This design comes from an exercise in tuning for small area on the open sky130 flow, not from production work.
Only simulation tests tie the RTL to the original design; equivalence was not proved.
Some runs may be left out. An edit can pass the tests and still lose a function that they never use.

**flow/config.mk**
```make
export PLATFORM = sky130hd
export DESIGN_NAME = farm_top
export DESIGN_NICKNAME = farm_top
export VERILOG_FILES = /design/flow/design.v
export SDC_FILE = /design/flow/constraint.sdc
export NUM_CORES = 4
export LEC_CHECK = 0
export CAP_MARGIN = 20
export CORE_MARGIN = 2
export CORE_UTILIZATION = 25
export GPL_ROUTABILITY_DRIVEN = 1
export PLACE_DENSITY = 0.4
export SLEW_MARGIN = 20
```
**flow/constraint.sdc**
```tcl
create_clock -name core_clock -period 10.0 [get_ports {clk}]
set_input_delay 2.0000 -clock core_clock [delete_from_list [all_inputs] [get_ports {clk}]]
set_output_delay 2.0000 -clock core_clock [all_outputs]
set_load 0.01 [all_outputs]
```
**flow/design.v**
```verilog
 module muxMto1 (Z, SEL, D);
 parameter N = 8;   
 parameter M = 4;   
 parameter S = 2;   
 parameter W = M * N;
 input [W-1:0] D;
 input [S-1:0] SEL;
 output [N-1:0] Z;
 reg[N-1:0] tmp, Z;
 integer i;
 always @(SEL or D) begin
	 for (i = 0; i < N; i = i + 1)
		 tmp[i] = D[N*SEL + i];
	 Z = tmp;
 end
 endmodule
 module regFile(
	 Ad_A,
	 Ad_B, 
	 Ad_C,
	 clk,
	 RD,
	 rst_n,
	 RF_write,
	 A,
	 B,
	 C);
 input [4:0] Ad_A, Ad_B, Ad_C;
 output [31:0] A, B;
 input [31:0] C;
 input clk, RD, rst_n, RF_write;
 integer i;
 reg [31:0] rf [0:31];
 always @(posedge clk or negedge rst_n) begin
	 if (rst_n == 0)begin
		 for(i = 0; i < 32; i++)
			 rf[i] <=32'h0;
	 end
	 else begin
		 if (RF_write == 1 && Ad_C != 0)
			 rf[Ad_C] <=C; 
	 end
 end
assign A = rf[Ad_A];
assign B = rf[Ad_B];
endmodule
 module ins_ad_gen(
     input clk,
	 input rst_n,
	 input PC_sel,
	 input PC_en,
	 input INC_sel,
	 input [31:0] ra,
	 input [31:0] branch_offset,
	 output [31:0] ret_ad,
     output [31:0] ins_ad);
 reg [31:0] PC;
 reg [31:0] PC_temp;
 wire [31:0] muxPC_out;
 wire [31:0] muxInc_out;
 wire [31:0] add_out;
 assign ret_ad = PC_temp;
 assign ins_ad = PC;
 assign muxPC_out = PC_sel ? add_out[31:0]:ra[31:0];
 assign muxInc_out = INC_sel? branch_offset[31:0]:32'd4;  
 assign add_out = muxInc_out + PC;
 always@(posedge clk) begin
	 if (rst_n == 0)begin
		 PC <=0;
	 end
	 else if (PC_en) begin
		 PC <=muxPC_out;
	 end
 end
always @(posedge clk)
	PC_temp <=PC;
 endmodule
 module ins_fetch(
	 input clk,
	 input rst_n,
	 input PC_sel,
	 input PC_en,
	 input INC_sel,
	 input IR_en,
	 input [31:0] ra,
	 input [31:0] ins_mem,
	 input [31:0] branch_offset,
	 output [31:0] ins_ad,
	 output [31:0] ins,
     output [31:0] ret_ad);
 reg [31:0] IR;
 assign ins = IR;
 ins_ad_gen iag (
     .clk(clk),
	 .rst_n(rst_n),
	 .PC_sel(PC_sel),
	 .PC_en(PC_en),
	 .INC_sel(INC_sel),
	 .ra(ra),
	 .branch_offset(branch_offset),
	 .ins_ad(ins_ad),
	 .ret_ad(ret_ad)
 );  
 always @(posedge clk)
	 if (rst_n == 0)
		 IR <=0;
	 else if (IR_en)
   		IR <=ins_mem;
 endmodule
module alu(inA, inB, alu_out, ALU_op);
input logic [31:0] inA, inB;
output logic [31:0] alu_out;
input logic [4:0] ALU_op;
always_comb begin
	case(ALU_op)
		5'b00000: alu_out = inA + inB;
		5'b00001: alu_out = inA - inB;
		5'b00010: alu_out = inA | inB;
		5'b00011: alu_out = inA ^ inB;
		5'b00100: alu_out = inA & inB;
		5'b00101: alu_out = inA << inB;
		5'b00110: alu_out = inA >> inB;
		5'b00111: alu_out = inA >>> inB;  
		5'b01000: alu_out = inB;  
		default: alu_out = 0;
	endcase
end
endmodule
 module control_gen(
	clk, 
	rst_n,
	ins,
	mfc,
	PC_sel,
	PC_en,
	INC_sel,
	IR_en,
	imm,
    RF_wr,
    B_sel, 
    ALU_op,
    Y_sel,
    Mem_rd,
    Mem_wr,
    MA_sel);
input logic clk, rst_n,mfc;
input logic [31:0] ins;
output logic [31:0] imm;
output logic [4:0] ALU_op;
output logic PC_sel, PC_en, INC_sel, IR_en, RF_wr, B_sel, Mem_rd, Mem_wr, MA_sel;
output logic [1:0] Y_sel;
logic wmfc;
localparam  R = 3'b000;
localparam  I = 3'b001;
localparam  L = 3'b010;
localparam JR =	3'b011;
localparam  S = 3'b100;
localparam SB = 3'b101;
localparam  U = 3'b110;
localparam UJ = 3'b111; 
 reg [4:0] state;
wire Count_en;
wire [6:0] opcode;
wire [2:0] funct3;
wire [6:0] funct7;
wire [11:0] imm12; 
reg [2:0] Ins_t;
assign opcode = ins[6:0];
assign funct3 = ins[14:12];
assign funct7 = ins[31:26];
assign imm12  = ins[21:20];    
assign Count_en = (wmfc == 0 || mfc==1); 
always @(*) begin
	case (opcode)
		7'b0110011: Ins_t = R;   
		7'b0000011: Ins_t = L;  
		7'b0010011: Ins_t = I;  
		7'b1100111: Ins_t = JR;  
		7'b0100011: Ins_t = S;  
		7'b1100111: Ins_t = SB;  
		7'b0110111: Ins_t = U;  
		7'b1101111: Ins_t = UJ;  
		default:    Ins_t = R;
	endcase
end
always_ff @(posedge clk or negedge rst_n) begin
	if (rst_n == 0)
		state <= 'b00000;
	else if (Count_en) begin
		case (state)
			'b00000:    state <= 'b00001;
			'b00001:    state <= 'b00010;
			'b00010:   state <= 'b00100;
			'b00100:  state <= 'b01000;
			'b01000:      state <= 'b10000;
			'b10000:       state <= 'b00001;
			default:   state <= 'b00001;
		endcase
	end
end  
always_comb begin
	if (state == 'b00100) INC_sel = 1; else INC_sel = 0;  
	if (state == 'b00001)   PC_sel =  1; else PC_sel = 0;  
	if (state == 'b00001)   PC_en = 1; else PC_en = 0;
	if (state == 'b00001)   IR_en = 1; else IR_en = 0;
	if (state == 'b10000 && (Ins_t == R || Ins_t == I || Ins_t == UJ || Ins_t == L || Ins_t ==JR || Ins_t==U ) ) RF_wr = 1; else RF_wr = 0;
	if ((Ins_t == I || Ins_t == L || Ins_t == JR)|| Ins_t ==U ) B_sel = 1; else B_sel = 0;
    if (Ins_t == I || Ins_t == R || Ins_t==U) Y_sel = 2'b00;
	else if (Ins_t == L) Y_sel = 2'b01;
	else if (Ins_t == JR) Y_sel = 2'b10;
	else Y_sel = 2'b11;
    if (state == 'b00001 || (state== 'b01000 && Ins_t==L)) Mem_rd = 1; else Mem_rd = 0;
	if (state == 'b01000 && Ins_t==S) Mem_wr = 1; else Mem_wr = 0;
    if (state == 'b00001 || (state == 'b01000 && Ins_t == L) || (state == 'b01000 && Ins_t == S)) wmfc = 1; else wmfc = 0;
    if (state == 'b01000 && (Ins_t ==L || Ins_t == S)) MA_sel = 0; else MA_sel = 1;
end
always @ (*) begin
case (Ins_t)
	I: imm  = { {20{ins[31]}}, ins[31:20]};
	S: imm  = { {20{ins[31]}}, ins[31:25] ,ins[11:7]};
	SB: imm = { {19{ins[31]}}, ins[31], ins[7], ins[30:25], ins[11:8] ,1'b0 };
    U : imm = (ins[31:12] << 12);
    UJ: imm = { {11{ins[31]}},ins[31], ins[19:12], ins[20], ins[30:21], 1'b0};
	default: imm = 32'd0;
endcase
end
logic is_ld;
logic is_st;
logic is_alu_add;
assign is_ld = (opcode == 7'b0000011);
assign is_st = (opcode == 7'b0100011);
assign is_alu_sub     = (Ins_t == R && funct3 == 3'b000 && funct7 == 7'b0100000);
assign is_alu_add     = (Ins_t == R && funct3 == 3'b000 && funct7 == 7'b0000000);
assign is_alu_or      = (Ins_t == R && funct3 == 3'b110 && funct7 == 7'b0000000);
assign is_alu_xor     = (Ins_t == R && funct3 == 3'b100 && funct7 == 7'b0000000);
assign is_alu_and     = (Ins_t == R && funct3 == 3'b111 && funct7 == 7'b0000000);
assign is_alu_sll     = (Ins_t == R && funct3 == 3'b001 && funct7 == 7'b0000000);
assign is_alu_srl     = (Ins_t == R && funct3 == 3'b101 && funct7 == 7'b0000000);
assign is_alu_sra     = (Ins_t == R && funct3 == 3'b101 && funct7 == 7'b0100000);
assign is_alu_addi    = ( Ins_t == I && funct3 == 3'b000);
assign is_alu_andi    = ( Ins_t == I && funct3 == 3'b111);
assign is_alu_ori     = ( Ins_t == I && funct3 == 3'b110);
assign is_alu_xori    = ( Ins_t == I && funct3 == 3'b100);
assign is_alu_lui = (opcode == 7'b0110111);
always_comb
 begin
	 if (is_ld || is_st || is_alu_add || is_alu_addi) ALU_op = 5'd0;
	 else if (is_alu_sub)                ALU_op = 5'd1;
	 else if (is_alu_or  || is_alu_ori)  ALU_op = 5'd2;
	 else if (is_alu_xor || is_alu_xori) ALU_op = 5'd3;
	 else if (is_alu_and || is_alu_andi) ALU_op = 5'd4;
	 else if (is_alu_sll)                ALU_op = 5'd5;
	 else if (is_alu_srl)                ALU_op = 5'd6;
	 else if (is_alu_sra)                ALU_op = 5'd7;
	 else if (is_alu_lui)                ALU_op = 5'd8;
	 else ALU_op = 5'd1;
 end
endmodule
module decode(
	clk,
	rst_n,
	RF_write,
	ins,
	A,
	B,
	C);
input clk, rst_n, RF_write;
input [31:0] ins;
input [31:0] C;
output [31:0] A, B;
reg [31:0] A, B;
wire [31:0] A_w, B_w;
wire [4:0] rs1, rs2, rd;
wire [6:0] opcode;
wire [2:0] funct3;
wire [6:0] funct7;
wire [31:0] C;
assign rd     = ins[11:7];
assign rs1    = ins[19:15];
assign rs2    = ins[25:20];
regFile RF(
	 .Ad_A(rs1),
	 .Ad_B(rs2),
	 .Ad_C(rd),
	 .clk(clk),
	 .RD(),
	 .rst_n(rst_n),
	 .RF_write(RF_write),
	 .A(A_w),
	 .B(B_w),
	 .C(C)); 
 always @(posedge clk) begin
	 if (rst_n==0)begin
		 A <=0; 
		 B <=0;
	 end
	 else begin 
		 A <=A_w;
		 B <=B_w;
	 end
 end
endmodule
 module compute(clk, rst_n, ra, rb, imm, ALU_op, B_sel, rz, rm);
 input clk, rst_n;
 input [31:0] ra, rb, imm;
 input [4:0] ALU_op;
 input B_sel;
 output [31:0] rz, rm;
 reg [31:0] rz, rm;
 wire [31:0] muxB_out;
 wire [31:0] alu_out;
 assign muxB_out = B_sel? imm: rb;
alu farm_alu (
	.inA(ra), 
	.inB(muxB_out),
	.alu_out(alu_out), 
	.ALU_op(ALU_op)
); 
 always_ff @(posedge clk) begin
	 if (rst_n == 0)begin
		 rz = 32'd0;
		 rm = 32'd0;
	 end
	 else begin
		 rz <= alu_out;
		 rm <= rb;
	 end
 end
 endmodule
module memAccess(
	input logic clk,
	input logic rst_n,
	input logic [31:0] rz,
	input logic [31:0] rm,
	input logic [1:0] Y_sel,
	input logic [31:0] mem_data,
	input logic [31:0] ret_ad,
	output logic [31:0] mem_adr,
	output logic[31:0] ry
);
logic [31:0] muxY_out;
assign mem_adr = rm;
muxMto1 #(32, 4, 2) muxY(.D ({32'd0 ,ret_ad, mem_data, rz}),
	                     .SEL(Y_sel),
						 .Z(muxY_out));
always_ff @(posedge clk) begin
	if (rst_n == 0) ry <= 0;
	else            ry <= muxY_out;
end
endmodule
module pmi(
	input logic clk,
	input logic rst_n,
	input logic [31:0] data_in,
	input logic [31:0] address,
	input logic mem_rd,
	input logic mem_wr,
	output wire [31:0] data,
	output logic mfc,
	output logic [31:0] bus_addr,
	output logic [31:0] bus_wdata,
	output logic bus_rd,
	output logic bus_wr,
	input  logic [31:0] bus_rdata);
logic ins_rd;
logic data_access;
assign ins_rd = (mem_rd && address <= 32'h0000ffff)? 1'b1:1'b0;
assign data_access = (mem_rd || mem_wr) && (address >= 32'h00030000);
assign mfc = ins_rd || (data_access); 
assign bus_addr  = address;
assign bus_wdata = data_in;
assign bus_rd    = mem_rd;
assign bus_wr    = mem_wr;
assign data      = bus_rdata;
  endmodule
module farm_top(
	input clk,
	input rst_n,
	output [31:0] ins,
	output [31:0] ret_ad,
	output [31:0] mem_addr,
	output [31:0] mem_wdata,
	output mem_rd,
	output mem_wr,
	input  [31:0] mem_rdata);
wire [31:0] imem_data;
logic [31:0] imem_ad;
logic [31:0] imm; 
logic [4:0] ALU_op;  
logic [31:0] ra, rb;  
logic [31:0] rz, rm;  
logic [31:0] ry;      
logic [1:0] y_sel;
wire [31:0] mem_ad;
wire MA_sel;
ins_fetch farm_fetch(
.clk(clk),
.rst_n(rst_n),
.PC_sel(PC_sel),
.PC_en(PC_en),
.INC_sel(INC_sel),
.IR_en(IR_en),
.ra(ra),
.ins_mem(imem_data),
.branch_offset(imm),
.ins_ad(imem_ad),
.ins(ins),
.ret_ad(ret_ad));
assign mem_ad = MA_sel ? imem_ad : rz;  
pmi farm_pmi(
	 .clk(clk),
	 .rst_n(rst_n),
	 .data_in(rm),
	 .address(mem_ad),
	 .mem_rd(Mem_rd),
	 .mem_wr(Mem_wr),
	 .data(imem_data),
	 .mfc(mfc),
	 .bus_addr(mem_addr),
	 .bus_wdata(mem_wdata),
	 .bus_rd(mem_rd),
	 .bus_wr(mem_wr),
	 .bus_rdata(mem_rdata));     
 control_gen cg(
 .clk   (clk),
 .rst_n (rst_n),
 .ins   (ins),
 .mfc   (mfc),
 .PC_sel(PC_sel),
 .PC_en (PC_en),
 .INC_sel(INC_sel),
 .IR_en (IR_en),
 .imm(imm),
 .RF_wr(RF_write),
 .B_sel(B_sel),
 .ALU_op(ALU_op),
 .Y_sel(y_sel),
 .Mem_rd(Mem_rd),
 .Mem_wr(Mem_wr),
 .MA_sel(MA_sel)
 );
 decode farm_dec(
 .clk(clk),
 .rst_n(rst_n),
 .RF_write(RF_write),
 .ins(ins),
 .A(ra),
 .B(rb),
 .C(rz));
compute farm_compute(
.clk(clk),
.rst_n(rst_n),
.ra(ra),
.rb(rb),
.imm(imm),
.ALU_op(ALU_op),
.B_sel(B_sel),
.rz(rz),
.rm(rm)
);
memAccess farm_ma(
.clk (clk),
.rst_n (rst_n),
.rz (rz),
.rm (rm),
.Y_sel(y_sel),  
.mem_data(),   
.ret_ad(ret_ad),
.mem_adr(),
.ry(ry)
);
endmodule
```
**flow/run.sh**
```bash
#!/bin/bash
# synth_recipe.tcl (not shown) runs the flow's synth.tcl, then flattens the netlist and writes it again
# the make line also repeats each setting of config.mk as NAME=value (left out here)
make -C /OpenROAD-flow-scripts/flow DESIGN_CONFIG=/design/flow/config.mk WORK_HOME=/design/flow/orfs CLKGATE_MAP_FILE= SYNTH_SCRIPT=/design/flow/synth_recipe.tcl finish
```
run_1/routed.png
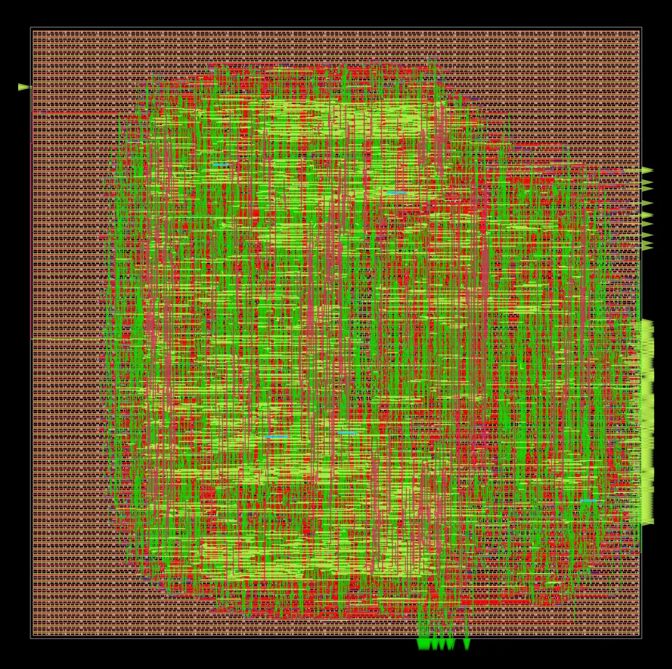
WL/cell: 41.1 um
routed wl met2: 171 mm
routed via count: 61200
WL final: 407 mm

run_1/util_map.png
Scale bar: 200 um. The die is cut into 26 by 26 equal tiles; dark purple is low, yellow is high, 0 to 100% covered.
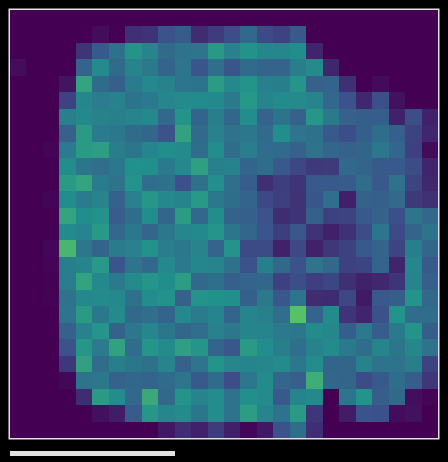
fullest tile: 72%
mean over tiles: 27%
emptiest ninth of the die: north-east
core area: 265000 um2
Final Util: 29.6%
Initial Util: 25.1%

==> flow_summary.yaml, run 1 <==
clock_tree:
  cts_setup_buffers: 0
  cts.sinks: 1253
  clk_pin_slew_worst_paths_ps: 60
  post_cts_resized: 0
  cts_made_buffers: 152
  clockBufferDepth: 3
detailed_routing:
  wl_met1_mm: 170
final_layout:
  clk_share_pct: 6.53
  layout_commonest_cell: "mux2_2"
  n_antenna_cell: 18
  drive_gt1_share_pct: 26.7
  seq_area_um2: 30200
  largest_reg_flops: 1024
die:
  fp-row-count: 189
  die_x_um: 520
synthesis:
  avgSynthCellArea_um2: 10.7
  synth_commonest_cells: "mux2_2 (1035), dfrtp_1 (1029), clkbuf_1 (446)"
  synth-seq-cells: 1253
grt:
  met3_usage_pct: 8.18
  grtUsageMet1_pct: 38.7
  antenna_found_initial: 29
timing:
  setup_slack_ps: 1360
  slew_violations: 0
  fin_crit_ps: 8640
  grt_setup_unrepaired: "false"
worst_setup_path:
  crit_path_frequent_cell: "nor2_1"
  worstPathRequired_ps: 10740
  critical_path.top_delay_family: "compound AO/OA/AOI/OAI gates"
  cp.buffers_inverters: 4
outcome:
  status: "timing/DRC/antenna clean"
run_1/closeup.png
Scale bar: 10 um. Region (240, 344) to (280, 384) um. Cells in gray, sequential cells in the stronger gray; small squares are vias.
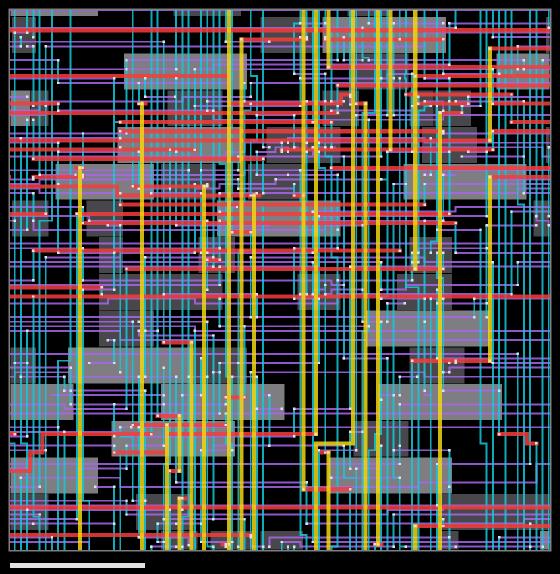
| layer | color |
|---|---|
| M1 | purple |
| M2 | cyan |
| M3 | red |
| M4 | yellow |
netlist names of flops here include: farm_dec.RF.rf (13), farm_dec.A (1)
most frequent: mux2_2 (13), dfrtp_1 (13), a22oi_1 (5)
cells with their middle in the window: 46
sequential cells in the window: 14

run_1/port_trees.png
Scale bar: 200 um.
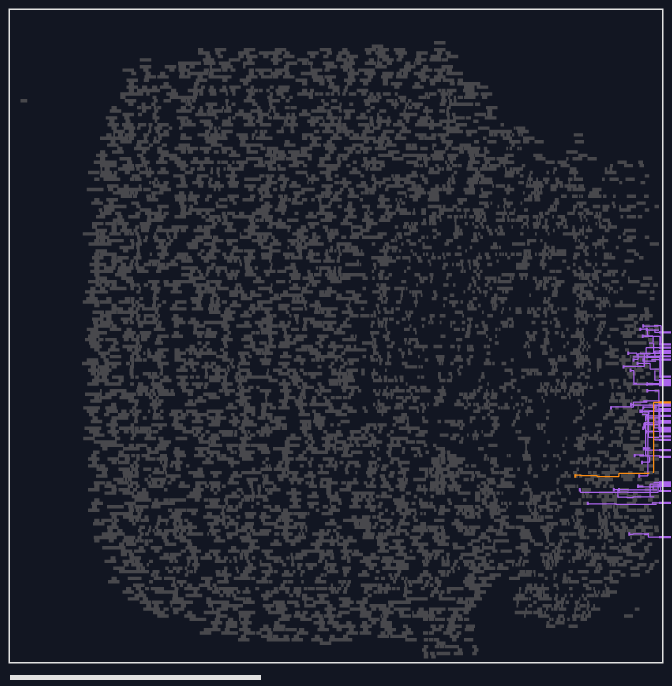
| port | color | direction | edge | end cells | buffers | wire |
|---|---|---|---|---|---|---|
| mem_rdata | purple | input | east | 32 | 32 | 1160 um |
| mem_wr | orange | output | east | 1 | 1 | 126 um |

run 1: final timing paths:
path | depth (start not counted) | start | to | slack [ps]
max | 25 | farm_fetch.IR[5]$_SDFFE_PN0P_ | farm_compute.rz[29]$_SDFF_PN0_ | 1360
min | 0 | farm_dec.RF.rf[0][29]$_DFFE_PN0P_ | farm_dec.RF.rf[0][29]$_DFFE_PN0P_ | 390
max reg2reg | 25 | farm_fetch.IR[5]$_SDFFE_PN0P_ | farm_compute.rz[29]$_SDFF_PN0_ | 1360
min reg2reg | 0 | farm_dec.RF.rf[0][29]$_DFFE_PN0P_ | farm_dec.RF.rf[0][29]$_DFFE_PN0P_ | 390
max in group asynchronous | 4 | rst_n | farm_dec.RF.rf[18][30]$_DFFE_PN0P_ | 6610
min in group asynchronous | 1 | rst_n | farm_dec.RF.rf[22][19]$_DFFE_PN0P_ | 1030
run_1/pinout.png
Pins as bars across the die edge, other pins in gray.
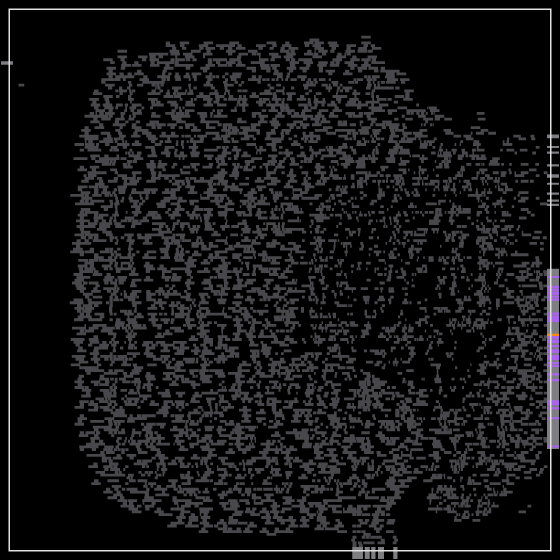

==> inputs of run 2 (changes only) <==
==> flow/design.v (replaced) <==
module farm_top(
	input clk,
	input rst_n,
	output [31:0] ins,
	output [31:0] ret_ad,
	output [31:0] mem_addr,
	output [31:0] mem_wdata,
	output mem_rd,
	output mem_wr,
	input  [31:0] mem_rdata);
localparam S_RESET   = 3'd0;
localparam S_FETCH   = 3'd1;
localparam S_DECODE  = 3'd2;
localparam S_COMPUTE = 3'd3;
localparam S_MEM     = 3'd4;
localparam S_WB      = 3'd5;
reg  [2:0] state;
wire st_fetch  = (state == S_FETCH);
wire st_decode = (state == S_DECODE);
wire st_mem    = (state == S_MEM);
wire st_wb     = (state == S_WB);
reg  [31:0] IR;
reg  [31:2] PC;
reg  [31:2] PC_prev;
assign ins    = IR;
assign ret_ad = {PC_prev, 2'b00};
wire [6:0] opc = IR[6:0];
wire [2:0] f3  = IR[14:12];
wire is_L  = (opc == 7'b0000011);
wire is_I  = (opc == 7'b0010011);
wire is_JR = (opc == 7'b1100111);
wire is_S  = (opc == 7'b0100011);
wire is_U  = (opc == 7'b0110111);
wire is_UJ = (opc == 7'b1101111);
wire is_R  = ~(is_L | is_I | is_JR | is_S | is_U | is_UJ);
wire f7z   = (IR[31:26] == 6'b000000);
wire f7s   = (IR[31:26] == 6'b100000);
wire op_add = is_L | is_S | (f3 == 3'b000 & ((is_R & f7z) | is_I));
wire op_or  = (f3 == 3'b110) & ((is_R & f7z) | is_I);
wire op_xor = (f3 == 3'b100) & ((is_R & f7z) | is_I);
wire op_and = (f3 == 3'b111) & ((is_R & f7z) | is_I);
wire op_sll = (f3 == 3'b001) & is_R & f7z;
wire op_srl = (f3 == 3'b101) & is_R & (f7z | f7s);
wire op_lui = is_U;
wire op_sub = ~(op_add | op_or | op_xor | op_and | op_sll | op_srl | op_lui);
reg [31:0] rf [1:31];
reg [31:1] rv;
wire [4:0] rs1 = IR[19:15];
wire [4:0] rs2 = IR[24:20];
wire [4:0] rd  = IR[11:7];
wire [4:0] raddr = st_decode ? rs2 : rs1;
reg [31:0] port;
integer k;
always @(*) begin
	port = 32'd0;
	for (k = 1; k < 32; k = k + 1)
		if (raddr == k && rv[k]) port = rf[k];
end
reg [31:0] H;
always @(posedge clk)
	if (st_decode) H <= port;
wire [31:0] A = port;
wire [31:0] B = is_I ? {{20{IR[31]}}, IR[31:20]} :
                is_U ? {IR[31:12], 12'd0} :
                (is_L | is_JR) ? 32'd0 : H;
wire [31:0] sum = A + (op_sub ? ~B : B) + {31'd0, op_sub};
reg  [31:0] a_rev, sh_rev;
wire [31:0] sh_in = op_sll ? a_rev : A;
wire [31:0] sh_r  = sh_in >> B[4:0];
integer j;
always @(*) begin
	for (j = 0; j < 32; j = j + 1) begin
		a_rev[j]  = A[31-j];
		sh_rev[j] = sh_r[31-j];
	end
end
wire        sh_big = |B[31:5];
wire [31:0] sh_out = sh_big ? 32'd0 : (op_sll ? sh_rev : sh_r);
wire [31:0] alu = (op_add | op_sub) ? sum :
                  op_or  ? (A | B) :
                  op_xor ? (A ^ B) :
                  op_and ? (A & B) :
                  (op_sll | op_srl) ? sh_out :
                  B;
assign mem_addr  = st_fetch ? {PC, 2'b00} : alu;
assign mem_wdata = H;
assign mem_rd    = st_fetch | (st_mem & is_L);
assign mem_wr    = st_mem & is_S;
wire a_lo = (mem_addr[31:16] == 16'd0);
wire a_hi = (|mem_addr[31:18]) | (&mem_addr[17:16]);
wire mfc  = a_hi | (a_lo & mem_rd);
wire stall = (st_fetch | (st_mem & (is_L | is_S))) & ~mfc;
always @(posedge clk or negedge rst_n) begin
	if (!rst_n)
		state <= S_RESET;
	else if (!stall) begin
		case (state)
			S_RESET:   state <= S_FETCH;
			S_FETCH:   state <= S_DECODE;
			S_DECODE:  state <= S_COMPUTE;
			S_COMPUTE: state <= S_MEM;
			S_MEM:     state <= S_WB;
			default:   state <= S_FETCH;
		endcase
	end
end
wire rf_we = st_wb & ~is_S;
integer m;
always @(posedge clk) begin
	for (m = 1; m < 32; m = m + 1)
		if (rf_we && rd == m) rf[m] <= alu;
end
always @(posedge clk or negedge rst_n) begin
	if (!rst_n)
		rv <= 31'd0;
	else if (rf_we && rd != 5'd0)
		rv[rd] <= 1'b1;
end
always @(posedge clk) begin
	if (!rst_n)
		IR <= 32'd0;
	else if (st_fetch)
		IR <= mem_rdata;
end
always @(posedge clk) begin
	if (!rst_n)
		PC <= 30'd0;
	else if (st_fetch)
		PC <= PC + 30'd1;
end
always @(posedge clk)
	PC_prev <= PC;
endmodule
run_2/pinout.png
Pins as bars across the die edge, other pins in gray.
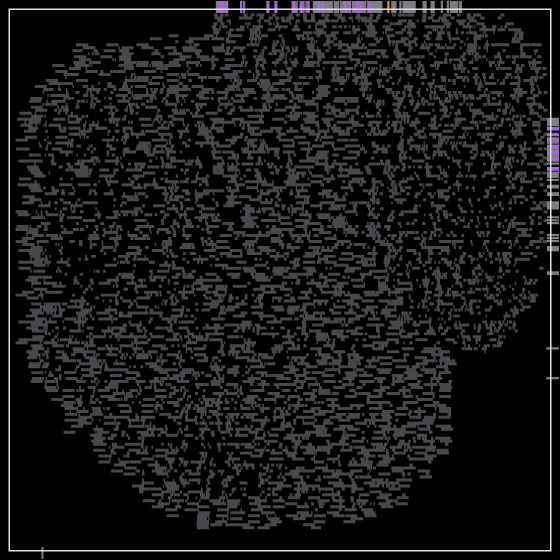
| port | color | pins | direction | edge |
|---|---|---|---|---|
| mem_wr | orange | 1 | output | north |
| mem_rdata | purple | 32 | input | 22 north, 10 east |
all pins by edge: 109 north, 54 east, 1 south

run_2/util_map.png
Scale bar: 100 um. The die is cut into 25 by 25 equal tiles; dark purple is low, yellow is high, 0 to 100% covered.
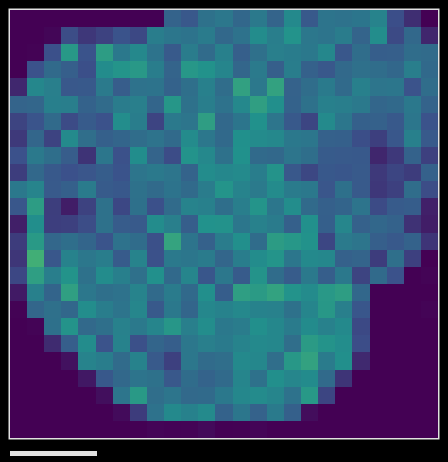
mean over tiles: 30%
nearly empty tiles: 17%
emptiest ninth of the die: south-east
fullest tile: 63%
Initial Util: 25.1%
core area: 238000 um2
Final Util: 32.5%

==> run 2 against run 1 <==
  * Cell count down 2.7%
  * Global-route usage is 3.3 points higher
  * Setup slack lost 1400 ps
  * The layout now fails its checks (negative setup slack)
  * Maximum frequency fell by 14%
  * Design area fell by 1.6%
  * Clock-buffer cell count decreased by 32
  * Via count shrank 4.8%
==> flow_summary.yaml, run 2 <==
grt:
  met3_usage_pct: 6.81
  grtUsageMet1_pct: 41.6
  antenna_found_initial: 55
worst_setup_path:
  worstPathRequired_ps: 8000
  critical_path.top_delay_family: "compound AO/OA/AOI/OAI gates"
  cp.depth: 24
  cp.buffers_inverters: 5
  reg2reg_depth: 29
  rrSetupSlack_ps: 1410
  cp-endpoint: "mem_addr[12]"
  crit_start: "IR[22]$_SDFFE_PN0P_"
  rr_endpoint: "state[0]$_DFFE_PN0N_"
outcome:
  status: "finished with violations"
  so_faults: "negative setup slack"
detailed_routing:
  wl_met2_mm: 178
  num_vias: 58200
  wl_met1_mm: 163
  routed_wl_mm: 408
  post_drt_wl_per_cell_um: 42.4
synthesis:
  synth_commonest_cells: "edfxtp_1 (1024), nand2_1 (667), nor2_1 (364)"
  avgSynthCellArea_um2: 10.7
  synth-seq-cells: 1150
timing:
  setup_violations: 1
  slew_violations: 0
  setup_slack_ps: -2.10
  grt_setup_unrepaired: "true"
  fin_crit_ps: 10000
hold_path:
  min-delay-start: "PC[17]$_SDFFE_PN0P_"
  hold_end: "PC_prev[17]$_DFF_P_"
  whs_path_depth: 0
clock_tree:
  cts_made_buffers: 145
  post_cts_resized: 94
  clockBufferDepth: 3
  cts_setup_buffers: 7
  cts.sinks: 1150
  htree_num_levels: 4
die:
  fp-row-count: 179
final_layout:
  largest_reg_flops: 992
  layout_commonest_cell: "edfxtp_1"
## run 2: cell types whose count changed after synthesis, sizes merged, moves of 88 or more
cell	delta
nand2	+386
o21ai	+90
mux2	-1008
dfxtp	-132
edfxtp	+1024
a22o	-265
o22ai	+116
dfrtp	-995
a22oi	-306
ha	-92
o211ai	+88
a221oi	-268
clkbuf	-153
nor4	+96
## run 2: logic make-up after synthesis
| logic type | count (synthesis) | share of synthesized area [%] |
|---|---|---|
| other | 1 | 0.00628 |
| buffers and inverters | 525 | 3.78 |
| AOI/OAI and AO/OA | 1655 | 19.9 |
| xor gates and xnor gates | 107 | 1.57 |
| adders and majority gates | 37 | 0.750 |
| DFF | 1150 | 56.0 |
| and+or+nand+nor | 2014 | 16.6 |
| muxes | 72 | 1.41 |
## run 2: cell type report
type,instances,area [um2],area share (%)
repair buffers,1055,9050,11.7
inverters,91,358,0.464
diodes,11,27.5,0.0357
clock buffers,189,4010,5.19
well taps,3167,3960,5.13
flip-flops and latches,1150,33500,43.4
multi-input cells,3888,25500,33.1
repair inverters,1,16.3,0.0211
clock inverters,75,764,0.991
run_2/closeup.png
Scale bar: 10 um. Region (226, 325) to (266, 365) um. Cells in gray, sequential cells in the stronger gray; small squares are vias.
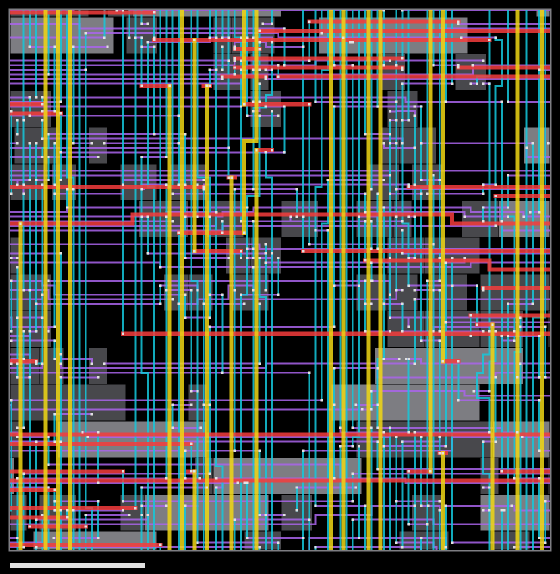

--- run 3 (changed files replaced; the others as in run 2) ---
removed: flow/run.sh
==> flow/design.v <==
module g_inv(input a, output y);            assign y = ~a;                     endmodule
module g_nand2(input a, input b, output y); assign y = ~(a & b);               endmodule
module g_nand3(input a, input b, input c, output y); assign y = ~(a & b & c);  endmodule
module g_nand4(input a, input b, input c, input d, output y);
	assign y = ~(a & b & c & d);
endmodule
module g_nor2(input a, input b, output y);  assign y = ~(a | b);               endmodule
module g_or3(input a, input b, input c, output y); assign y = a | b | c;       endmodule
module g_xor2(input a, input b, output y);  assign y = a ^ b;                  endmodule
module g_xnor2(input a, input b, output y); assign y = ~(a ^ b);               endmodule
module g_a22o(input a1, input a2, input b1, input b2, output y);
	assign y = (a1 & a2) | (b1 & b2);
endmodule
module g_a222oi(input a1, input a2, input b1, input b2, input c1, input c2, output y);
	assign y = ~((a1 & a2) | (b1 & b2) | (c1 & c2));
endmodule
module g_mux2i(input a, input b, input s, output y); assign y = ~(s ? b : a);  endmodule
module g_and2(input a, input b, output y);  assign y = a & b;                  endmodule
module g_a21oi(input a1, input a2, input b, output y); assign y = ~((a1 & a2) | b); endmodule
module g_o21ai(input a1, input a2, input b, output y); assign y = ~((a1 | a2) & b); endmodule
module g_a21o(input a1, input a2, input b, output y);  assign y = (a1 & a2) | b;    endmodule
module g_nand2b(input an, input b, output y); assign y = ~(~an & b);            endmodule
module g_ha(input a, input b, output s, output co); assign {co, s} = a + b;    endmodule
module rf_rdbit(input [30:0] s, input [30:0] d, output y);
	wire [10:0] n;
	wire [2:0] q;
	genvar i;
	generate for (i = 0; i < 10; i = i + 1) begin : t
		g_a222oi u(.a1(s[3*i]), .a2(d[3*i]), .b1(s[3*i+1]), .b2(d[3*i+1]),
		           .c1(s[3*i+2]), .c2(d[3*i+2]), .y(n[i]));
	end endgenerate
	g_nand2 u30(.a(s[30]), .b(d[30]), .y(n[10]));
	g_nand4 c0(.a(n[0]), .b(n[1]), .c(n[2]), .d(n[3]), .y(q[0]));
	g_nand4 c1(.a(n[4]), .b(n[5]), .c(n[6]), .d(n[7]), .y(q[1]));
	g_nand3 c2(.a(n[8]), .b(n[9]), .c(n[10]), .y(q[2]));
	g_or3   c3(.a(q[0]), .b(q[1]), .c(q[2]), .y(y));
endmodule
module alu_out(input ks, input s, input kp, input p, input kg, input g,
               input kb, input b, input sh, output r);
	wire n1, v;
	g_a222oi o0(.a1(ks), .a2(s), .b1(kp), .b2(p), .c1(kg), .c2(g), .y(n1));
	g_a21o   o1(.a1(kb), .a2(b), .b(sh), .y(v));
	g_nand2b o2(.an(v), .b(n1), .y(r));
endmodule
module alu_pair(input [1:0] a, input [1:0] b, input sub, input cin, input ks,
                input kp, input kg, input kb, input [1:0] sh, output [1:0] r,
                output cout, output [1:0] p, output [1:0] g);
	wire bx0, p0, g0, c1n, s0;
	wire bx1, p1n, g1n, p1, g1, s1;
	g_xor2  x00(.a(b[0]), .b(sub), .y(bx0));
	g_xor2  x01(.a(a[0]), .b(bx0), .y(p0));
	g_and2  a00(.a(a[0]), .b(bx0), .y(g0));
	g_a21oi c0(.a1(p0), .a2(cin), .b(g0), .y(c1n));
	g_xor2  x02(.a(p0), .b(cin), .y(s0));
	alu_out u0(.ks(ks), .s(s0), .kp(kp), .p(p0), .kg(kg), .g(g0), .kb(kb),
	           .b(b[0]), .sh(sh[0]), .r(r[0]));
	g_xor2  x10(.a(b[1]), .b(sub), .y(bx1));
	g_xnor2 x11(.a(a[1]), .b(bx1), .y(p1n));
	g_nand2 a10(.a(a[1]), .b(bx1), .y(g1n));
	g_o21ai c1(.a1(p1n), .a2(c1n), .b(g1n), .y(cout));
	g_xor2  x12(.a(p1n), .b(c1n), .y(s1));
	g_inv   i10(.a(p1n), .y(p1));
	g_inv   i11(.a(g1n), .y(g1));
	alu_out u1(.ks(ks), .s(s1), .kp(kp), .p(p1), .kg(kg), .g(g1), .kb(kb),
	           .b(b[1]), .sh(sh[1]), .r(r[1]));
	assign p = {p1, p0};
	assign g = {g1, g0};
endmodule
module alu_cla4(input [3:0] p, input [3:0] g, input cin, output cout);
	wire gg = g[3] | (p[3] & g[2]) | (p[3] & p[2] & g[1]) | (p[3] & p[2] & p[1] & g[0]);
	wire pp = &p;
	assign cout = gg | (pp & cin);
endmodule
module alu_shift(input [31:0] x, input [4:0] n, input rev, input left,
                 input right, output [31:0] y);
	wire [31:0] l0, l1, l2, l3, l4, l5;
	wire [4:0] nn;
	genvar i, k;
	generate
	for (k = 0; k < 5; k = k + 1) begin : ni
		g_inv u(.a(n[k]), .y(nn[k]));
	end
	for (i = 0; i < 32; i = i + 1) begin : st
		g_mux2i m0(.a(x[i]), .b(x[31-i]), .s(rev), .y(l0[i]));
		if (i + 1 < 32) begin : s1m
			g_mux2i m(.a(l0[i]), .b(l0[i+1]), .s(n[0]), .y(l1[i]));
		end else begin : s1z
			g_nor2 m(.a(l0[i]), .b(n[0]), .y(l1[i]));
		end
		if (i + 2 < 32) begin : s2m
			g_mux2i m(.a(l1[i]), .b(l1[i+2]), .s(n[1]), .y(l2[i]));
		end else begin : s2z
			g_nand2 m(.a(l1[i]), .b(nn[1]), .y(l2[i]));
		end
		if (i + 4 < 32) begin : s3m
			g_mux2i m(.a(l2[i]), .b(l2[i+4]), .s(n[2]), .y(l3[i]));
		end else begin : s3z
			g_nor2 m(.a(l2[i]), .b(n[2]), .y(l3[i]));
		end
		if (i + 8 < 32) begin : s4m
			g_mux2i m(.a(l3[i]), .b(l3[i+8]), .s(n[3]), .y(l4[i]));
		end else begin : s4z
			g_nand2 m(.a(l3[i]), .b(nn[3]), .y(l4[i]));
		end
		if (i + 16 < 32) begin : s5m
			g_mux2i m(.a(l4[i]), .b(l4[i+16]), .s(n[4]), .y(l5[i]));
		end else begin : s5z
			g_nor2 m(.a(l4[i]), .b(n[4]), .y(l5[i]));
		end
	end
	for (i = 0; i < 32; i = i + 1) begin : ov
		g_a22o o(.a1(right), .a2(l5[i]), .b1(left), .b2(l5[31-i]), .y(y[i]));
	end
	endgenerate
endmodule
module farm_top(
	input clk,
	input rst_n,
	output [31:0] ins,
	output [31:0] ret_ad,
	output [31:0] mem_addr,
	output [31:0] mem_wdata,
	output mem_rd,
	output mem_wr,
	input  [31:0] mem_rdata);
localparam S_RESET   = 3'd0;
localparam S_FETCH   = 3'd1;
localparam S_DECODE  = 3'd2;
localparam S_COMPUTE = 3'd3;
localparam S_MEM     = 3'd4;
localparam S_WB      = 3'd5;
reg  [2:0] state;
wire st_fetch   = (state == S_FETCH);
wire st_decode  = (state == S_DECODE);
wire st_compute = (state == S_COMPUTE);
wire st_mem     = (state == S_MEM);
wire st_wb      = (state == S_WB);
reg  [31:0] IR;
reg  [31:0] H;
reg  [31:2] T;         
reg         pc_inc;    
reg         pc_zero;   
assign ins    = IR;
assign ret_ad = {T, 2'b00};
wire [6:0] opc = IR[6:0];
wire [2:0] f3  = IR[14:12];
wire is_L  = (opc == 7'b0000011);
wire is_I  = (opc == 7'b0010011);
wire is_JR = (opc == 7'b1100111);
wire is_S  = (opc == 7'b0100011);
wire is_U  = (opc == 7'b0110111);
wire is_UJ = (opc == 7'b1101111);
wire is_R  = ~(is_L | is_I | is_JR | is_S | is_U | is_UJ);
wire f7z   = (IR[31:26] == 6'b000000);
wire f7s   = (IR[31:26] == 6'b100000);
wire op_add = is_L | is_S | (f3 == 3'b000 & ((is_R & f7z) | is_I));
wire op_or  = (f3 == 3'b110) & ((is_R & f7z) | is_I);
wire op_xor = (f3 == 3'b100) & ((is_R & f7z) | is_I);
wire op_and = (f3 == 3'b111) & ((is_R & f7z) | is_I);
wire op_sll = (f3 == 3'b001) & is_R & f7z;
wire op_srl = (f3 == 3'b101) & is_R & (f7z | f7s);
wire op_lui = is_U;
wire op_sub = ~(op_add | op_or | op_xor | op_and | op_sll | op_srl | op_lui);
reg [31:0] ring [0:30];
reg [30:0] vs;         
reg [4:0]  p;          
reg [4:0]  rsl;        
reg        rnone;      
reg [4:0]  wsl;        
reg        pw;         
wire [4:0] rd  = IR[11:7];
wire [4:0] src = st_fetch ? mem_rdata[19:15] : st_decode ? IR[24:20] : rd;
wire [5:0] s6  = {1'b0, src} + {1'b0, p} + 6'd1;
wire [4:0] s5  = s6[4:0] + {4'd0, s6[5]};
wire [4:0] slot_nx = (s5 == 5'd31) ? 5'd0 : s5;
function [4:0] inc31(input [4:0] x);
	inc31 = (x == 5'd30) ? 5'd0 : x + 5'd1;
endfunction
wire [7:0] wp_hit;
genvar g;
generate for (g = 0; g < 8; g = g + 1) begin : wph
	assign wp_hit[g] = pw & (wsl == ((4 * g + 30) % 31));
end endgenerate
wire wdone = |wp_hit;
integer j;
always @(posedge clk) begin
	for (j = 0; j < 31; j = j + 1)
		if (j % 4 == 0 && wp_hit[j / 4])
			ring[j] <= H;
		else
			ring[j] <= ring[(j + 30) % 31];
end
always @(posedge clk or negedge rst_n) begin
	if (!rst_n)
		vs <= 31'd0;
	else
		for (j = 0; j < 31; j = j + 1)
			if (j % 4 == 0 && wp_hit[j / 4])
				vs[j] <= 1'b1;
			else
				vs[j] <= vs[(j + 30) % 31];
end
always @(posedge clk) begin
	p <= inc31(p);
	rsl <= (st_fetch | st_decode) ? slot_nx : inc31(rsl);
	if (st_fetch | st_decode)
		rnone <= (src == 5'd0);
end
always @(posedge clk or negedge rst_n) begin
	if (!rst_n)
		pw <= 1'b0;
	else if (st_compute)
		pw <= ~is_S & (rd != 5'd0);
	else if (wdone)
		pw <= 1'b0;
end
always @(posedge clk) begin
	if (st_compute)
		wsl <= slot_nx;
	else
		wsl <= inc31(wsl);
end
wire [30:0] rsel;
generate for (g = 0; g < 31; g = g + 1) begin : sel
	assign rsel[g] = (rsl == g) & ~rnone & vs[g];
end endgenerate
wire [31:0] port;
generate for (g = 0; g < 32; g = g + 1) begin : rdp
	wire [30:0] col;
	genvar r;
	for (r = 0; r < 31; r = r + 1) begin : c
		assign col[r] = ring[r][g];
	end
	rf_rdbit u(.s(rsel), .d(col), .y(port[g]));
end endgenerate
wire bypass = pw & ~rnone & (rsl == wsl);
wire useI = is_I & ~st_decode;
wire useU = is_U & ~st_decode;
wire useZ = (is_L | is_JR) & ~st_decode;
wire [31:0] immI = {{20{IR[31]}}, IR[31:20]};
wire [31:0] immU = {IR[31:12], 12'd0};
wire [31:0] B = useI ? immI : useU ? immU : useZ ? 32'd0 : port;
wire c_sub = op_sub & ~st_decode;
wire c_ks  = (op_add | op_sub) & ~st_decode;
wire c_kp  = (op_or | op_xor) & ~st_decode;
wire c_kg  = (op_or | op_and) & ~st_decode;
wire c_kb  = op_lui | st_decode;
wire big   = |B[31:5];
wire c_l   = op_sll & ~st_decode & ~big;
wire c_r   = op_srl & ~st_decode & ~big;
wire [31:0] sh;
alu_shift ush(.x(H), .n(B[4:0]), .rev(op_sll), .left(c_l), .right(c_r), .y(sh));
wire [31:0] alu_r;
wire [31:0] ap, ag;
wire [8:0]  cy4;
wire [15:0] cmid;
assign cy4[0] = c_sub;
generate for (g = 0; g < 16; g = g + 1) begin : ab
	wire cout_unused;
	alu_pair u(.a(H[2*g+1:2*g]), .b(B[2*g+1:2*g]), .sub(c_sub),
	           .cin((g % 2 == 0) ? cy4[g/2] : cmid[g-1]),
	           .ks(c_ks), .kp(c_kp), .kg(c_kg), .kb(c_kb), .sh(sh[2*g+1:2*g]),
	           .r(alu_r[2*g+1:2*g]), .cout(cmid[g]),
	           .p(ap[2*g+1:2*g]), .g(ag[2*g+1:2*g]));
end
for (g = 0; g < 8; g = g + 1) begin : cla
	alu_cla4 u(.p(ap[4*g+3:4*g]), .g(ag[4*g+3:4*g]), .cin(cy4[g]), .cout(cy4[g+1]));
end endgenerate
always @(posedge clk)
	if ((st_decode & ~bypass) | st_compute) H <= alu_r;
assign mem_wdata = port;
assign mem_rd    = st_fetch | (st_mem & is_L);
assign mem_wr    = st_mem & is_S;
wire a_lo  = (mem_addr[31:16] == 16'd0);
wire a_hi  = (|mem_addr[31:18]) | (&mem_addr[17:16]);
wire mfc   = a_hi | (a_lo & mem_rd);
wire stall = (st_fetch | (st_mem & (is_L | is_S))) & ~mfc;
always @(posedge clk or negedge rst_n) begin
	if (!rst_n)
		state <= S_RESET;
	else if (!stall) begin
		case (state)
			S_RESET:   state <= S_FETCH;
			S_FETCH:   state <= S_DECODE;
			S_DECODE:  state <= S_COMPUTE;
			S_COMPUTE: state <= S_MEM;
			S_MEM:     state <= S_WB;
			default:   state <= S_FETCH;
		endcase
	end
end
wire ir_ld = st_fetch & rst_n;
wire ir_hd = ~st_fetch & rst_n;
wire [31:0] ir_d;
wire [32:2] pc_c;
wire [31:2] pc_s, T_d;
wire pc_nz = ~pc_zero;
wire pc_fz = st_fetch & ~pc_zero;
wire nf    = ~st_fetch;
assign pc_c[2] = pc_inc;
generate for (g = 0; g < 32; g = g + 1) begin : fb
	g_a22o ui(.a1(ir_ld), .a2(mem_rdata[g]), .b1(ir_hd), .b2(IR[g]), .y(ir_d[g]));
	if (g >= 2) begin : pcb
		g_ha   uh(.a(T[g]), .b(pc_c[g]), .s(pc_s[g]), .co(pc_c[g+1]));
		g_and2 uz(.a(pc_s[g]), .b(pc_nz), .y(T_d[g]));
		g_a22o um(.a1(pc_fz), .a2(pc_s[g]), .b1(nf), .b2(H[g]), .y(mem_addr[g]));
	end else begin : lo
		g_and2 um(.a(nf), .b(H[g]), .y(mem_addr[g]));
	end
end endgenerate
always @(posedge clk) begin
	IR      <= ir_d;
	T       <= T_d;
	pc_inc  <= st_fetch & rst_n;
	pc_zero <= ~rst_n;
end
endmodule
==> flow/flow/run.sh <==
#!/bin/bash
set -euo pipefail
bash standard.sh synth > synth.log 2>&1
export BUFFER_PORTS_ARGS="-buffer_cell sky130_fd_sc_hd__buf_1"
bash standard.sh floorplan > floorplan.log 2>&1
bash standard.sh place > place.log 2>&1
bash standard.sh cts > cts.log 2>&1
bash standard.sh route > route.log 2>&1
bash standard.sh finish > finish.log 2>&1
==> flow/standard.sh <==
#!/bin/bash
# synth_recipe.tcl (not shown) runs the flow's synth.tcl, then flattens the netlist and writes it again
# the make line also repeats each setting of config.mk as NAME=value (left out here)
make -C /OpenROAD-flow-scripts/flow DESIGN_CONFIG=/design/flow/config.mk WORK_HOME=/design/flow/orfs CLKGATE_MAP_FILE= SYNTH_SCRIPT=/design/flow/synth_recipe.tcl "${@:-finish}"
==> flow/config.mk <==
export PLATFORM = sky130hd
export DESIGN_NAME = farm_top
export DESIGN_NICKNAME = farm_top
export VERILOG_FILES = /design/flow/design.v
export SDC_FILE = /design/flow/constraint.sdc
export NUM_CORES = 4
export LEC_CHECK = 0
export CAP_MARGIN = 20
export CORE_MARGIN = 2
export CORE_UTILIZATION = 60
export CTS_BUF_LIST = sky130_fd_sc_hd__clkbuf_8
export CTS_CLUSTER_DIAMETER = 45
export CTS_CLUSTER_SIZE = 18
export GPL_ROUTABILITY_DRIVEN = 1
export PLACE_DENSITY = 0.7
export SLEW_MARGIN = 20
export SYNTH_HIERARCHICAL = 1
run_3/closeup.png
Scale bar: 10 um. Region (109, 161) to (149, 201) um. Cells in gray, sequential cells in the stronger gray; small squares are vias.
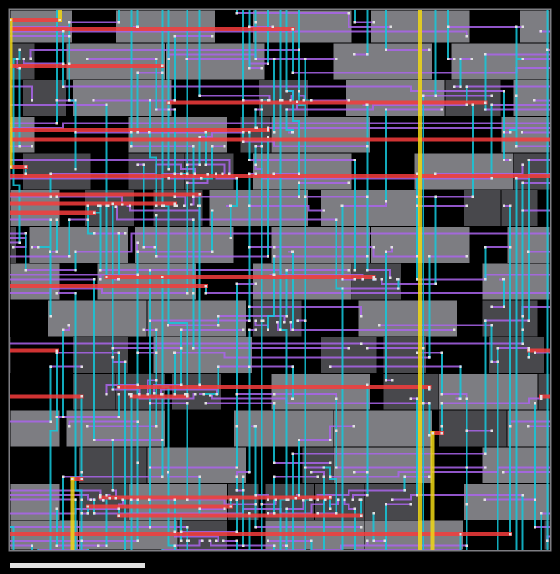
| layer | color |
|---|---|
| M1 | purple |
| M2 | cyan |
| M3 | red |
| M4 | yellow |
netlist names of flops here include: ring (45)
cells with their middle in the window: 78
sequential cells in the window: 45
most frequent: dfxtp_1 (45), a222oi_1 (13), mux2_2 (9)

run_3/util_map.png
Scale bar: 100 um. The die is cut into 26 by 26 equal tiles; dark purple is low, yellow is high, 0 to 100% covered.
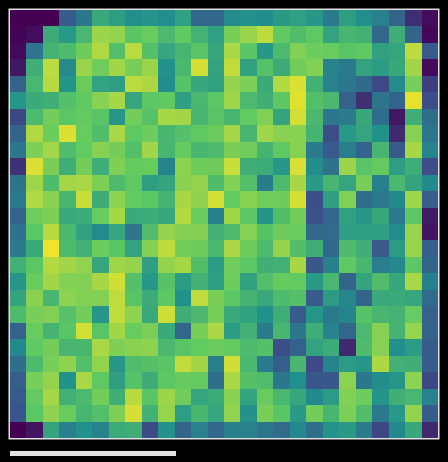
Initial Util: 60.6%
core area: 64200 um2
Final Util: 66.8%

==> run 3 against run 2 <==
  * Now clean on timing, DRC and antenna
  * Clock-buffer cell count is 82 lower
  * Maximum frequency increased by 10%
  * Flip-flop and latch count down 11
  * Highest routed layer is now met4
==> flow_summary.yaml, run 3 <==
worst_setup_path:
  crit_start: "T[2]$_DFF_P_"
  rrSetupSlack_ps: 1170
  end_kind: "output pin"
  cp-endpoint: "mem_addr[31]"
  reg2reg_depth: 32
  rr_endpoint: "H[31]$_DFFE_PP_"
  crit_path_frequent_cell: "ha_1"
  reg2reg_from: "rsl[0]$_DFF_P_"
  path_class: "reg -> out"
  crit_arrival_ps: 7090
  worstPathRequired_ps: 8000
die:
  io_pins: 164
  fp-row-count: 93
  die_x_um: 259
final_layout:
  area_growth_pct: 10.4
  largest_reg_flops: 992
  drive_gt1_share_pct: 18.0
  layout_commonest_cell: "dfxtp_1"
clock_tree:
  htree_num_levels: 3
  clk_pin_slew_worst_paths_ps: 100
  clockBufferDepth: 3
  post_cts_resized: 0
  cts_made_buffers: 102
  cts.sinks: 1139
  cts_setup_buffers: 0
  cts_tree: "yes"
detailed_routing:
  routed_wl_mm: 123
  post_drt_wl_per_cell_um: 29.5
  drt_iter0_drc: 4714
  num_vias: 28300
grt:
  antenna_found_initial: 10
outcome:
  status: "timing/DRC/antenna clean"
timing:
  fin_skew_ps: 49.0
  setup_violations: 0
  slew_violations: 0
  tightestPinTransition_ps: 1180
  fin_crit_ps: 9090
  grt_setup_unrepaired: "false"
place:
  hpwl_mm: 83.3
hold_path:
  whs_path_depth: 0
  min-delay-start: "ring[1][21]$_DFF_P_"
  hold_end: "ring[2][21]$_DFF_P_"
synthesis:
  avgSynthCellArea_um2: 12.9
  synth_area_um2: 38900
==> run 3: per-stage QoR <==
stage,worst slack (ps),std cells
detailed placement,1380,3997
floorplan,136,3027
finish,914,4187
global placement,1610,3997
CTS,792,4184
global route,524,4185
==> run 3: area by class of cell <==
type                       count  area (um2)  area share [%]
clock inverter                80         923            2.15
inverter                      52         195           0.455
antenna                        3        7.51          0.0175
timing repair buffer         226        1090            2.55
sequential                  1139       23300            54.3
tap                          855        1070            2.49
multi-input combinational   1725       14900            34.6
clock buffer                 107        1470            3.43
==> run 3: worst max-delay path, delay by kind of cell, from the launching register on <==
family	cells	cell delay (ps)
AOI/OAI and AO/OA	1	220
buffers and inverters	1	130
DFF	1	330
adders and majority gates	30	5690
==> run 3: metal layers <==
| layer | up-vias | GRT usage (%) | routed length [um] |
|---|---|---|---|
| li1 | 12300 | - | - |
| met1 | 14000 | 45.8 | 47800 |
| met2 | 1652 | 58.4 | 57000 |
| met3 | 331 | 7.81 | 12100 |
| met4 | 0 | 18.5 | 6580 |
| met5 | - | 0 | 0 |
run_3/port_trees.png
Scale bar: 100 um.
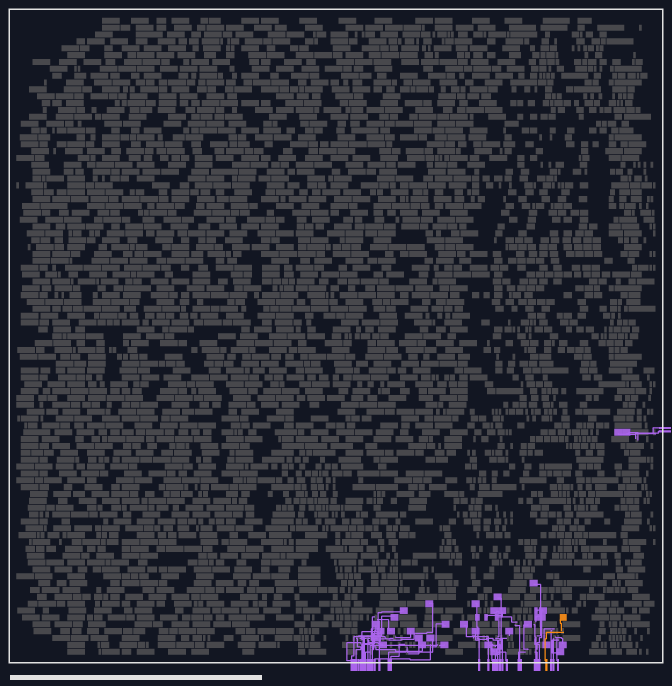

==> inputs of run 4 (changes only) <==
==> flow/config.mk (replaced) <==
export PLATFORM = sky130hd
export DESIGN_NAME = farm_top
export DESIGN_NICKNAME = farm_top
export VERILOG_FILES = /design/flow/design.v
export SDC_FILE = /design/flow/constraint.sdc
export NUM_CORES = 4
export LEC_CHECK = 0
export CAP_MARGIN = 20
export CORE_MARGIN = 2
export CORE_UTILIZATION = 70
export CTS_BUF_LIST = sky130_fd_sc_hd__clkbuf_16
export CTS_CLUSTER_DIAMETER = 60
export CTS_CLUSTER_SIZE = 30
export GPL_ROUTABILITY_DRIVEN = 1
export PLACE_DENSITY = 0.8
export SLEW_MARGIN = 20
export SYNTH_HIERARCHICAL = 1
run_4/port_trees.png
Scale bar: 50 um.
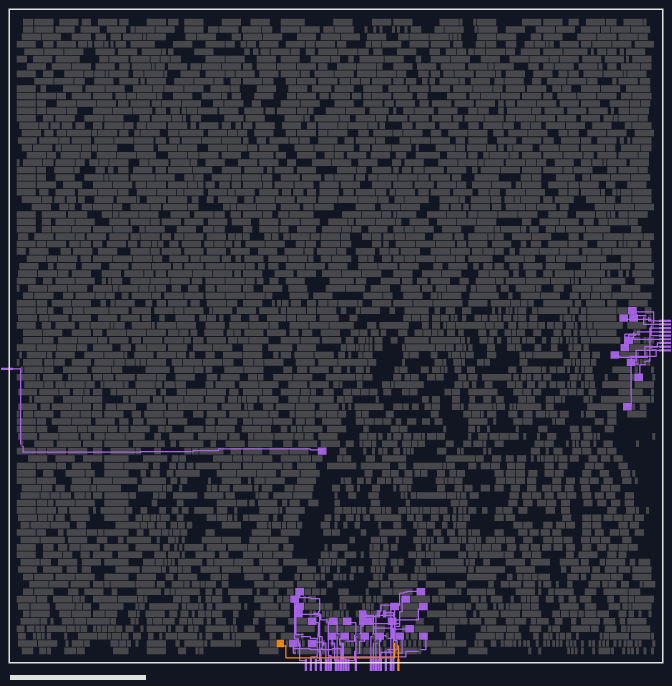
| port | color | direction | edge | end cells | buffers | wire |
|---|---|---|---|---|---|---|
| mem_rdata | purple | input | 22 south, 9 east, 1 west | 37 | 32 | 895 um |
| mem_wr | orange | output | south | 1 | 1 | 59.2 um |

==> run 4 against run 3 <==
  * Still clean on timing, DRC and antenna
  * Maximum frequency increased by 1.2%
  * Non-clock buffer count decreased by 5
  * Setup slack improved by 110 ps
  * Cell count decreased by 5.3%
  * Critical path depth unchanged
  * Via count about the same
  * Register-to-register slack about the same
  * Global-route usage increased by 4.5 points
==> flow_summary.yaml, run 4 <==
outcome:
  status: "timing/DRC/antenna clean"
clock_tree:
  clk_pin_slew_worst_paths_ps: 110
  htree_num_levels: 2
  clockBufferDepth: 3
  cts_made_buffers: 52
  cts.sinks: 1139
final_layout:
  clk_share_pct: 3.84
  layout.nonclk_buf_share_pct: 2.54
  area_growth_pct: 7.99
  largest_reg_flops: 992
  nClkBuffers: 54
  flops_and_latches: 1139
  n_antenna_cell: 2
  multiInputGateArea_um2: 14900
  drive_gt1_share_pct: 15.1
  seq_area_um2: 23300
  area_dominant_class: "sequential cells"
synthesis:
  synth_area_um2: 38900
  avgSynthCellArea_um2: 12.9
timing:
  fin_crit_ps: 8970
  slew_violations: 0
  grt_setup_unrepaired: "false"
grt:
  antenna_found_initial: 10
detailed_routing:
  drt_iter0_drc: 4852
  wl_met2_mm: 52.6
  routed.top_layer: "met5"
  num_vias: 28300
  post_drt_wl_per_cell_um: 30.1
  wl_met3_mm: 14.4
hold_path:
  min-delay-start: "ring[18][15]$_DFF_P_"
  hold_end: "ring[19][15]$_DFF_P_"
die:
  coreArea_um2: 55000
  io_pins: 164
  start_util_pct: 70.7
worst_setup_path:
  worstPathRequired_ps: 8000
  reg2reg_from: "rsl[0]$_DFF_P_"
  end_kind: "output pin"
  cp.buffers_inverters: 1
  rr_endpoint: "H[31]$_DFFE_PP_"
place:
  hpwl_mm: 82.6
run_4/pinout.png
Pins as bars across the die edge, other pins in gray.
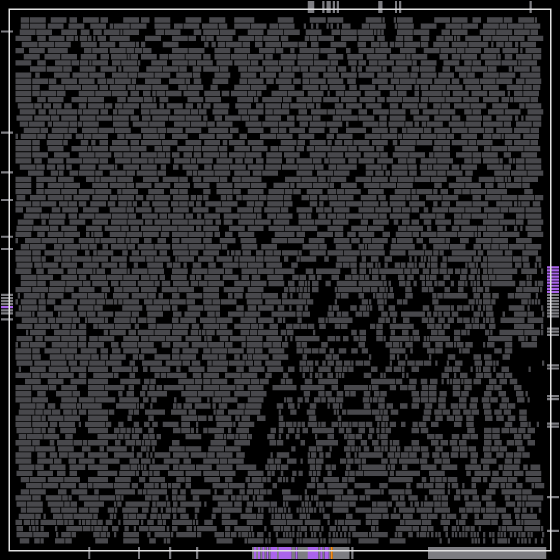
height of the die: 240 um
Die W: 240 um
port bufs: 161

run 4: through the flow:
step / util, % / setup slack, ps / instances
6_report: 76.4 / 1030 / 3965
5_1_grt: 76.4 / 743 / 3963
4_1_cts: 76.3 / 1000 / 3962
3_5_place_dp: 73.4 / 1490 / 3884
3_3_place_gp: 73.4 / 1800 / 3884
2_1_floorplan: - / 136 / 3027
run 4: how the worst max path moves through the flow:
stage                    startpoint         endpoint  cells past startpoint
5_1_grt                T[2]$_DFF_P_     mem_addr[31]                     32
2_1_floorplan  state[1]$_DFFE_PN0N_  H[31]$_DFFE_PP_                     29
6_report               T[2]$_DFF_P_     mem_addr[31]                     32
3_3_place_gp         rsl[0]$_DFF_P_  H[31]$_DFFE_PP_                     31
3_5_place_dp         rsl[0]$_DFF_P_  H[31]$_DFFE_PP_                     31
4_1_cts                T[2]$_DFF_P_     mem_addr[31]                     32
run 4: routing by layer:
metal | GRT usage (%) | vias up
li1 | - | 12200
met1 | 54.2 | 13900
met3 | 10.5 | 360
met4 | 19.4 | 8
met2 | 61.7 | 1851
met5 | 0 | -
run_4/closeup.png
Scale bar: 10 um. Region (100, 148) to (140, 188) um. Cells in gray, sequential cells in the stronger gray; small squares are vias.
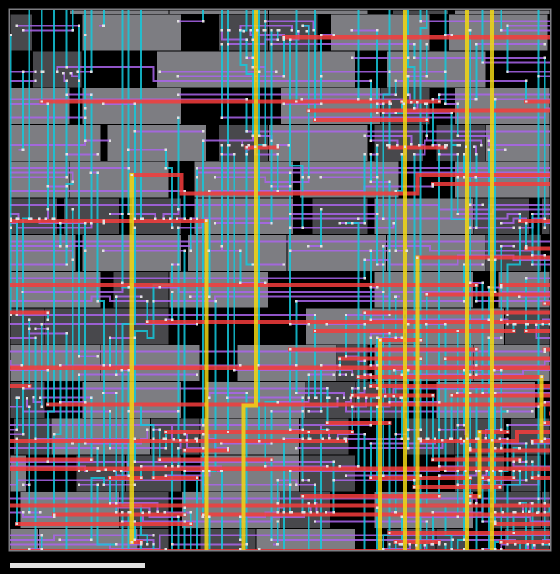

==> inputs of run 5 (changes only) <==
--- a/flow/design.v
+++ b/flow/design.v
@@ -235,18 +235,21 @@
 end endgenerate
 wire bypass = pw & ~rnone & (rsl == wsl);
-wire useI = is_I & ~st_decode;
-wire useU = is_U & ~st_decode;
-wire useZ = (is_L | is_JR) & ~st_decode;
+wire act  = st_compute;
+wire pass = st_decode & ~bypass;
+wire hold = ~(act | pass);
+wire useI = is_I & act;
+wire useU = is_U & act;
+wire useZ = ((is_L | is_JR) & act) | hold;
 wire [31:0] immI = {{20{IR[31]}}, IR[31:20]};
 wire [31:0] immU = {IR[31:12], 12'd0};
 wire [31:0] B = useI ? immI : useU ? immU : useZ ? 32'd0 : port;
-wire c_sub = op_sub & ~st_decode;
-wire c_ks  = (op_add | op_sub) & ~st_decode;
-wire c_kp  = (op_or | op_xor) & ~st_decode;
-wire c_kg  = (op_or | op_and) & ~st_decode;
-wire c_kb  = op_lui | st_decode;
+wire c_sub = op_sub & act;
+wire c_ks  = ((op_add | op_sub) & act) | hold;
+wire c_kp  = (op_or | op_xor) & act;
+wire c_kg  = (op_or | op_and) & act;
+wire c_kb  = (op_lui & act) | pass;
 wire big   = |B[31:5];
-wire c_l   = op_sll & ~st_decode & ~big;
-wire c_r   = op_srl & ~st_decode & ~big;
+wire c_l   = op_sll & act & ~big;
+wire c_r   = op_srl & act & ~big;
 wire [31:0] sh;
 alu_shift ush(.x(H), .n(B[4:0]), .rev(op_sll), .left(c_l), .right(c_r), .y(sh));
@@ -268,5 +271,5 @@
 end endgenerate
 always @(posedge clk)
-	if ((st_decode & ~bypass) | st_compute) H <= alu_r;
+	H <= alu_r;
 assign mem_wdata = port;
 assign mem_rd    = st_fetch | (st_mem & is_L);
run_5/closeup.png
Scale bar: 10 um. Region (99, 147) to (139, 187) um. Cells in gray, sequential cells in the stronger gray; small squares are vias.
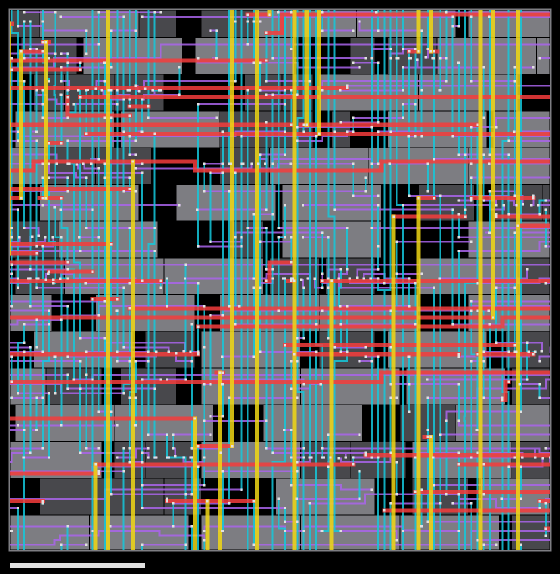
| layer | color |
|---|---|
| M2 | cyan |
| M3 | red |
| M1 | purple |
| M4 | yellow |
netlist names of flops here include: ring (49)
cells with their middle in the window: 90
most frequent: dfxtp_1 (49), mux2_2 (15), a222oi_1 (15)
sequential cells in the window: 49

run_5/util_map.png
Scale bar: 50 um. The die is cut into 24 by 24 equal tiles; dark purple is low, yellow is high, 0 to 100% covered.
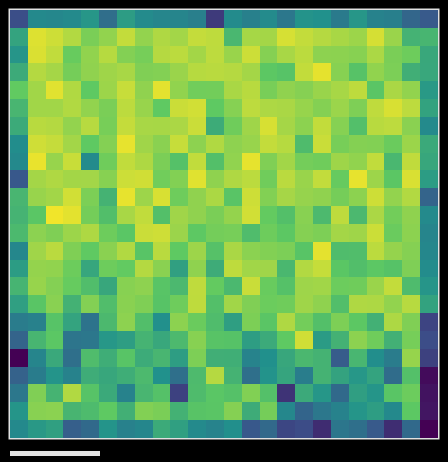
tiles over 75% full: 56%
mean over tiles: 72%
nearly empty tiles: 0.30%
fullest tile: 98%

==> run 5 against run 4 <==
  * Highest routed layer unchanged
  * Synthesized area shrank 1.1%
  * Still clean on timing, DRC and antenna
  * Sequential share of layout area shrank 0.36 points
  * First-iteration DRC count grew 15%
  * Hold slack gained 2.3 ps
  * Design area shrank 0.72%
==> flow_summary.yaml, run 5 <==
outcome:
  status: "timing/DRC/antenna clean"
clock_tree:
  post_cts_resized: 0
  clockBufferDepth: 3
  htree_num_levels: 2
  cts_tree: "yes"
  clk_pin_slew_worst_paths_ps: 110
  cts_setup_buffers: 0
  cts.sinks: 1139
grt:
  antenna_found_initial: 7
detailed_routing:
  post_drt_wl_per_cell_um: 31.7
  num_vias: 28800
  routed_wl_mm: 125
  drt_iter0_drc: 5599
worst_setup_path:
  cp.depth: 32
  cp.buffers_inverters: 1
  critical_path.top_delay_family: "adder cells"
  reg2reg_depth: 31
  worstPathRequired_ps: 8000
  rrSetupSlack_ps: 1330
  cp-endpoint: "mem_addr[31]"
  end_kind: "output pin"
  crit_path_frequent_cell: "ha_1"
  rr_endpoint: "H[31]$_DFF_P_"
  crit_arrival_ps: 6970
final_layout:
  multiInputGateArea_um2: 14800
  drive_gt1_share_pct: 15.0
  fin_cells: 3931
  finalCoreUtilization_pct: 77.2
  largest_reg_flops: 992
  area_growth_pct: 8.43
  seq_area_um2: 23000
synthesis:
  avgSynthCellArea_um2: 12.7
  synth_area_um2: 38500
timing:
  grt_setup_unrepaired: "false"
  slew_violations: 0
  tightestPinTransition_ps: 1220
  setup_violations: 0
  fin_crit_ps: 8970
die:
  die_x_um: 238
  coreArea_um2: 54000
  start_util_pct: 71.2
  io_pins: 164
  fp-row-count: 85
hold_path:
  min-delay-start: "ring[25][7]$_DFF_P_"
  whs_path_depth: 0
  hold_end: "ring[26][7]$_DFF_P_"
place:
  dp_slack_ps: 1730
  portBuffers: 161
  dp.cells: 3843
[run 5: cell count changes in the layout (fill, tap and decap cells not counted), sizes merged, moves of 15 or more]
cell / change
nand3: +16
a21oi: +15
dfxtp: +32
nor2: -23
edfxtp: -32
a221oi: -17
clkinv: +15
[run 5: area by class of cell]
cell class	instances	share of cell area, %
Timing Repair Buffer	229	2.68
Tap cell	696	2.09
Clock inverter	31	1.04
Clock buffer	53	3.18
Antenna cell	4	0.0240
Inverter	53	0.477
Sequential cell	1139	55.1
Multi-Input combinational cell	1726	35.4
[run 5: layer usage]
| metal | global-route usage (%) | up-vias | part of all wire [%] |
|---|---|---|---|
| met3 | 10.3 | 412 | 13 |
| li1 | - | 12100 | - |
| met5 | 0 | - | 0.026 |
| met1 | 56.1 | 14100 | 37 |
| met4 | 26.9 | 6 | 6.5 |
| met2 | 64.8 | 2119 | 43 |
run_5/pinout.png
Pins as bars across the die edge, other pins in gray.
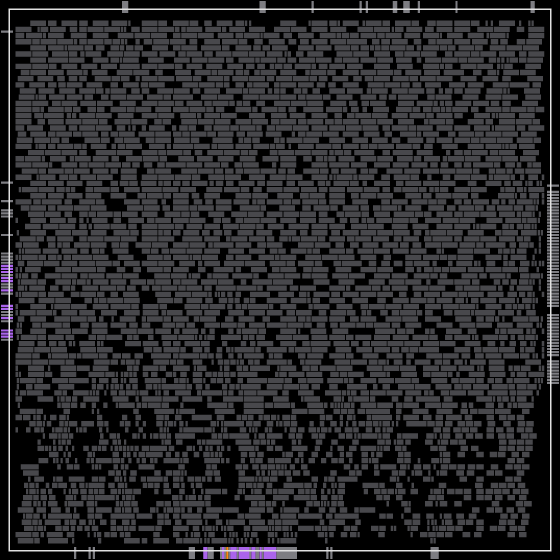

==> inputs of run 6 (changes only) <==
--- a/flow/config.mk
+++ b/flow/config.mk
@@ -8,10 +8,10 @@
 export CAP_MARGIN = 20
 export CORE_MARGIN = 2
-export CORE_UTILIZATION = 70
+export CORE_UTILIZATION = 78
 export CTS_BUF_LIST = sky130_fd_sc_hd__clkbuf_16
 export CTS_CLUSTER_DIAMETER = 60
 export CTS_CLUSTER_SIZE = 30
 export GPL_ROUTABILITY_DRIVEN = 1
-export PLACE_DENSITY = 0.8
+export PLACE_DENSITY = 0.88
 export SLEW_MARGIN = 20
 export SYNTH_HIERARCHICAL = 1
run_6/pinout.png
Pins as bars across the die edge, other pins in gray.
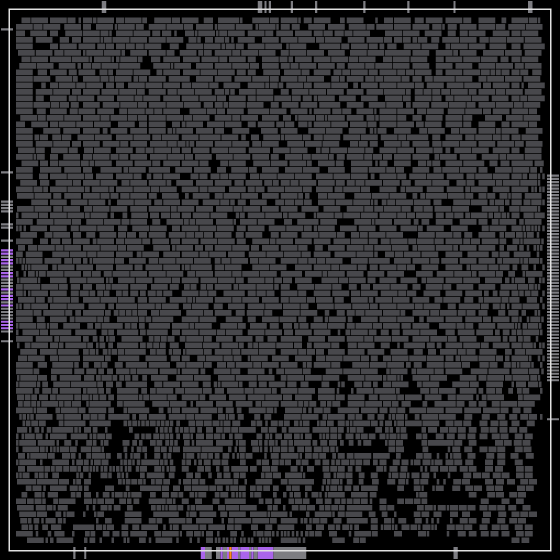
| port | color | pins | direction | edge |
|---|---|---|---|---|
| mem_wr | orange | 1 | output | south |
| mem_rdata | purple | 32 | input | 19 south, 13 west |
all pins by edge: 65 east, 50 south, 36 west, 13 north

run_6/port_trees.png
Scale bar: 50 um.
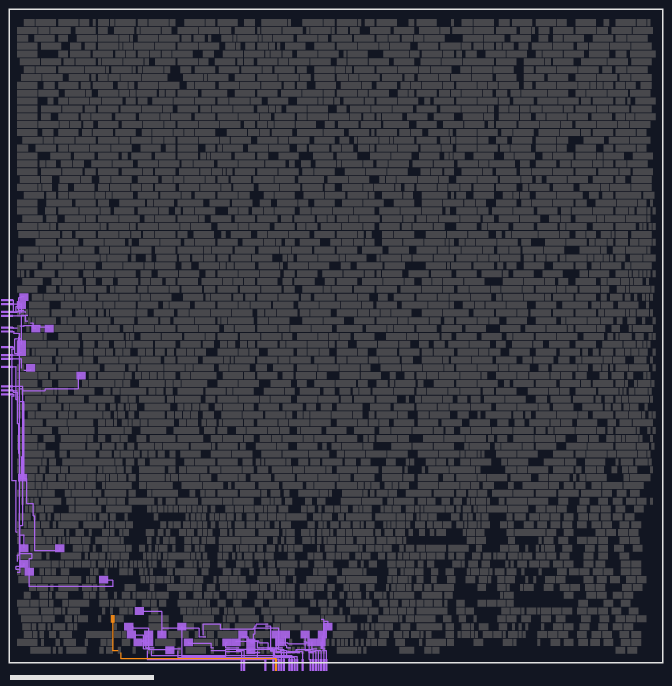
| port | color | direction | edge | end cells | buffers | wire |
|---|---|---|---|---|---|---|
| mem_wr | orange | output | south | 1 | 1 | 68.8 um |
| mem_rdata | purple | input | 19 south, 13 west | 37 | 32 | 1090 um |
Top Ports: 164

==> run 6 against run 5 <==
  * Still clean on timing, DRC and antenna
  * Hold slack better by 9.7 ps
  * Clock-buffer cell count is 2 lower
  * Clock skew is 11 ps lower
  * Design area is 0.59% lower
  * Cell count is 1.2% lower
  * Via count is 4.2% higher
  * Synthesized cell count stayed put
  * Critical path depth stayed put
  * Synthesized area stayed put
  * Critical endpoint unchanged
  * Largest cell class unchanged
  * Highest routed layer unchanged
==> flow_summary.yaml, run 6 <==
outcome:
  status: "timing/DRC/antenna clean"
timing:
  setup_slack_ps: 1040
  slew_violations: 0
place:
  hpwl_mm: 80.2
  dp.cells: 3804
final_layout:
  multi_input_cells: 1726
  drive_gt1_share_pct: 14.8
  buffers: 223
  multi_input_area_share_pct: 35.6
  sh_seq_area_pct: 55.5
  area_growth_pct: 7.79
  seq_area_um2: 23000
  fin_cells: 3883
  nClkBuffers: 51
  flops_and_latches: 1139
synthesis:
  synth_area_um2: 38500
detailed_routing:
  num_vias: 30000
  routed_wl_mm: 131
  drt_iter0_drc: 6465
  post_drt_wl_per_cell_um: 33.7
worst_setup_path:
  critical_path.top_delay_family: "adder cells"
  crit_path_frequent_cell: "ha_1"
  crit_arrival_ps: 6960
clock_tree:
  clk_pin_slew_worst_paths_ps: 110
  htree_num_levels: 2
  post_cts_resized: 0
die:
  coreArea_um2: 48800
-- run 6: changes by cell type in the layout (fill, tap and decap cells not counted), sizes merged --
cell / previous run / this run
buf: 228 / 222
clkbuf: 54 / 52
clkinv: 18 / 14
clkinvlp: 2 / 1
inv: 63 / 60
-- run 6: path summary, 6_finish.rpt --
| check | from | end | slack (ps) | cells past startpoint |
|---|---|---|---|---|
| worst min register to register | ring[28][1]$_DFF_P_ | ring[29][1]$_DFF_P_ | 340 | 0 |
| worst min-delay path | ring[28][1]$_DFF_P_ | ring[29][1]$_DFF_P_ | 340 | 0 |
| max in group asynchronous | rst_n | vs[26]$_DFF_PN0_ | 8260 | 2 |
| worst max-delay path | T[2]$_DFF_P_ | mem_addr[31] | 1040 | 32 |
| min in group asynchronous | rst_n | vs[27]$_DFF_PN0_ | 1380 | 2 |
| worst max register to register | rsl[0]$_DFF_P_ | H[31]$_DFF_P_ | 1310 | 30 |
-- run 6: routing by layer --
layer / track usage (%) / share of wire [%] / up-vias
li1: - / - / 12100
met1: 62.1 / 35 / 14300
met2: 73.0 / 42 / 2796
met3: 15.8 / 14 / 766
met4: 37.9 / 8.7 / 16
met5: 0 / 0.081 / -
run_6/util_map.png
Scale bar: 50 um. The die is cut into 23 by 23 equal tiles; dark purple is low, yellow is high, 0 to 100% covered.
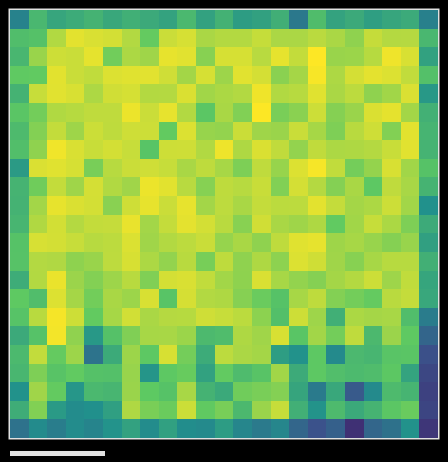

==> inputs of run 7 (changes only) <==
--- a/flow/config.mk
+++ b/flow/config.mk
@@ -6,12 +6,13 @@
 export NUM_CORES = 4
 export LEC_CHECK = 0
-export CAP_MARGIN = 20
+export CAP_MARGIN = 10
 export CORE_MARGIN = 2
-export CORE_UTILIZATION = 78
+export CORE_UTILIZATION = 70
 export CTS_BUF_LIST = sky130_fd_sc_hd__clkbuf_16
 export CTS_CLUSTER_DIAMETER = 60
 export CTS_CLUSTER_SIZE = 30
 export GPL_ROUTABILITY_DRIVEN = 1
-export PLACE_DENSITY = 0.88
-export SLEW_MARGIN = 20
+export GPL_TIMING_DRIVEN = 0
+export PLACE_DENSITY = 0.8
+export SLEW_MARGIN = 10
 export SYNTH_HIERARCHICAL = 1
run_7/util_map.png
Scale bar: 50 um. The die is cut into 24 by 24 equal tiles; dark purple is low, yellow is high, 0 to 100% covered.
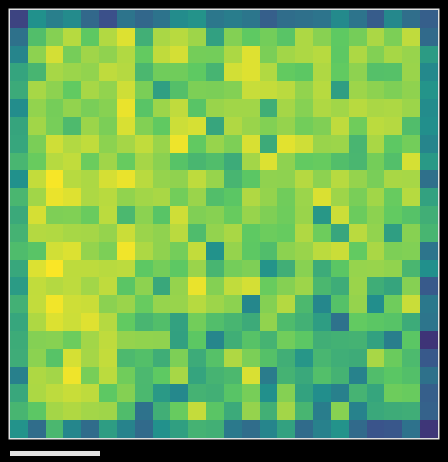
Final Util: 78.9%
Initial Util: 71.2%

run_7/routed.png
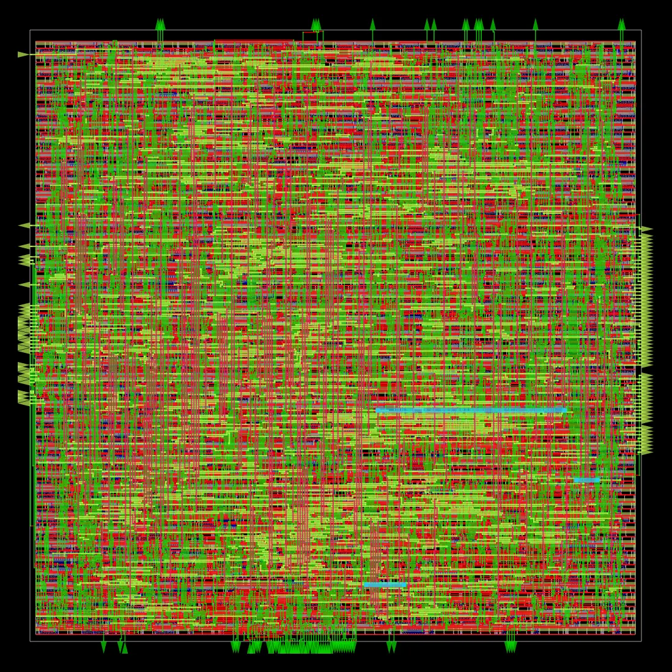
WL/cell: 31.2 um
WL final: 125 mm

==> run 7 against run 6 <==
  * Sequential share of layout area decreased by 1.6 points
  * First-iteration DRC count decreased by 18%
  * Flip-flop and latch count unchanged
  * Highest routed layer unchanged
  * Synthesized cell count unchanged
  * Routed wire length decreased by 4.5%
  * Synthesized area unchanged
==> flow_summary.yaml, run 7 <==
synthesis:
  synth_area_um2: 38500
  avgSynthCellArea_um2: 12.7
final_layout:
  drive_gt1_share_pct: 16.0
  area_growth_pct: 10.9
  largest_reg_flops: 992
timing:
  setup_slack_ps: 843
  setup_violations: 0
  slew_violations: 0
  tightestPinTransition_ps: 1300
  fin_skew_ps: 41.0
  grt_setup_unrepaired: "false"
worst_setup_path:
  path_class: "reg -> out"
  cp.depth: 32
  crit_start: "pc_inc$_DFF_P_"
  crit_arrival_ps: 7160
  crit_path_frequent_cell: "ha_1"
  rr_endpoint: "H[31]$_DFF_P_"
  rrSetupSlack_ps: 1000
  critical_path.top_delay_family: "adder cells"
  cp.buffers_inverters: 1
  end_kind: "output pin"
  cp-endpoint: "mem_addr[31]"
clock_tree:
  htree_num_levels: 2
  cts_tree: "yes"
  post_cts_resized: 0
  clk_pin_slew_worst_paths_ps: 110
  clockBufferDepth: 3
  cts_made_buffers: 52
outcome:
  status: "timing/DRC/antenna clean"
place:
  portBuffers: 161
  dp_slack_ps: 1410
  hpwl_mm: 84.9
detailed_routing:
  num_vias: 29200
  drt_iter0_drc: 5293
die:
  fp-row-count: 85
  io_pins: 164
  die_x_um: 238
grt:
  antenna_found_initial: 5
[run 7: layout make-up]
cell class / instances / area, um2
Antenna cell: 2 / 5.00
Buffer: 105 / 651
Clock buffer: 53 / 1330
Clock inverter: 26 / 365
Fill cell: 3311 / 11400
Inverter: 53 / 199
Multi-Input combinational cell: 1726 / 14700
Sequential cell: 1139 / 23000
Tap cell: 696 / 871
Timing Repair Buffer: 206 / 1510
[run 7: worst min path at each step]
stage,slack [ps],start,to,cells after the start
after detailed placement,330,ring[28][15]$_DFF_P_,ring[29][15]$_DFF_P_,0
after global placement,330,ring[21][1]$_DFF_P_,ring[22][1]$_DFF_P_,0
after CTS,340,ring[21][7]$_DFF_P_,ring[22][7]$_DFF_P_,0
after global routing,340,ring[21][7]$_DFF_P_,ring[22][7]$_DFF_P_,0
final,340,ring[21][7]$_DFF_P_,ring[22][7]$_DFF_P_,0
after floorplan,330,ring[9][0]$_DFF_P_,ring[10][0]$_DFF_P_,0
[run 7: routing by layer]
layer	track usage (%)	share of wire, %	up-vias
met1	54.2	37	14300
met4	28.4	7.4	6
met5	0.952	0.076	-
met3	11.3	13	520
li1	-	-	12300
met2	65.2	43	2141
run_7/port_trees.png
Scale bar: 50 um.
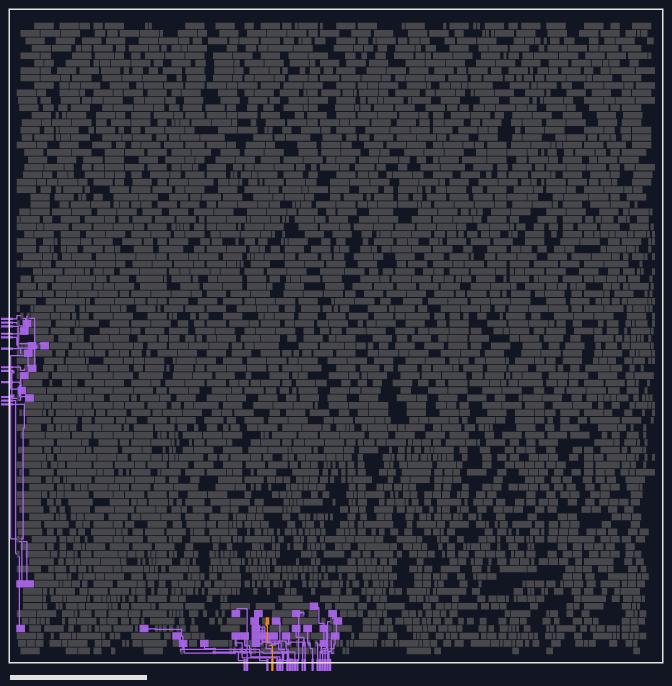

==> inputs of run 8 (changes only) <==
--- a/flow/design.v
+++ b/flow/design.v
@@ -37,12 +37,14 @@
 endmodule
 module alu_out(input ks, input s, input kp, input p, input kg, input g,
-               input kb, input b, input sh, output r);
-	wire n1, v;
+               input kb, input b, input rt, input shr, input lf, input shl,
+               output r);
+	wire n1, n2;
 	g_a222oi o0(.a1(ks), .a2(s), .b1(kp), .b2(p), .c1(kg), .c2(g), .y(n1));
-	g_a21o   o1(.a1(kb), .a2(b), .b(sh), .y(v));
-	g_nand2b o2(.an(v), .b(n1), .y(r));
+	g_a222oi o1(.a1(kb), .a2(b), .b1(rt), .b2(shr), .c1(lf), .c2(shl), .y(n2));
+	g_nand2  o2(.a(n1), .b(n2), .y(r));
 endmodule
 module alu_pair(input [1:0] a, input [1:0] b, input sub, input cin, input ks,
-                input kp, input kg, input kb, input [1:0] sh, output [1:0] r,
+                input kp, input kg, input kb, input rt, input lf,
+                input [1:0] shr, input [1:0] shl, output [1:0] r,
                 output cout, output [1:0] p, output [1:0] g);
 	wire bx0, p0, g0, c1n, s0;
@@ -54,5 +56,5 @@
 	g_xor2  x02(.a(p0), .b(cin), .y(s0));
 	alu_out u0(.ks(ks), .s(s0), .kp(kp), .p(p0), .kg(kg), .g(g0), .kb(kb),
-	           .b(b[0]), .sh(sh[0]), .r(r[0]));
+	           .b(b[0]), .rt(rt), .shr(shr[0]), .lf(lf), .shl(shl[0]), .r(r[0]));
 	g_xor2  x10(.a(b[1]), .b(sub), .y(bx1));
 	g_xnor2 x11(.a(a[1]), .b(bx1), .y(p1n));
@@ -63,5 +65,5 @@
 	g_inv   i11(.a(g1n), .y(g1));
 	alu_out u1(.ks(ks), .s(s1), .kp(kp), .p(p1), .kg(kg), .g(g1), .kb(kb),
-	           .b(b[1]), .sh(sh[1]), .r(r[1]));
+	           .b(b[1]), .rt(rt), .shr(shr[1]), .lf(lf), .shl(shl[1]), .r(r[1]));
 	assign p = {p1, p0};
 	assign g = {g1, g0};
@@ -72,6 +74,5 @@
 	assign cout = gg | (pp & cin);
 endmodule
-module alu_shift(input [31:0] x, input [4:0] n, input rev, input left,
-                 input right, output [31:0] y);
+module alu_shift(input [31:0] x, input [4:0] n, input rev, output [31:0] y);
 	wire [31:0] l0, l1, l2, l3, l4, l5;
 	wire [4:0] nn;
@@ -109,7 +110,5 @@
 		end
 	end
-	for (i = 0; i < 32; i = i + 1) begin : ov
-		g_a22o o(.a1(right), .a2(l5[i]), .b1(left), .b2(l5[31-i]), .y(y[i]));
-	end
+	assign y = l5;
 	endgenerate
 endmodule
@@ -253,5 +252,9 @@
 wire c_r   = op_srl & act & ~big;
 wire [31:0] sh;
-alu_shift ush(.x(H), .n(B[4:0]), .rev(op_sll), .left(c_l), .right(c_r), .y(sh));
+alu_shift ush(.x(H), .n(B[4:0]), .rev(op_sll), .y(sh));
+wire [31:0] shrev;
+generate for (g = 0; g < 32; g = g + 1) begin : shr
+	assign shrev[g] = sh[31-g];
+end endgenerate
 wire [31:0] alu_r;
 wire [31:0] ap, ag;
@@ -263,5 +266,6 @@
 	alu_pair u(.a(H[2*g+1:2*g]), .b(B[2*g+1:2*g]), .sub(c_sub),
 	           .cin((g % 2 == 0) ? cy4[g/2] : cmid[g-1]),
-	           .ks(c_ks), .kp(c_kp), .kg(c_kg), .kb(c_kb), .sh(sh[2*g+1:2*g]),
+	           .ks(c_ks), .kp(c_kp), .kg(c_kg), .kb(c_kb), .rt(c_r), .lf(c_l),
+	           .shr(sh[2*g+1:2*g]), .shl(shrev[2*g+1:2*g]),
 	           .r(alu_r[2*g+1:2*g]), .cout(cmid[g]),
 	           .p(ap[2*g+1:2*g]), .g(ag[2*g+1:2*g]));
==> flow/config.mk (replaced) <==
export PLATFORM = sky130hd
export DESIGN_NAME = farm_top
export DESIGN_NICKNAME = farm_top
export VERILOG_FILES = /design/flow/design.v
export SDC_FILE = /design/flow/constraint.sdc
export NUM_CORES = 4
export LEC_CHECK = 0
export CAP_MARGIN = 20
export CORE_MARGIN = 2
export CORE_UTILIZATION = 78
export CTS_BUF_LIST = sky130_fd_sc_hd__clkbuf_16
export CTS_CLUSTER_DIAMETER = 60
export CTS_CLUSTER_SIZE = 30
export GPL_ROUTABILITY_DRIVEN = 1
export PLACE_DENSITY = 0.88
export SLEW_MARGIN = 20
export SYNTH_HIERARCHICAL = 1
run_8/port_trees.png
Scale bar: 50 um.
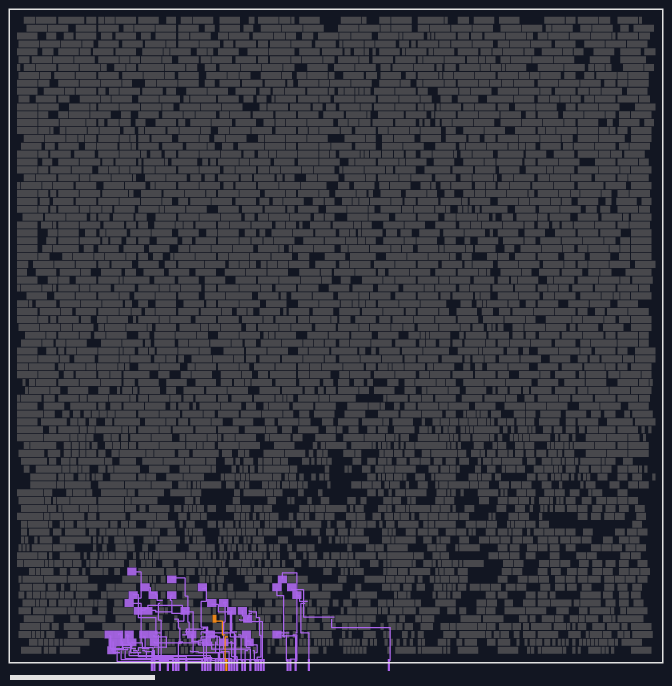
| port | color | direction | edge | end cells | buffers | wire |
|---|---|---|---|---|---|---|
| mem_wr | orange | output | south | 1 | 1 | 18.1 um |
| mem_rdata | purple | input | south | 37 | 32 | 1000 um |

run_8/routed.png
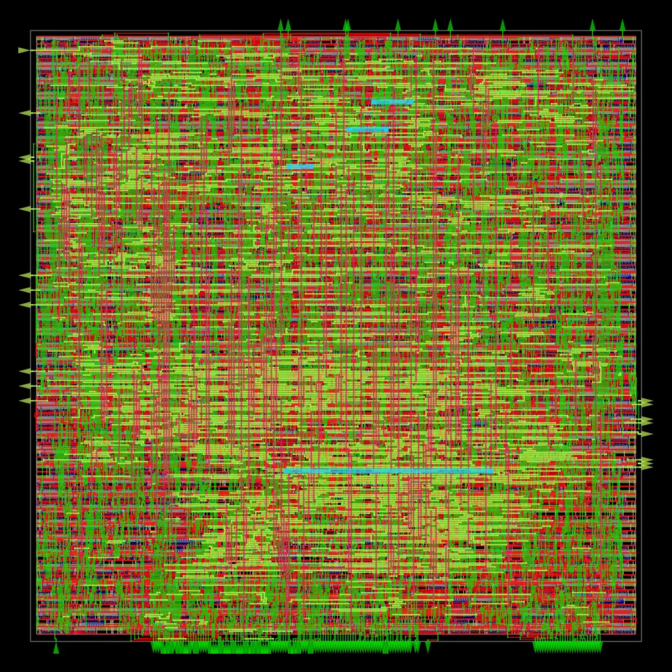
WL final: 123 mm
met3 WL: 18.3 mm
GRT Resource Usage Total: 47.1%
routed via count: 29300

==> run 8 against run 7 <==
  * Sequential share of layout area is 2.1 points higher
  * Non-clock buffer count is 99 lower
  * Clock-buffer cell count is 2 lower
  * Routed wire length is 1.3% lower
  * Setup slack better by 15 ps
  * Clock skew is 10 ps lower
  * Flip-flop and latch count stayed put
  * Critical path depth stayed put
  * Critical path type unchanged
==> flow_summary.yaml, run 8 <==
place:
  dp_slack_ps: 1620
  portBuffers: 161
  dp.cells: 3719
clock_tree:
  htree_num_levels: 2
  clockBufferDepth: 3
  cts_made_buffers: 50
  cts_tree: "yes"
  cts.sinks: 1139
  clk_pin_slew_worst_paths_ps: 110
  cts_setup_buffers: 0
worst_setup_path:
  reg2reg_from: "rsl[0]$_DFF_P_"
  reg2reg_depth: 31
  rrSetupSlack_ps: 1260
  critical_path.top_delay_family: "adder cells"
  end_kind: "output pin"
  path_class: "reg -> out"
hold_path:
  whs_path_depth: 0
grt:
  antenna_found_initial: 8
detailed_routing:
  routed.top_layer: "met5"
  wl_met2_mm: 52.1
  post_drt_wl_per_cell_um: 32.5
final_layout:
  drive_gt1_share_pct: 14.6
  layout_commonest_cell: "dfxtp_1"
  seq_area_um2: 23000
  multiInputGateArea_um2: 14500
  finalCoreUtilization_pct: 84.3
die:
  fp-row-count: 81
  die_x_um: 225
  start_util_pct: 78.5
timing:
  fin_skew_ps: 30.6
  setup_slack_ps: 858
  grt_setup_unrepaired: "false"
  slew_violations: 0
outcome:
  status: "timing/DRC/antenna clean"
synthesis:
  synth_area_um2: 38200
## run 8: final cells by class
cell class / instances / share of cell area (%)
timing repair buffer: 212 / 2.44
multi-input combinational: 1694 / 35.3
sequential: 1139 / 56.0
tap: 622 / 1.90
clock buffer: 51 / 3.11
clock inverter: 23 / 0.705
antenna: 4 / 0.0244
inverter: 53 / 0.485
## run 8: how the worst max path moves through the flow
| stage | to | depth (start not counted) | startpoint |
|---|---|---|---|
| final | mem_addr[31] | 32 | T[2]$_DFF_P_ |
| after global routing | mem_addr[31] | 32 | T[2]$_DFF_P_ |
| after CTS | mem_addr[31] | 32 | T[2]$_DFF_P_ |
| after detailed placement | mem_addr[31] | 32 | T[2]$_DFF_P_ |
| after global placement | mem_addr[31] | 32 | T[2]$_DFF_P_ |
| after floorplan | H[31]$_DFF_P_ | 29 | IR[4]$_DFF_P_ |
## run 8: metal layers
layer / up-vias / GRT usage, %
li1: 12000 / -
met1: 14200 / 62.3
met2: 2564 / 68.4
met3: 546 / 15.5
met4: 8 / 26.4
met5: - / 0
run_8/pinout.png
Pins as bars across the die edge, other pins in gray.
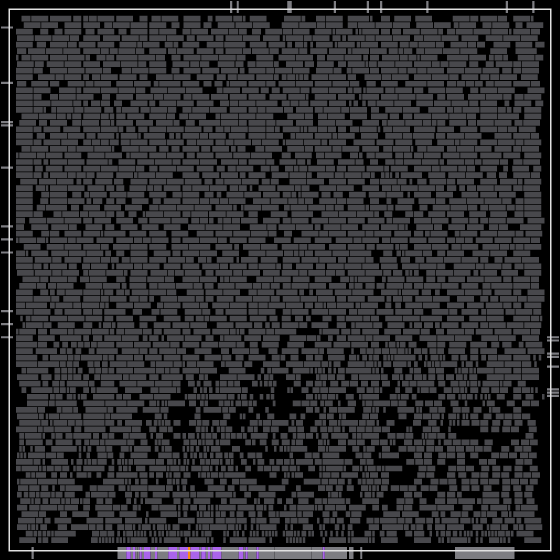

==> inputs of run 9 (changes only) <==
--- a/flow/config.mk
+++ b/flow/config.mk
@@ -8,10 +8,10 @@
 export CAP_MARGIN = 20
 export CORE_MARGIN = 2
-export CORE_UTILIZATION = 78
+export CORE_UTILIZATION = 70
 export CTS_BUF_LIST = sky130_fd_sc_hd__clkbuf_16
 export CTS_CLUSTER_DIAMETER = 60
 export CTS_CLUSTER_SIZE = 30
 export GPL_ROUTABILITY_DRIVEN = 1
-export PLACE_DENSITY = 0.88
+export PLACE_DENSITY = 0.8
 export SLEW_MARGIN = 20
 export SYNTH_HIERARCHICAL = 1
run_9/pinout.png
Pins as bars across the die edge, other pins in gray.
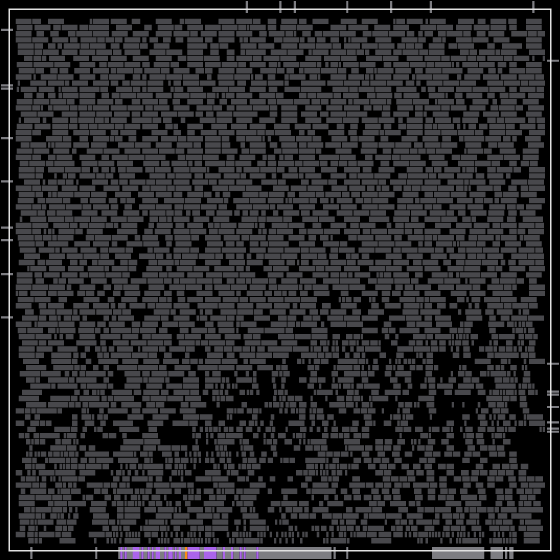
| port | color | pins | direction | edge |
|---|---|---|---|---|
| mem_rdata | purple | 32 | input | south |
| mem_wr | orange | 1 | output | south |

==> run 9 against run 8 <==
  * Highest routed layer unchanged
  * Setup slack improved by 89 ps
  * Register-to-register slack got worse by 110 ps
  * Critical path depth stayed put
  * Hold slack improved by 8.7 ps
  * Still clean on timing, DRC and antenna
  * Clock skew decreased by 7.5 ps
  * Core utilization down 7.8 points
  * Design area rose by 0.57%
  * Largest cell class unchanged
  * Sequential share of layout area shrank 0.32 points
==> flow_summary.yaml, run 9 <==
outcome:
  status: "timing/DRC/antenna clean"
final_layout:
  fin_cells: 3877
  largest_reg_flops: 992
clock_tree:
  cts_made_buffers: 50
  post_cts_resized: 0
  cts_tree: "yes"
  cts_setup_buffers: 0
worst_setup_path:
  crit_start: "T[2]$_DFF_P_"
  crit_path_frequent_cell: "ha_1"
  reg2reg_from: "rsl[0]$_DFF_P_"
grt:
  grt_most_used_layer: "met2"
  grtUsageMet1_pct: 53.9
  antenna_found_initial: 4
  met3_usage_pct: 10.7
die:
  fp-row-count: 85
  coreArea_um2: 53900
timing:
  slew_violations: 0
  setup_slack_ps: 946
  setup_violations: 0
  fin_crit_ps: 9050
synthesis:
  avgSynthCellArea_um2: 12.8
  synth_area_um2: 38200
run_9/routed.png
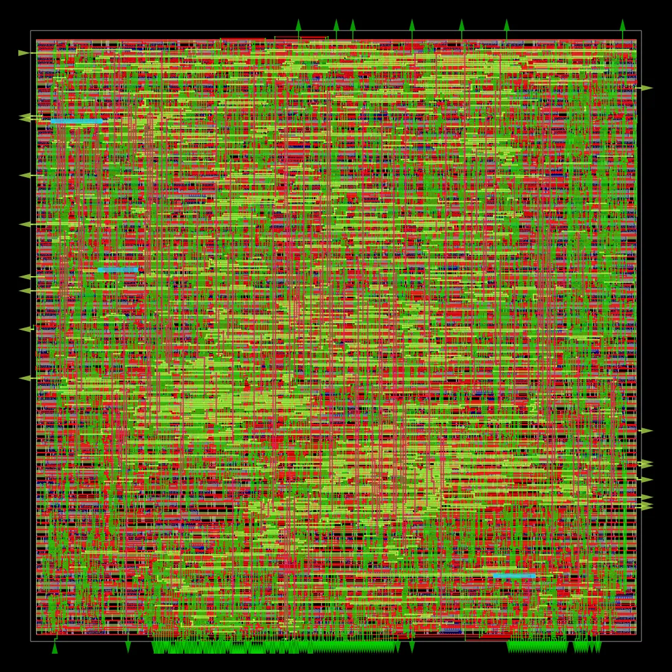
met3 WL: 14.6 mm
routed wl met2: 51.8 mm
M1 wire length: 45.4 mm
uppermost layer routed: met5
routed via count: 28300

run 9: worst min path at each step:
stage                         startpoint                    to  slack [ps]  cells after the start
floorplan             ring[9][0]$_DFF_P_   ring[10][0]$_DFF_P_         330                      0
global placement     ring[18][4]$_DFF_P_   ring[19][4]$_DFF_P_         330                      0
detailed placement  ring[22][18]$_DFF_P_  ring[23][18]$_DFF_P_         340                      0
CTS                 ring[18][18]$_DFF_P_  ring[19][18]$_DFF_P_         340                      0
global route        ring[18][18]$_DFF_P_  ring[19][18]$_DFF_P_         340                      0
finish               ring[28][1]$_DFF_P_   ring[29][1]$_DFF_P_         340                      0
run 9: final cells by class:
cell class | count | area, um2
flip-flops and latches | 1139 | 23000
diodes | 1 | 2.50
repair buffers | 213 | 1000
clock inverters | 29 | 414
multi-input cells | 1694 | 14500
inverters | 53 | 199
fillers | 3465 | 12700
clock buffers | 52 | 1300
well taps | 696 | 871
run 9: critical path: cells and delay by family, from the launching register on:
kind                       cells  cell delay (ps)
AOI/OAI and AO/OA              1              230
DFF                            1              330
buffers and inverters          1              130
adders and majority gates     30             5730

==> screenshots <==
Wires after detailed routing.
picture 1
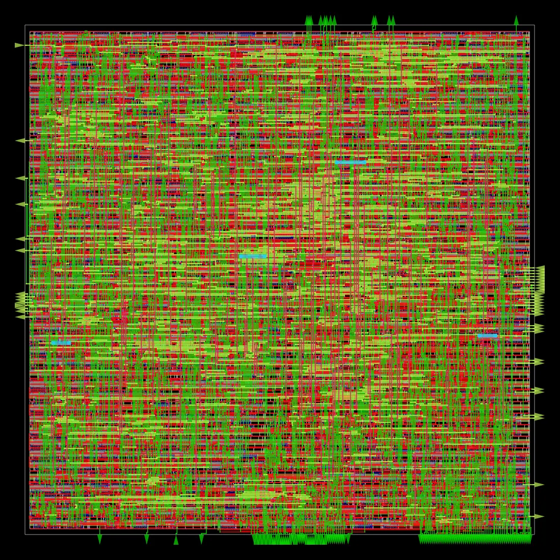
picture 2
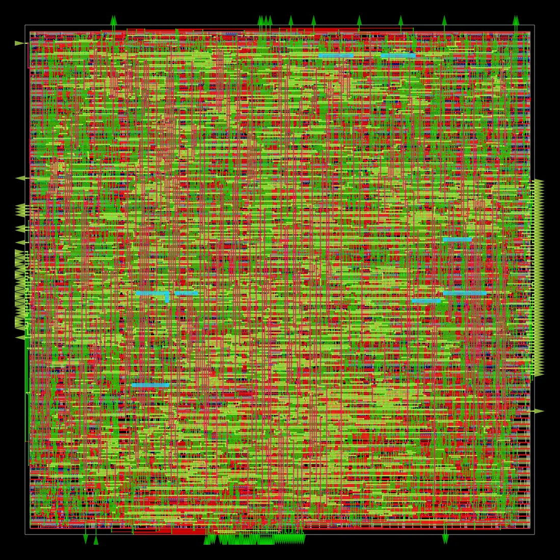
picture 3
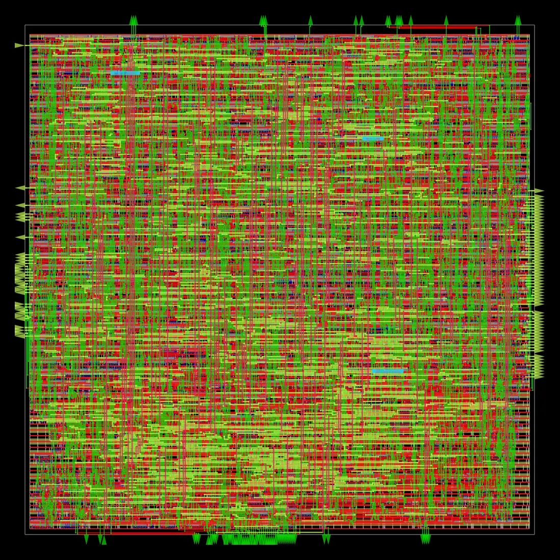
picture 4
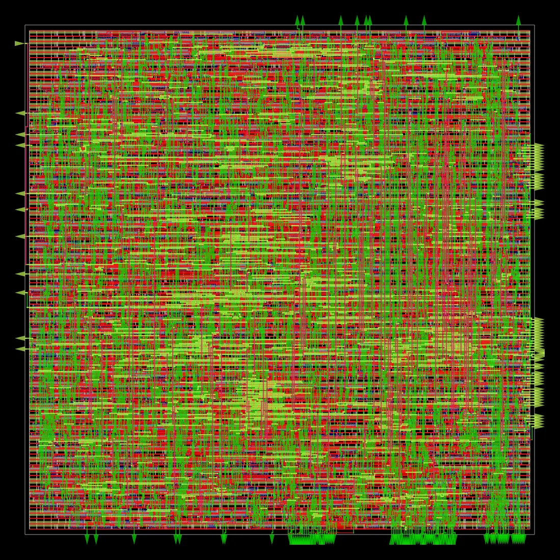
picture 5
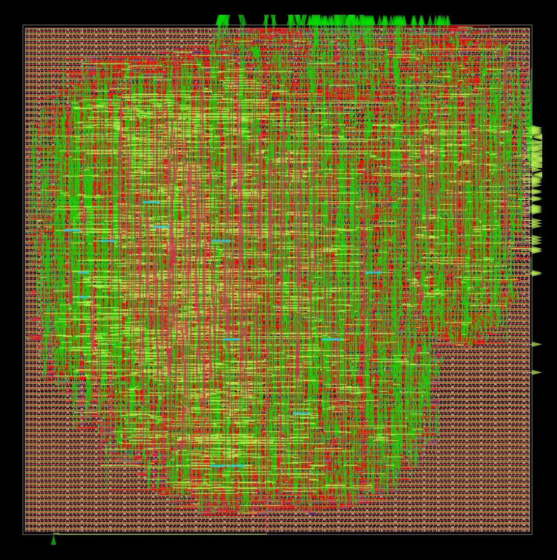
picture 1 -> run 4
picture 4 -> run 3
picture 3 -> run 5
picture 2 -> run 6
picture 5 -> run 2
- most wire per cell: picture 5


## Gallery

Placement density heat map.
shot_01.png
Scale bar: 50 um. The die is cut into 23 by 23 equal tiles; dark purple is low, yellow is high, 0 to 100% covered.
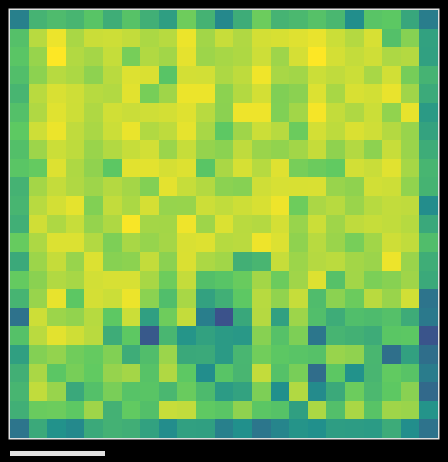
shot_02.png
Scale bar: 50 um. The die is cut into 24 by 24 equal tiles; dark purple is low, yellow is high, 0 to 100% covered.
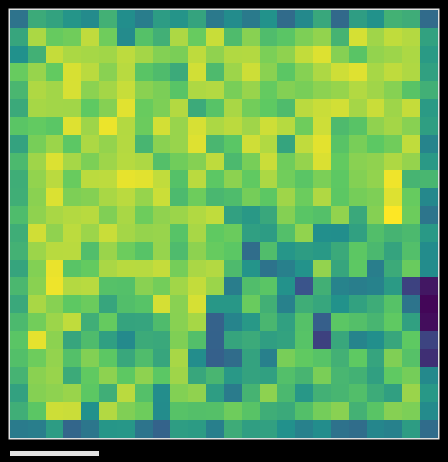
shot_03.png
Scale bar: 50 um. The die is cut into 24 by 24 equal tiles; dark purple is low, yellow is high, 0 to 100% covered.
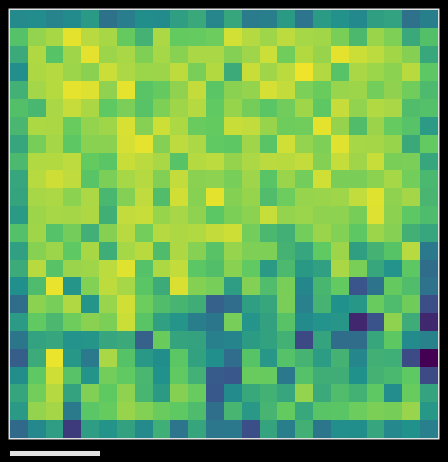
Run 4 is shot_02.png.
Run 8 is shot_01.png.
Run 9 is shot_03.png.

Key to shot_02.png:
nearly empty tiles: 0.20%
mean over tiles: 72%
tiles over 75% full: 50%

[re-timing with driven ports]
No port has a modelled driver above. Below, the same layouts with a new extraction and two added sets of constraints.
Step 1: set_driving_cell puts a clkbuf_16 on clk and a buf_2 on each other input, an assumption about the parent block.
Step 2, shift: input delay + t, output delay - t, t = (earliest + latest rising clock arrival at the registers) / 2. This alone moves slack from input paths to output paths.
a / b / c = no drivers / after step 1 / after step 2; a / b = the first two.
| run | shift t [ns] | slack for setup (ns) | slew at the worst register clock pin (ns) | worst slew at a driven data input, ns | cell pins on the clock port's net |
|---|---|---|---|---|---|
| run 1 | 0.941 | 1.362 / 1.362 / 1.362 | 0.07 / 0.07 | 0.06 | 1 |
| run 2 | 0.891 | -0.002 / -0.090 / 0.801 | 0.07 / 0.07 | 0.13 | 1 |
| run 3 | 0.772 | 0.914 / 0.859 / 1.170 | 0.11 / 0.11 | 0.05 | 1 |
| run 4 | 0.707 | 1.025 / 0.961 / 1.169 | 0.11 / 0.11 | 0.06 | 1 |
| run 5 | 0.712 | 1.027 / 0.962 / 1.333 | 0.11 / 0.11 | 0.06 | 1 |
| run 6 | 0.714 | 1.042 / 0.979 / 1.308 | 0.12 / 0.12 | 0.11 | 1 |
| run 7 | 0.717 | 0.843 / 0.776 / 1.001 | 0.11 / 0.11 | 0.06 | 1 |
| run 8 | 0.714 | 0.858 / 0.792 / 1.257 | 0.12 / 0.12 | 0.06 | 1 |
| run 9 | 0.712 | 0.946 / 0.880 / 1.153 | 0.11 / 0.11 | 0.05 | 1 |
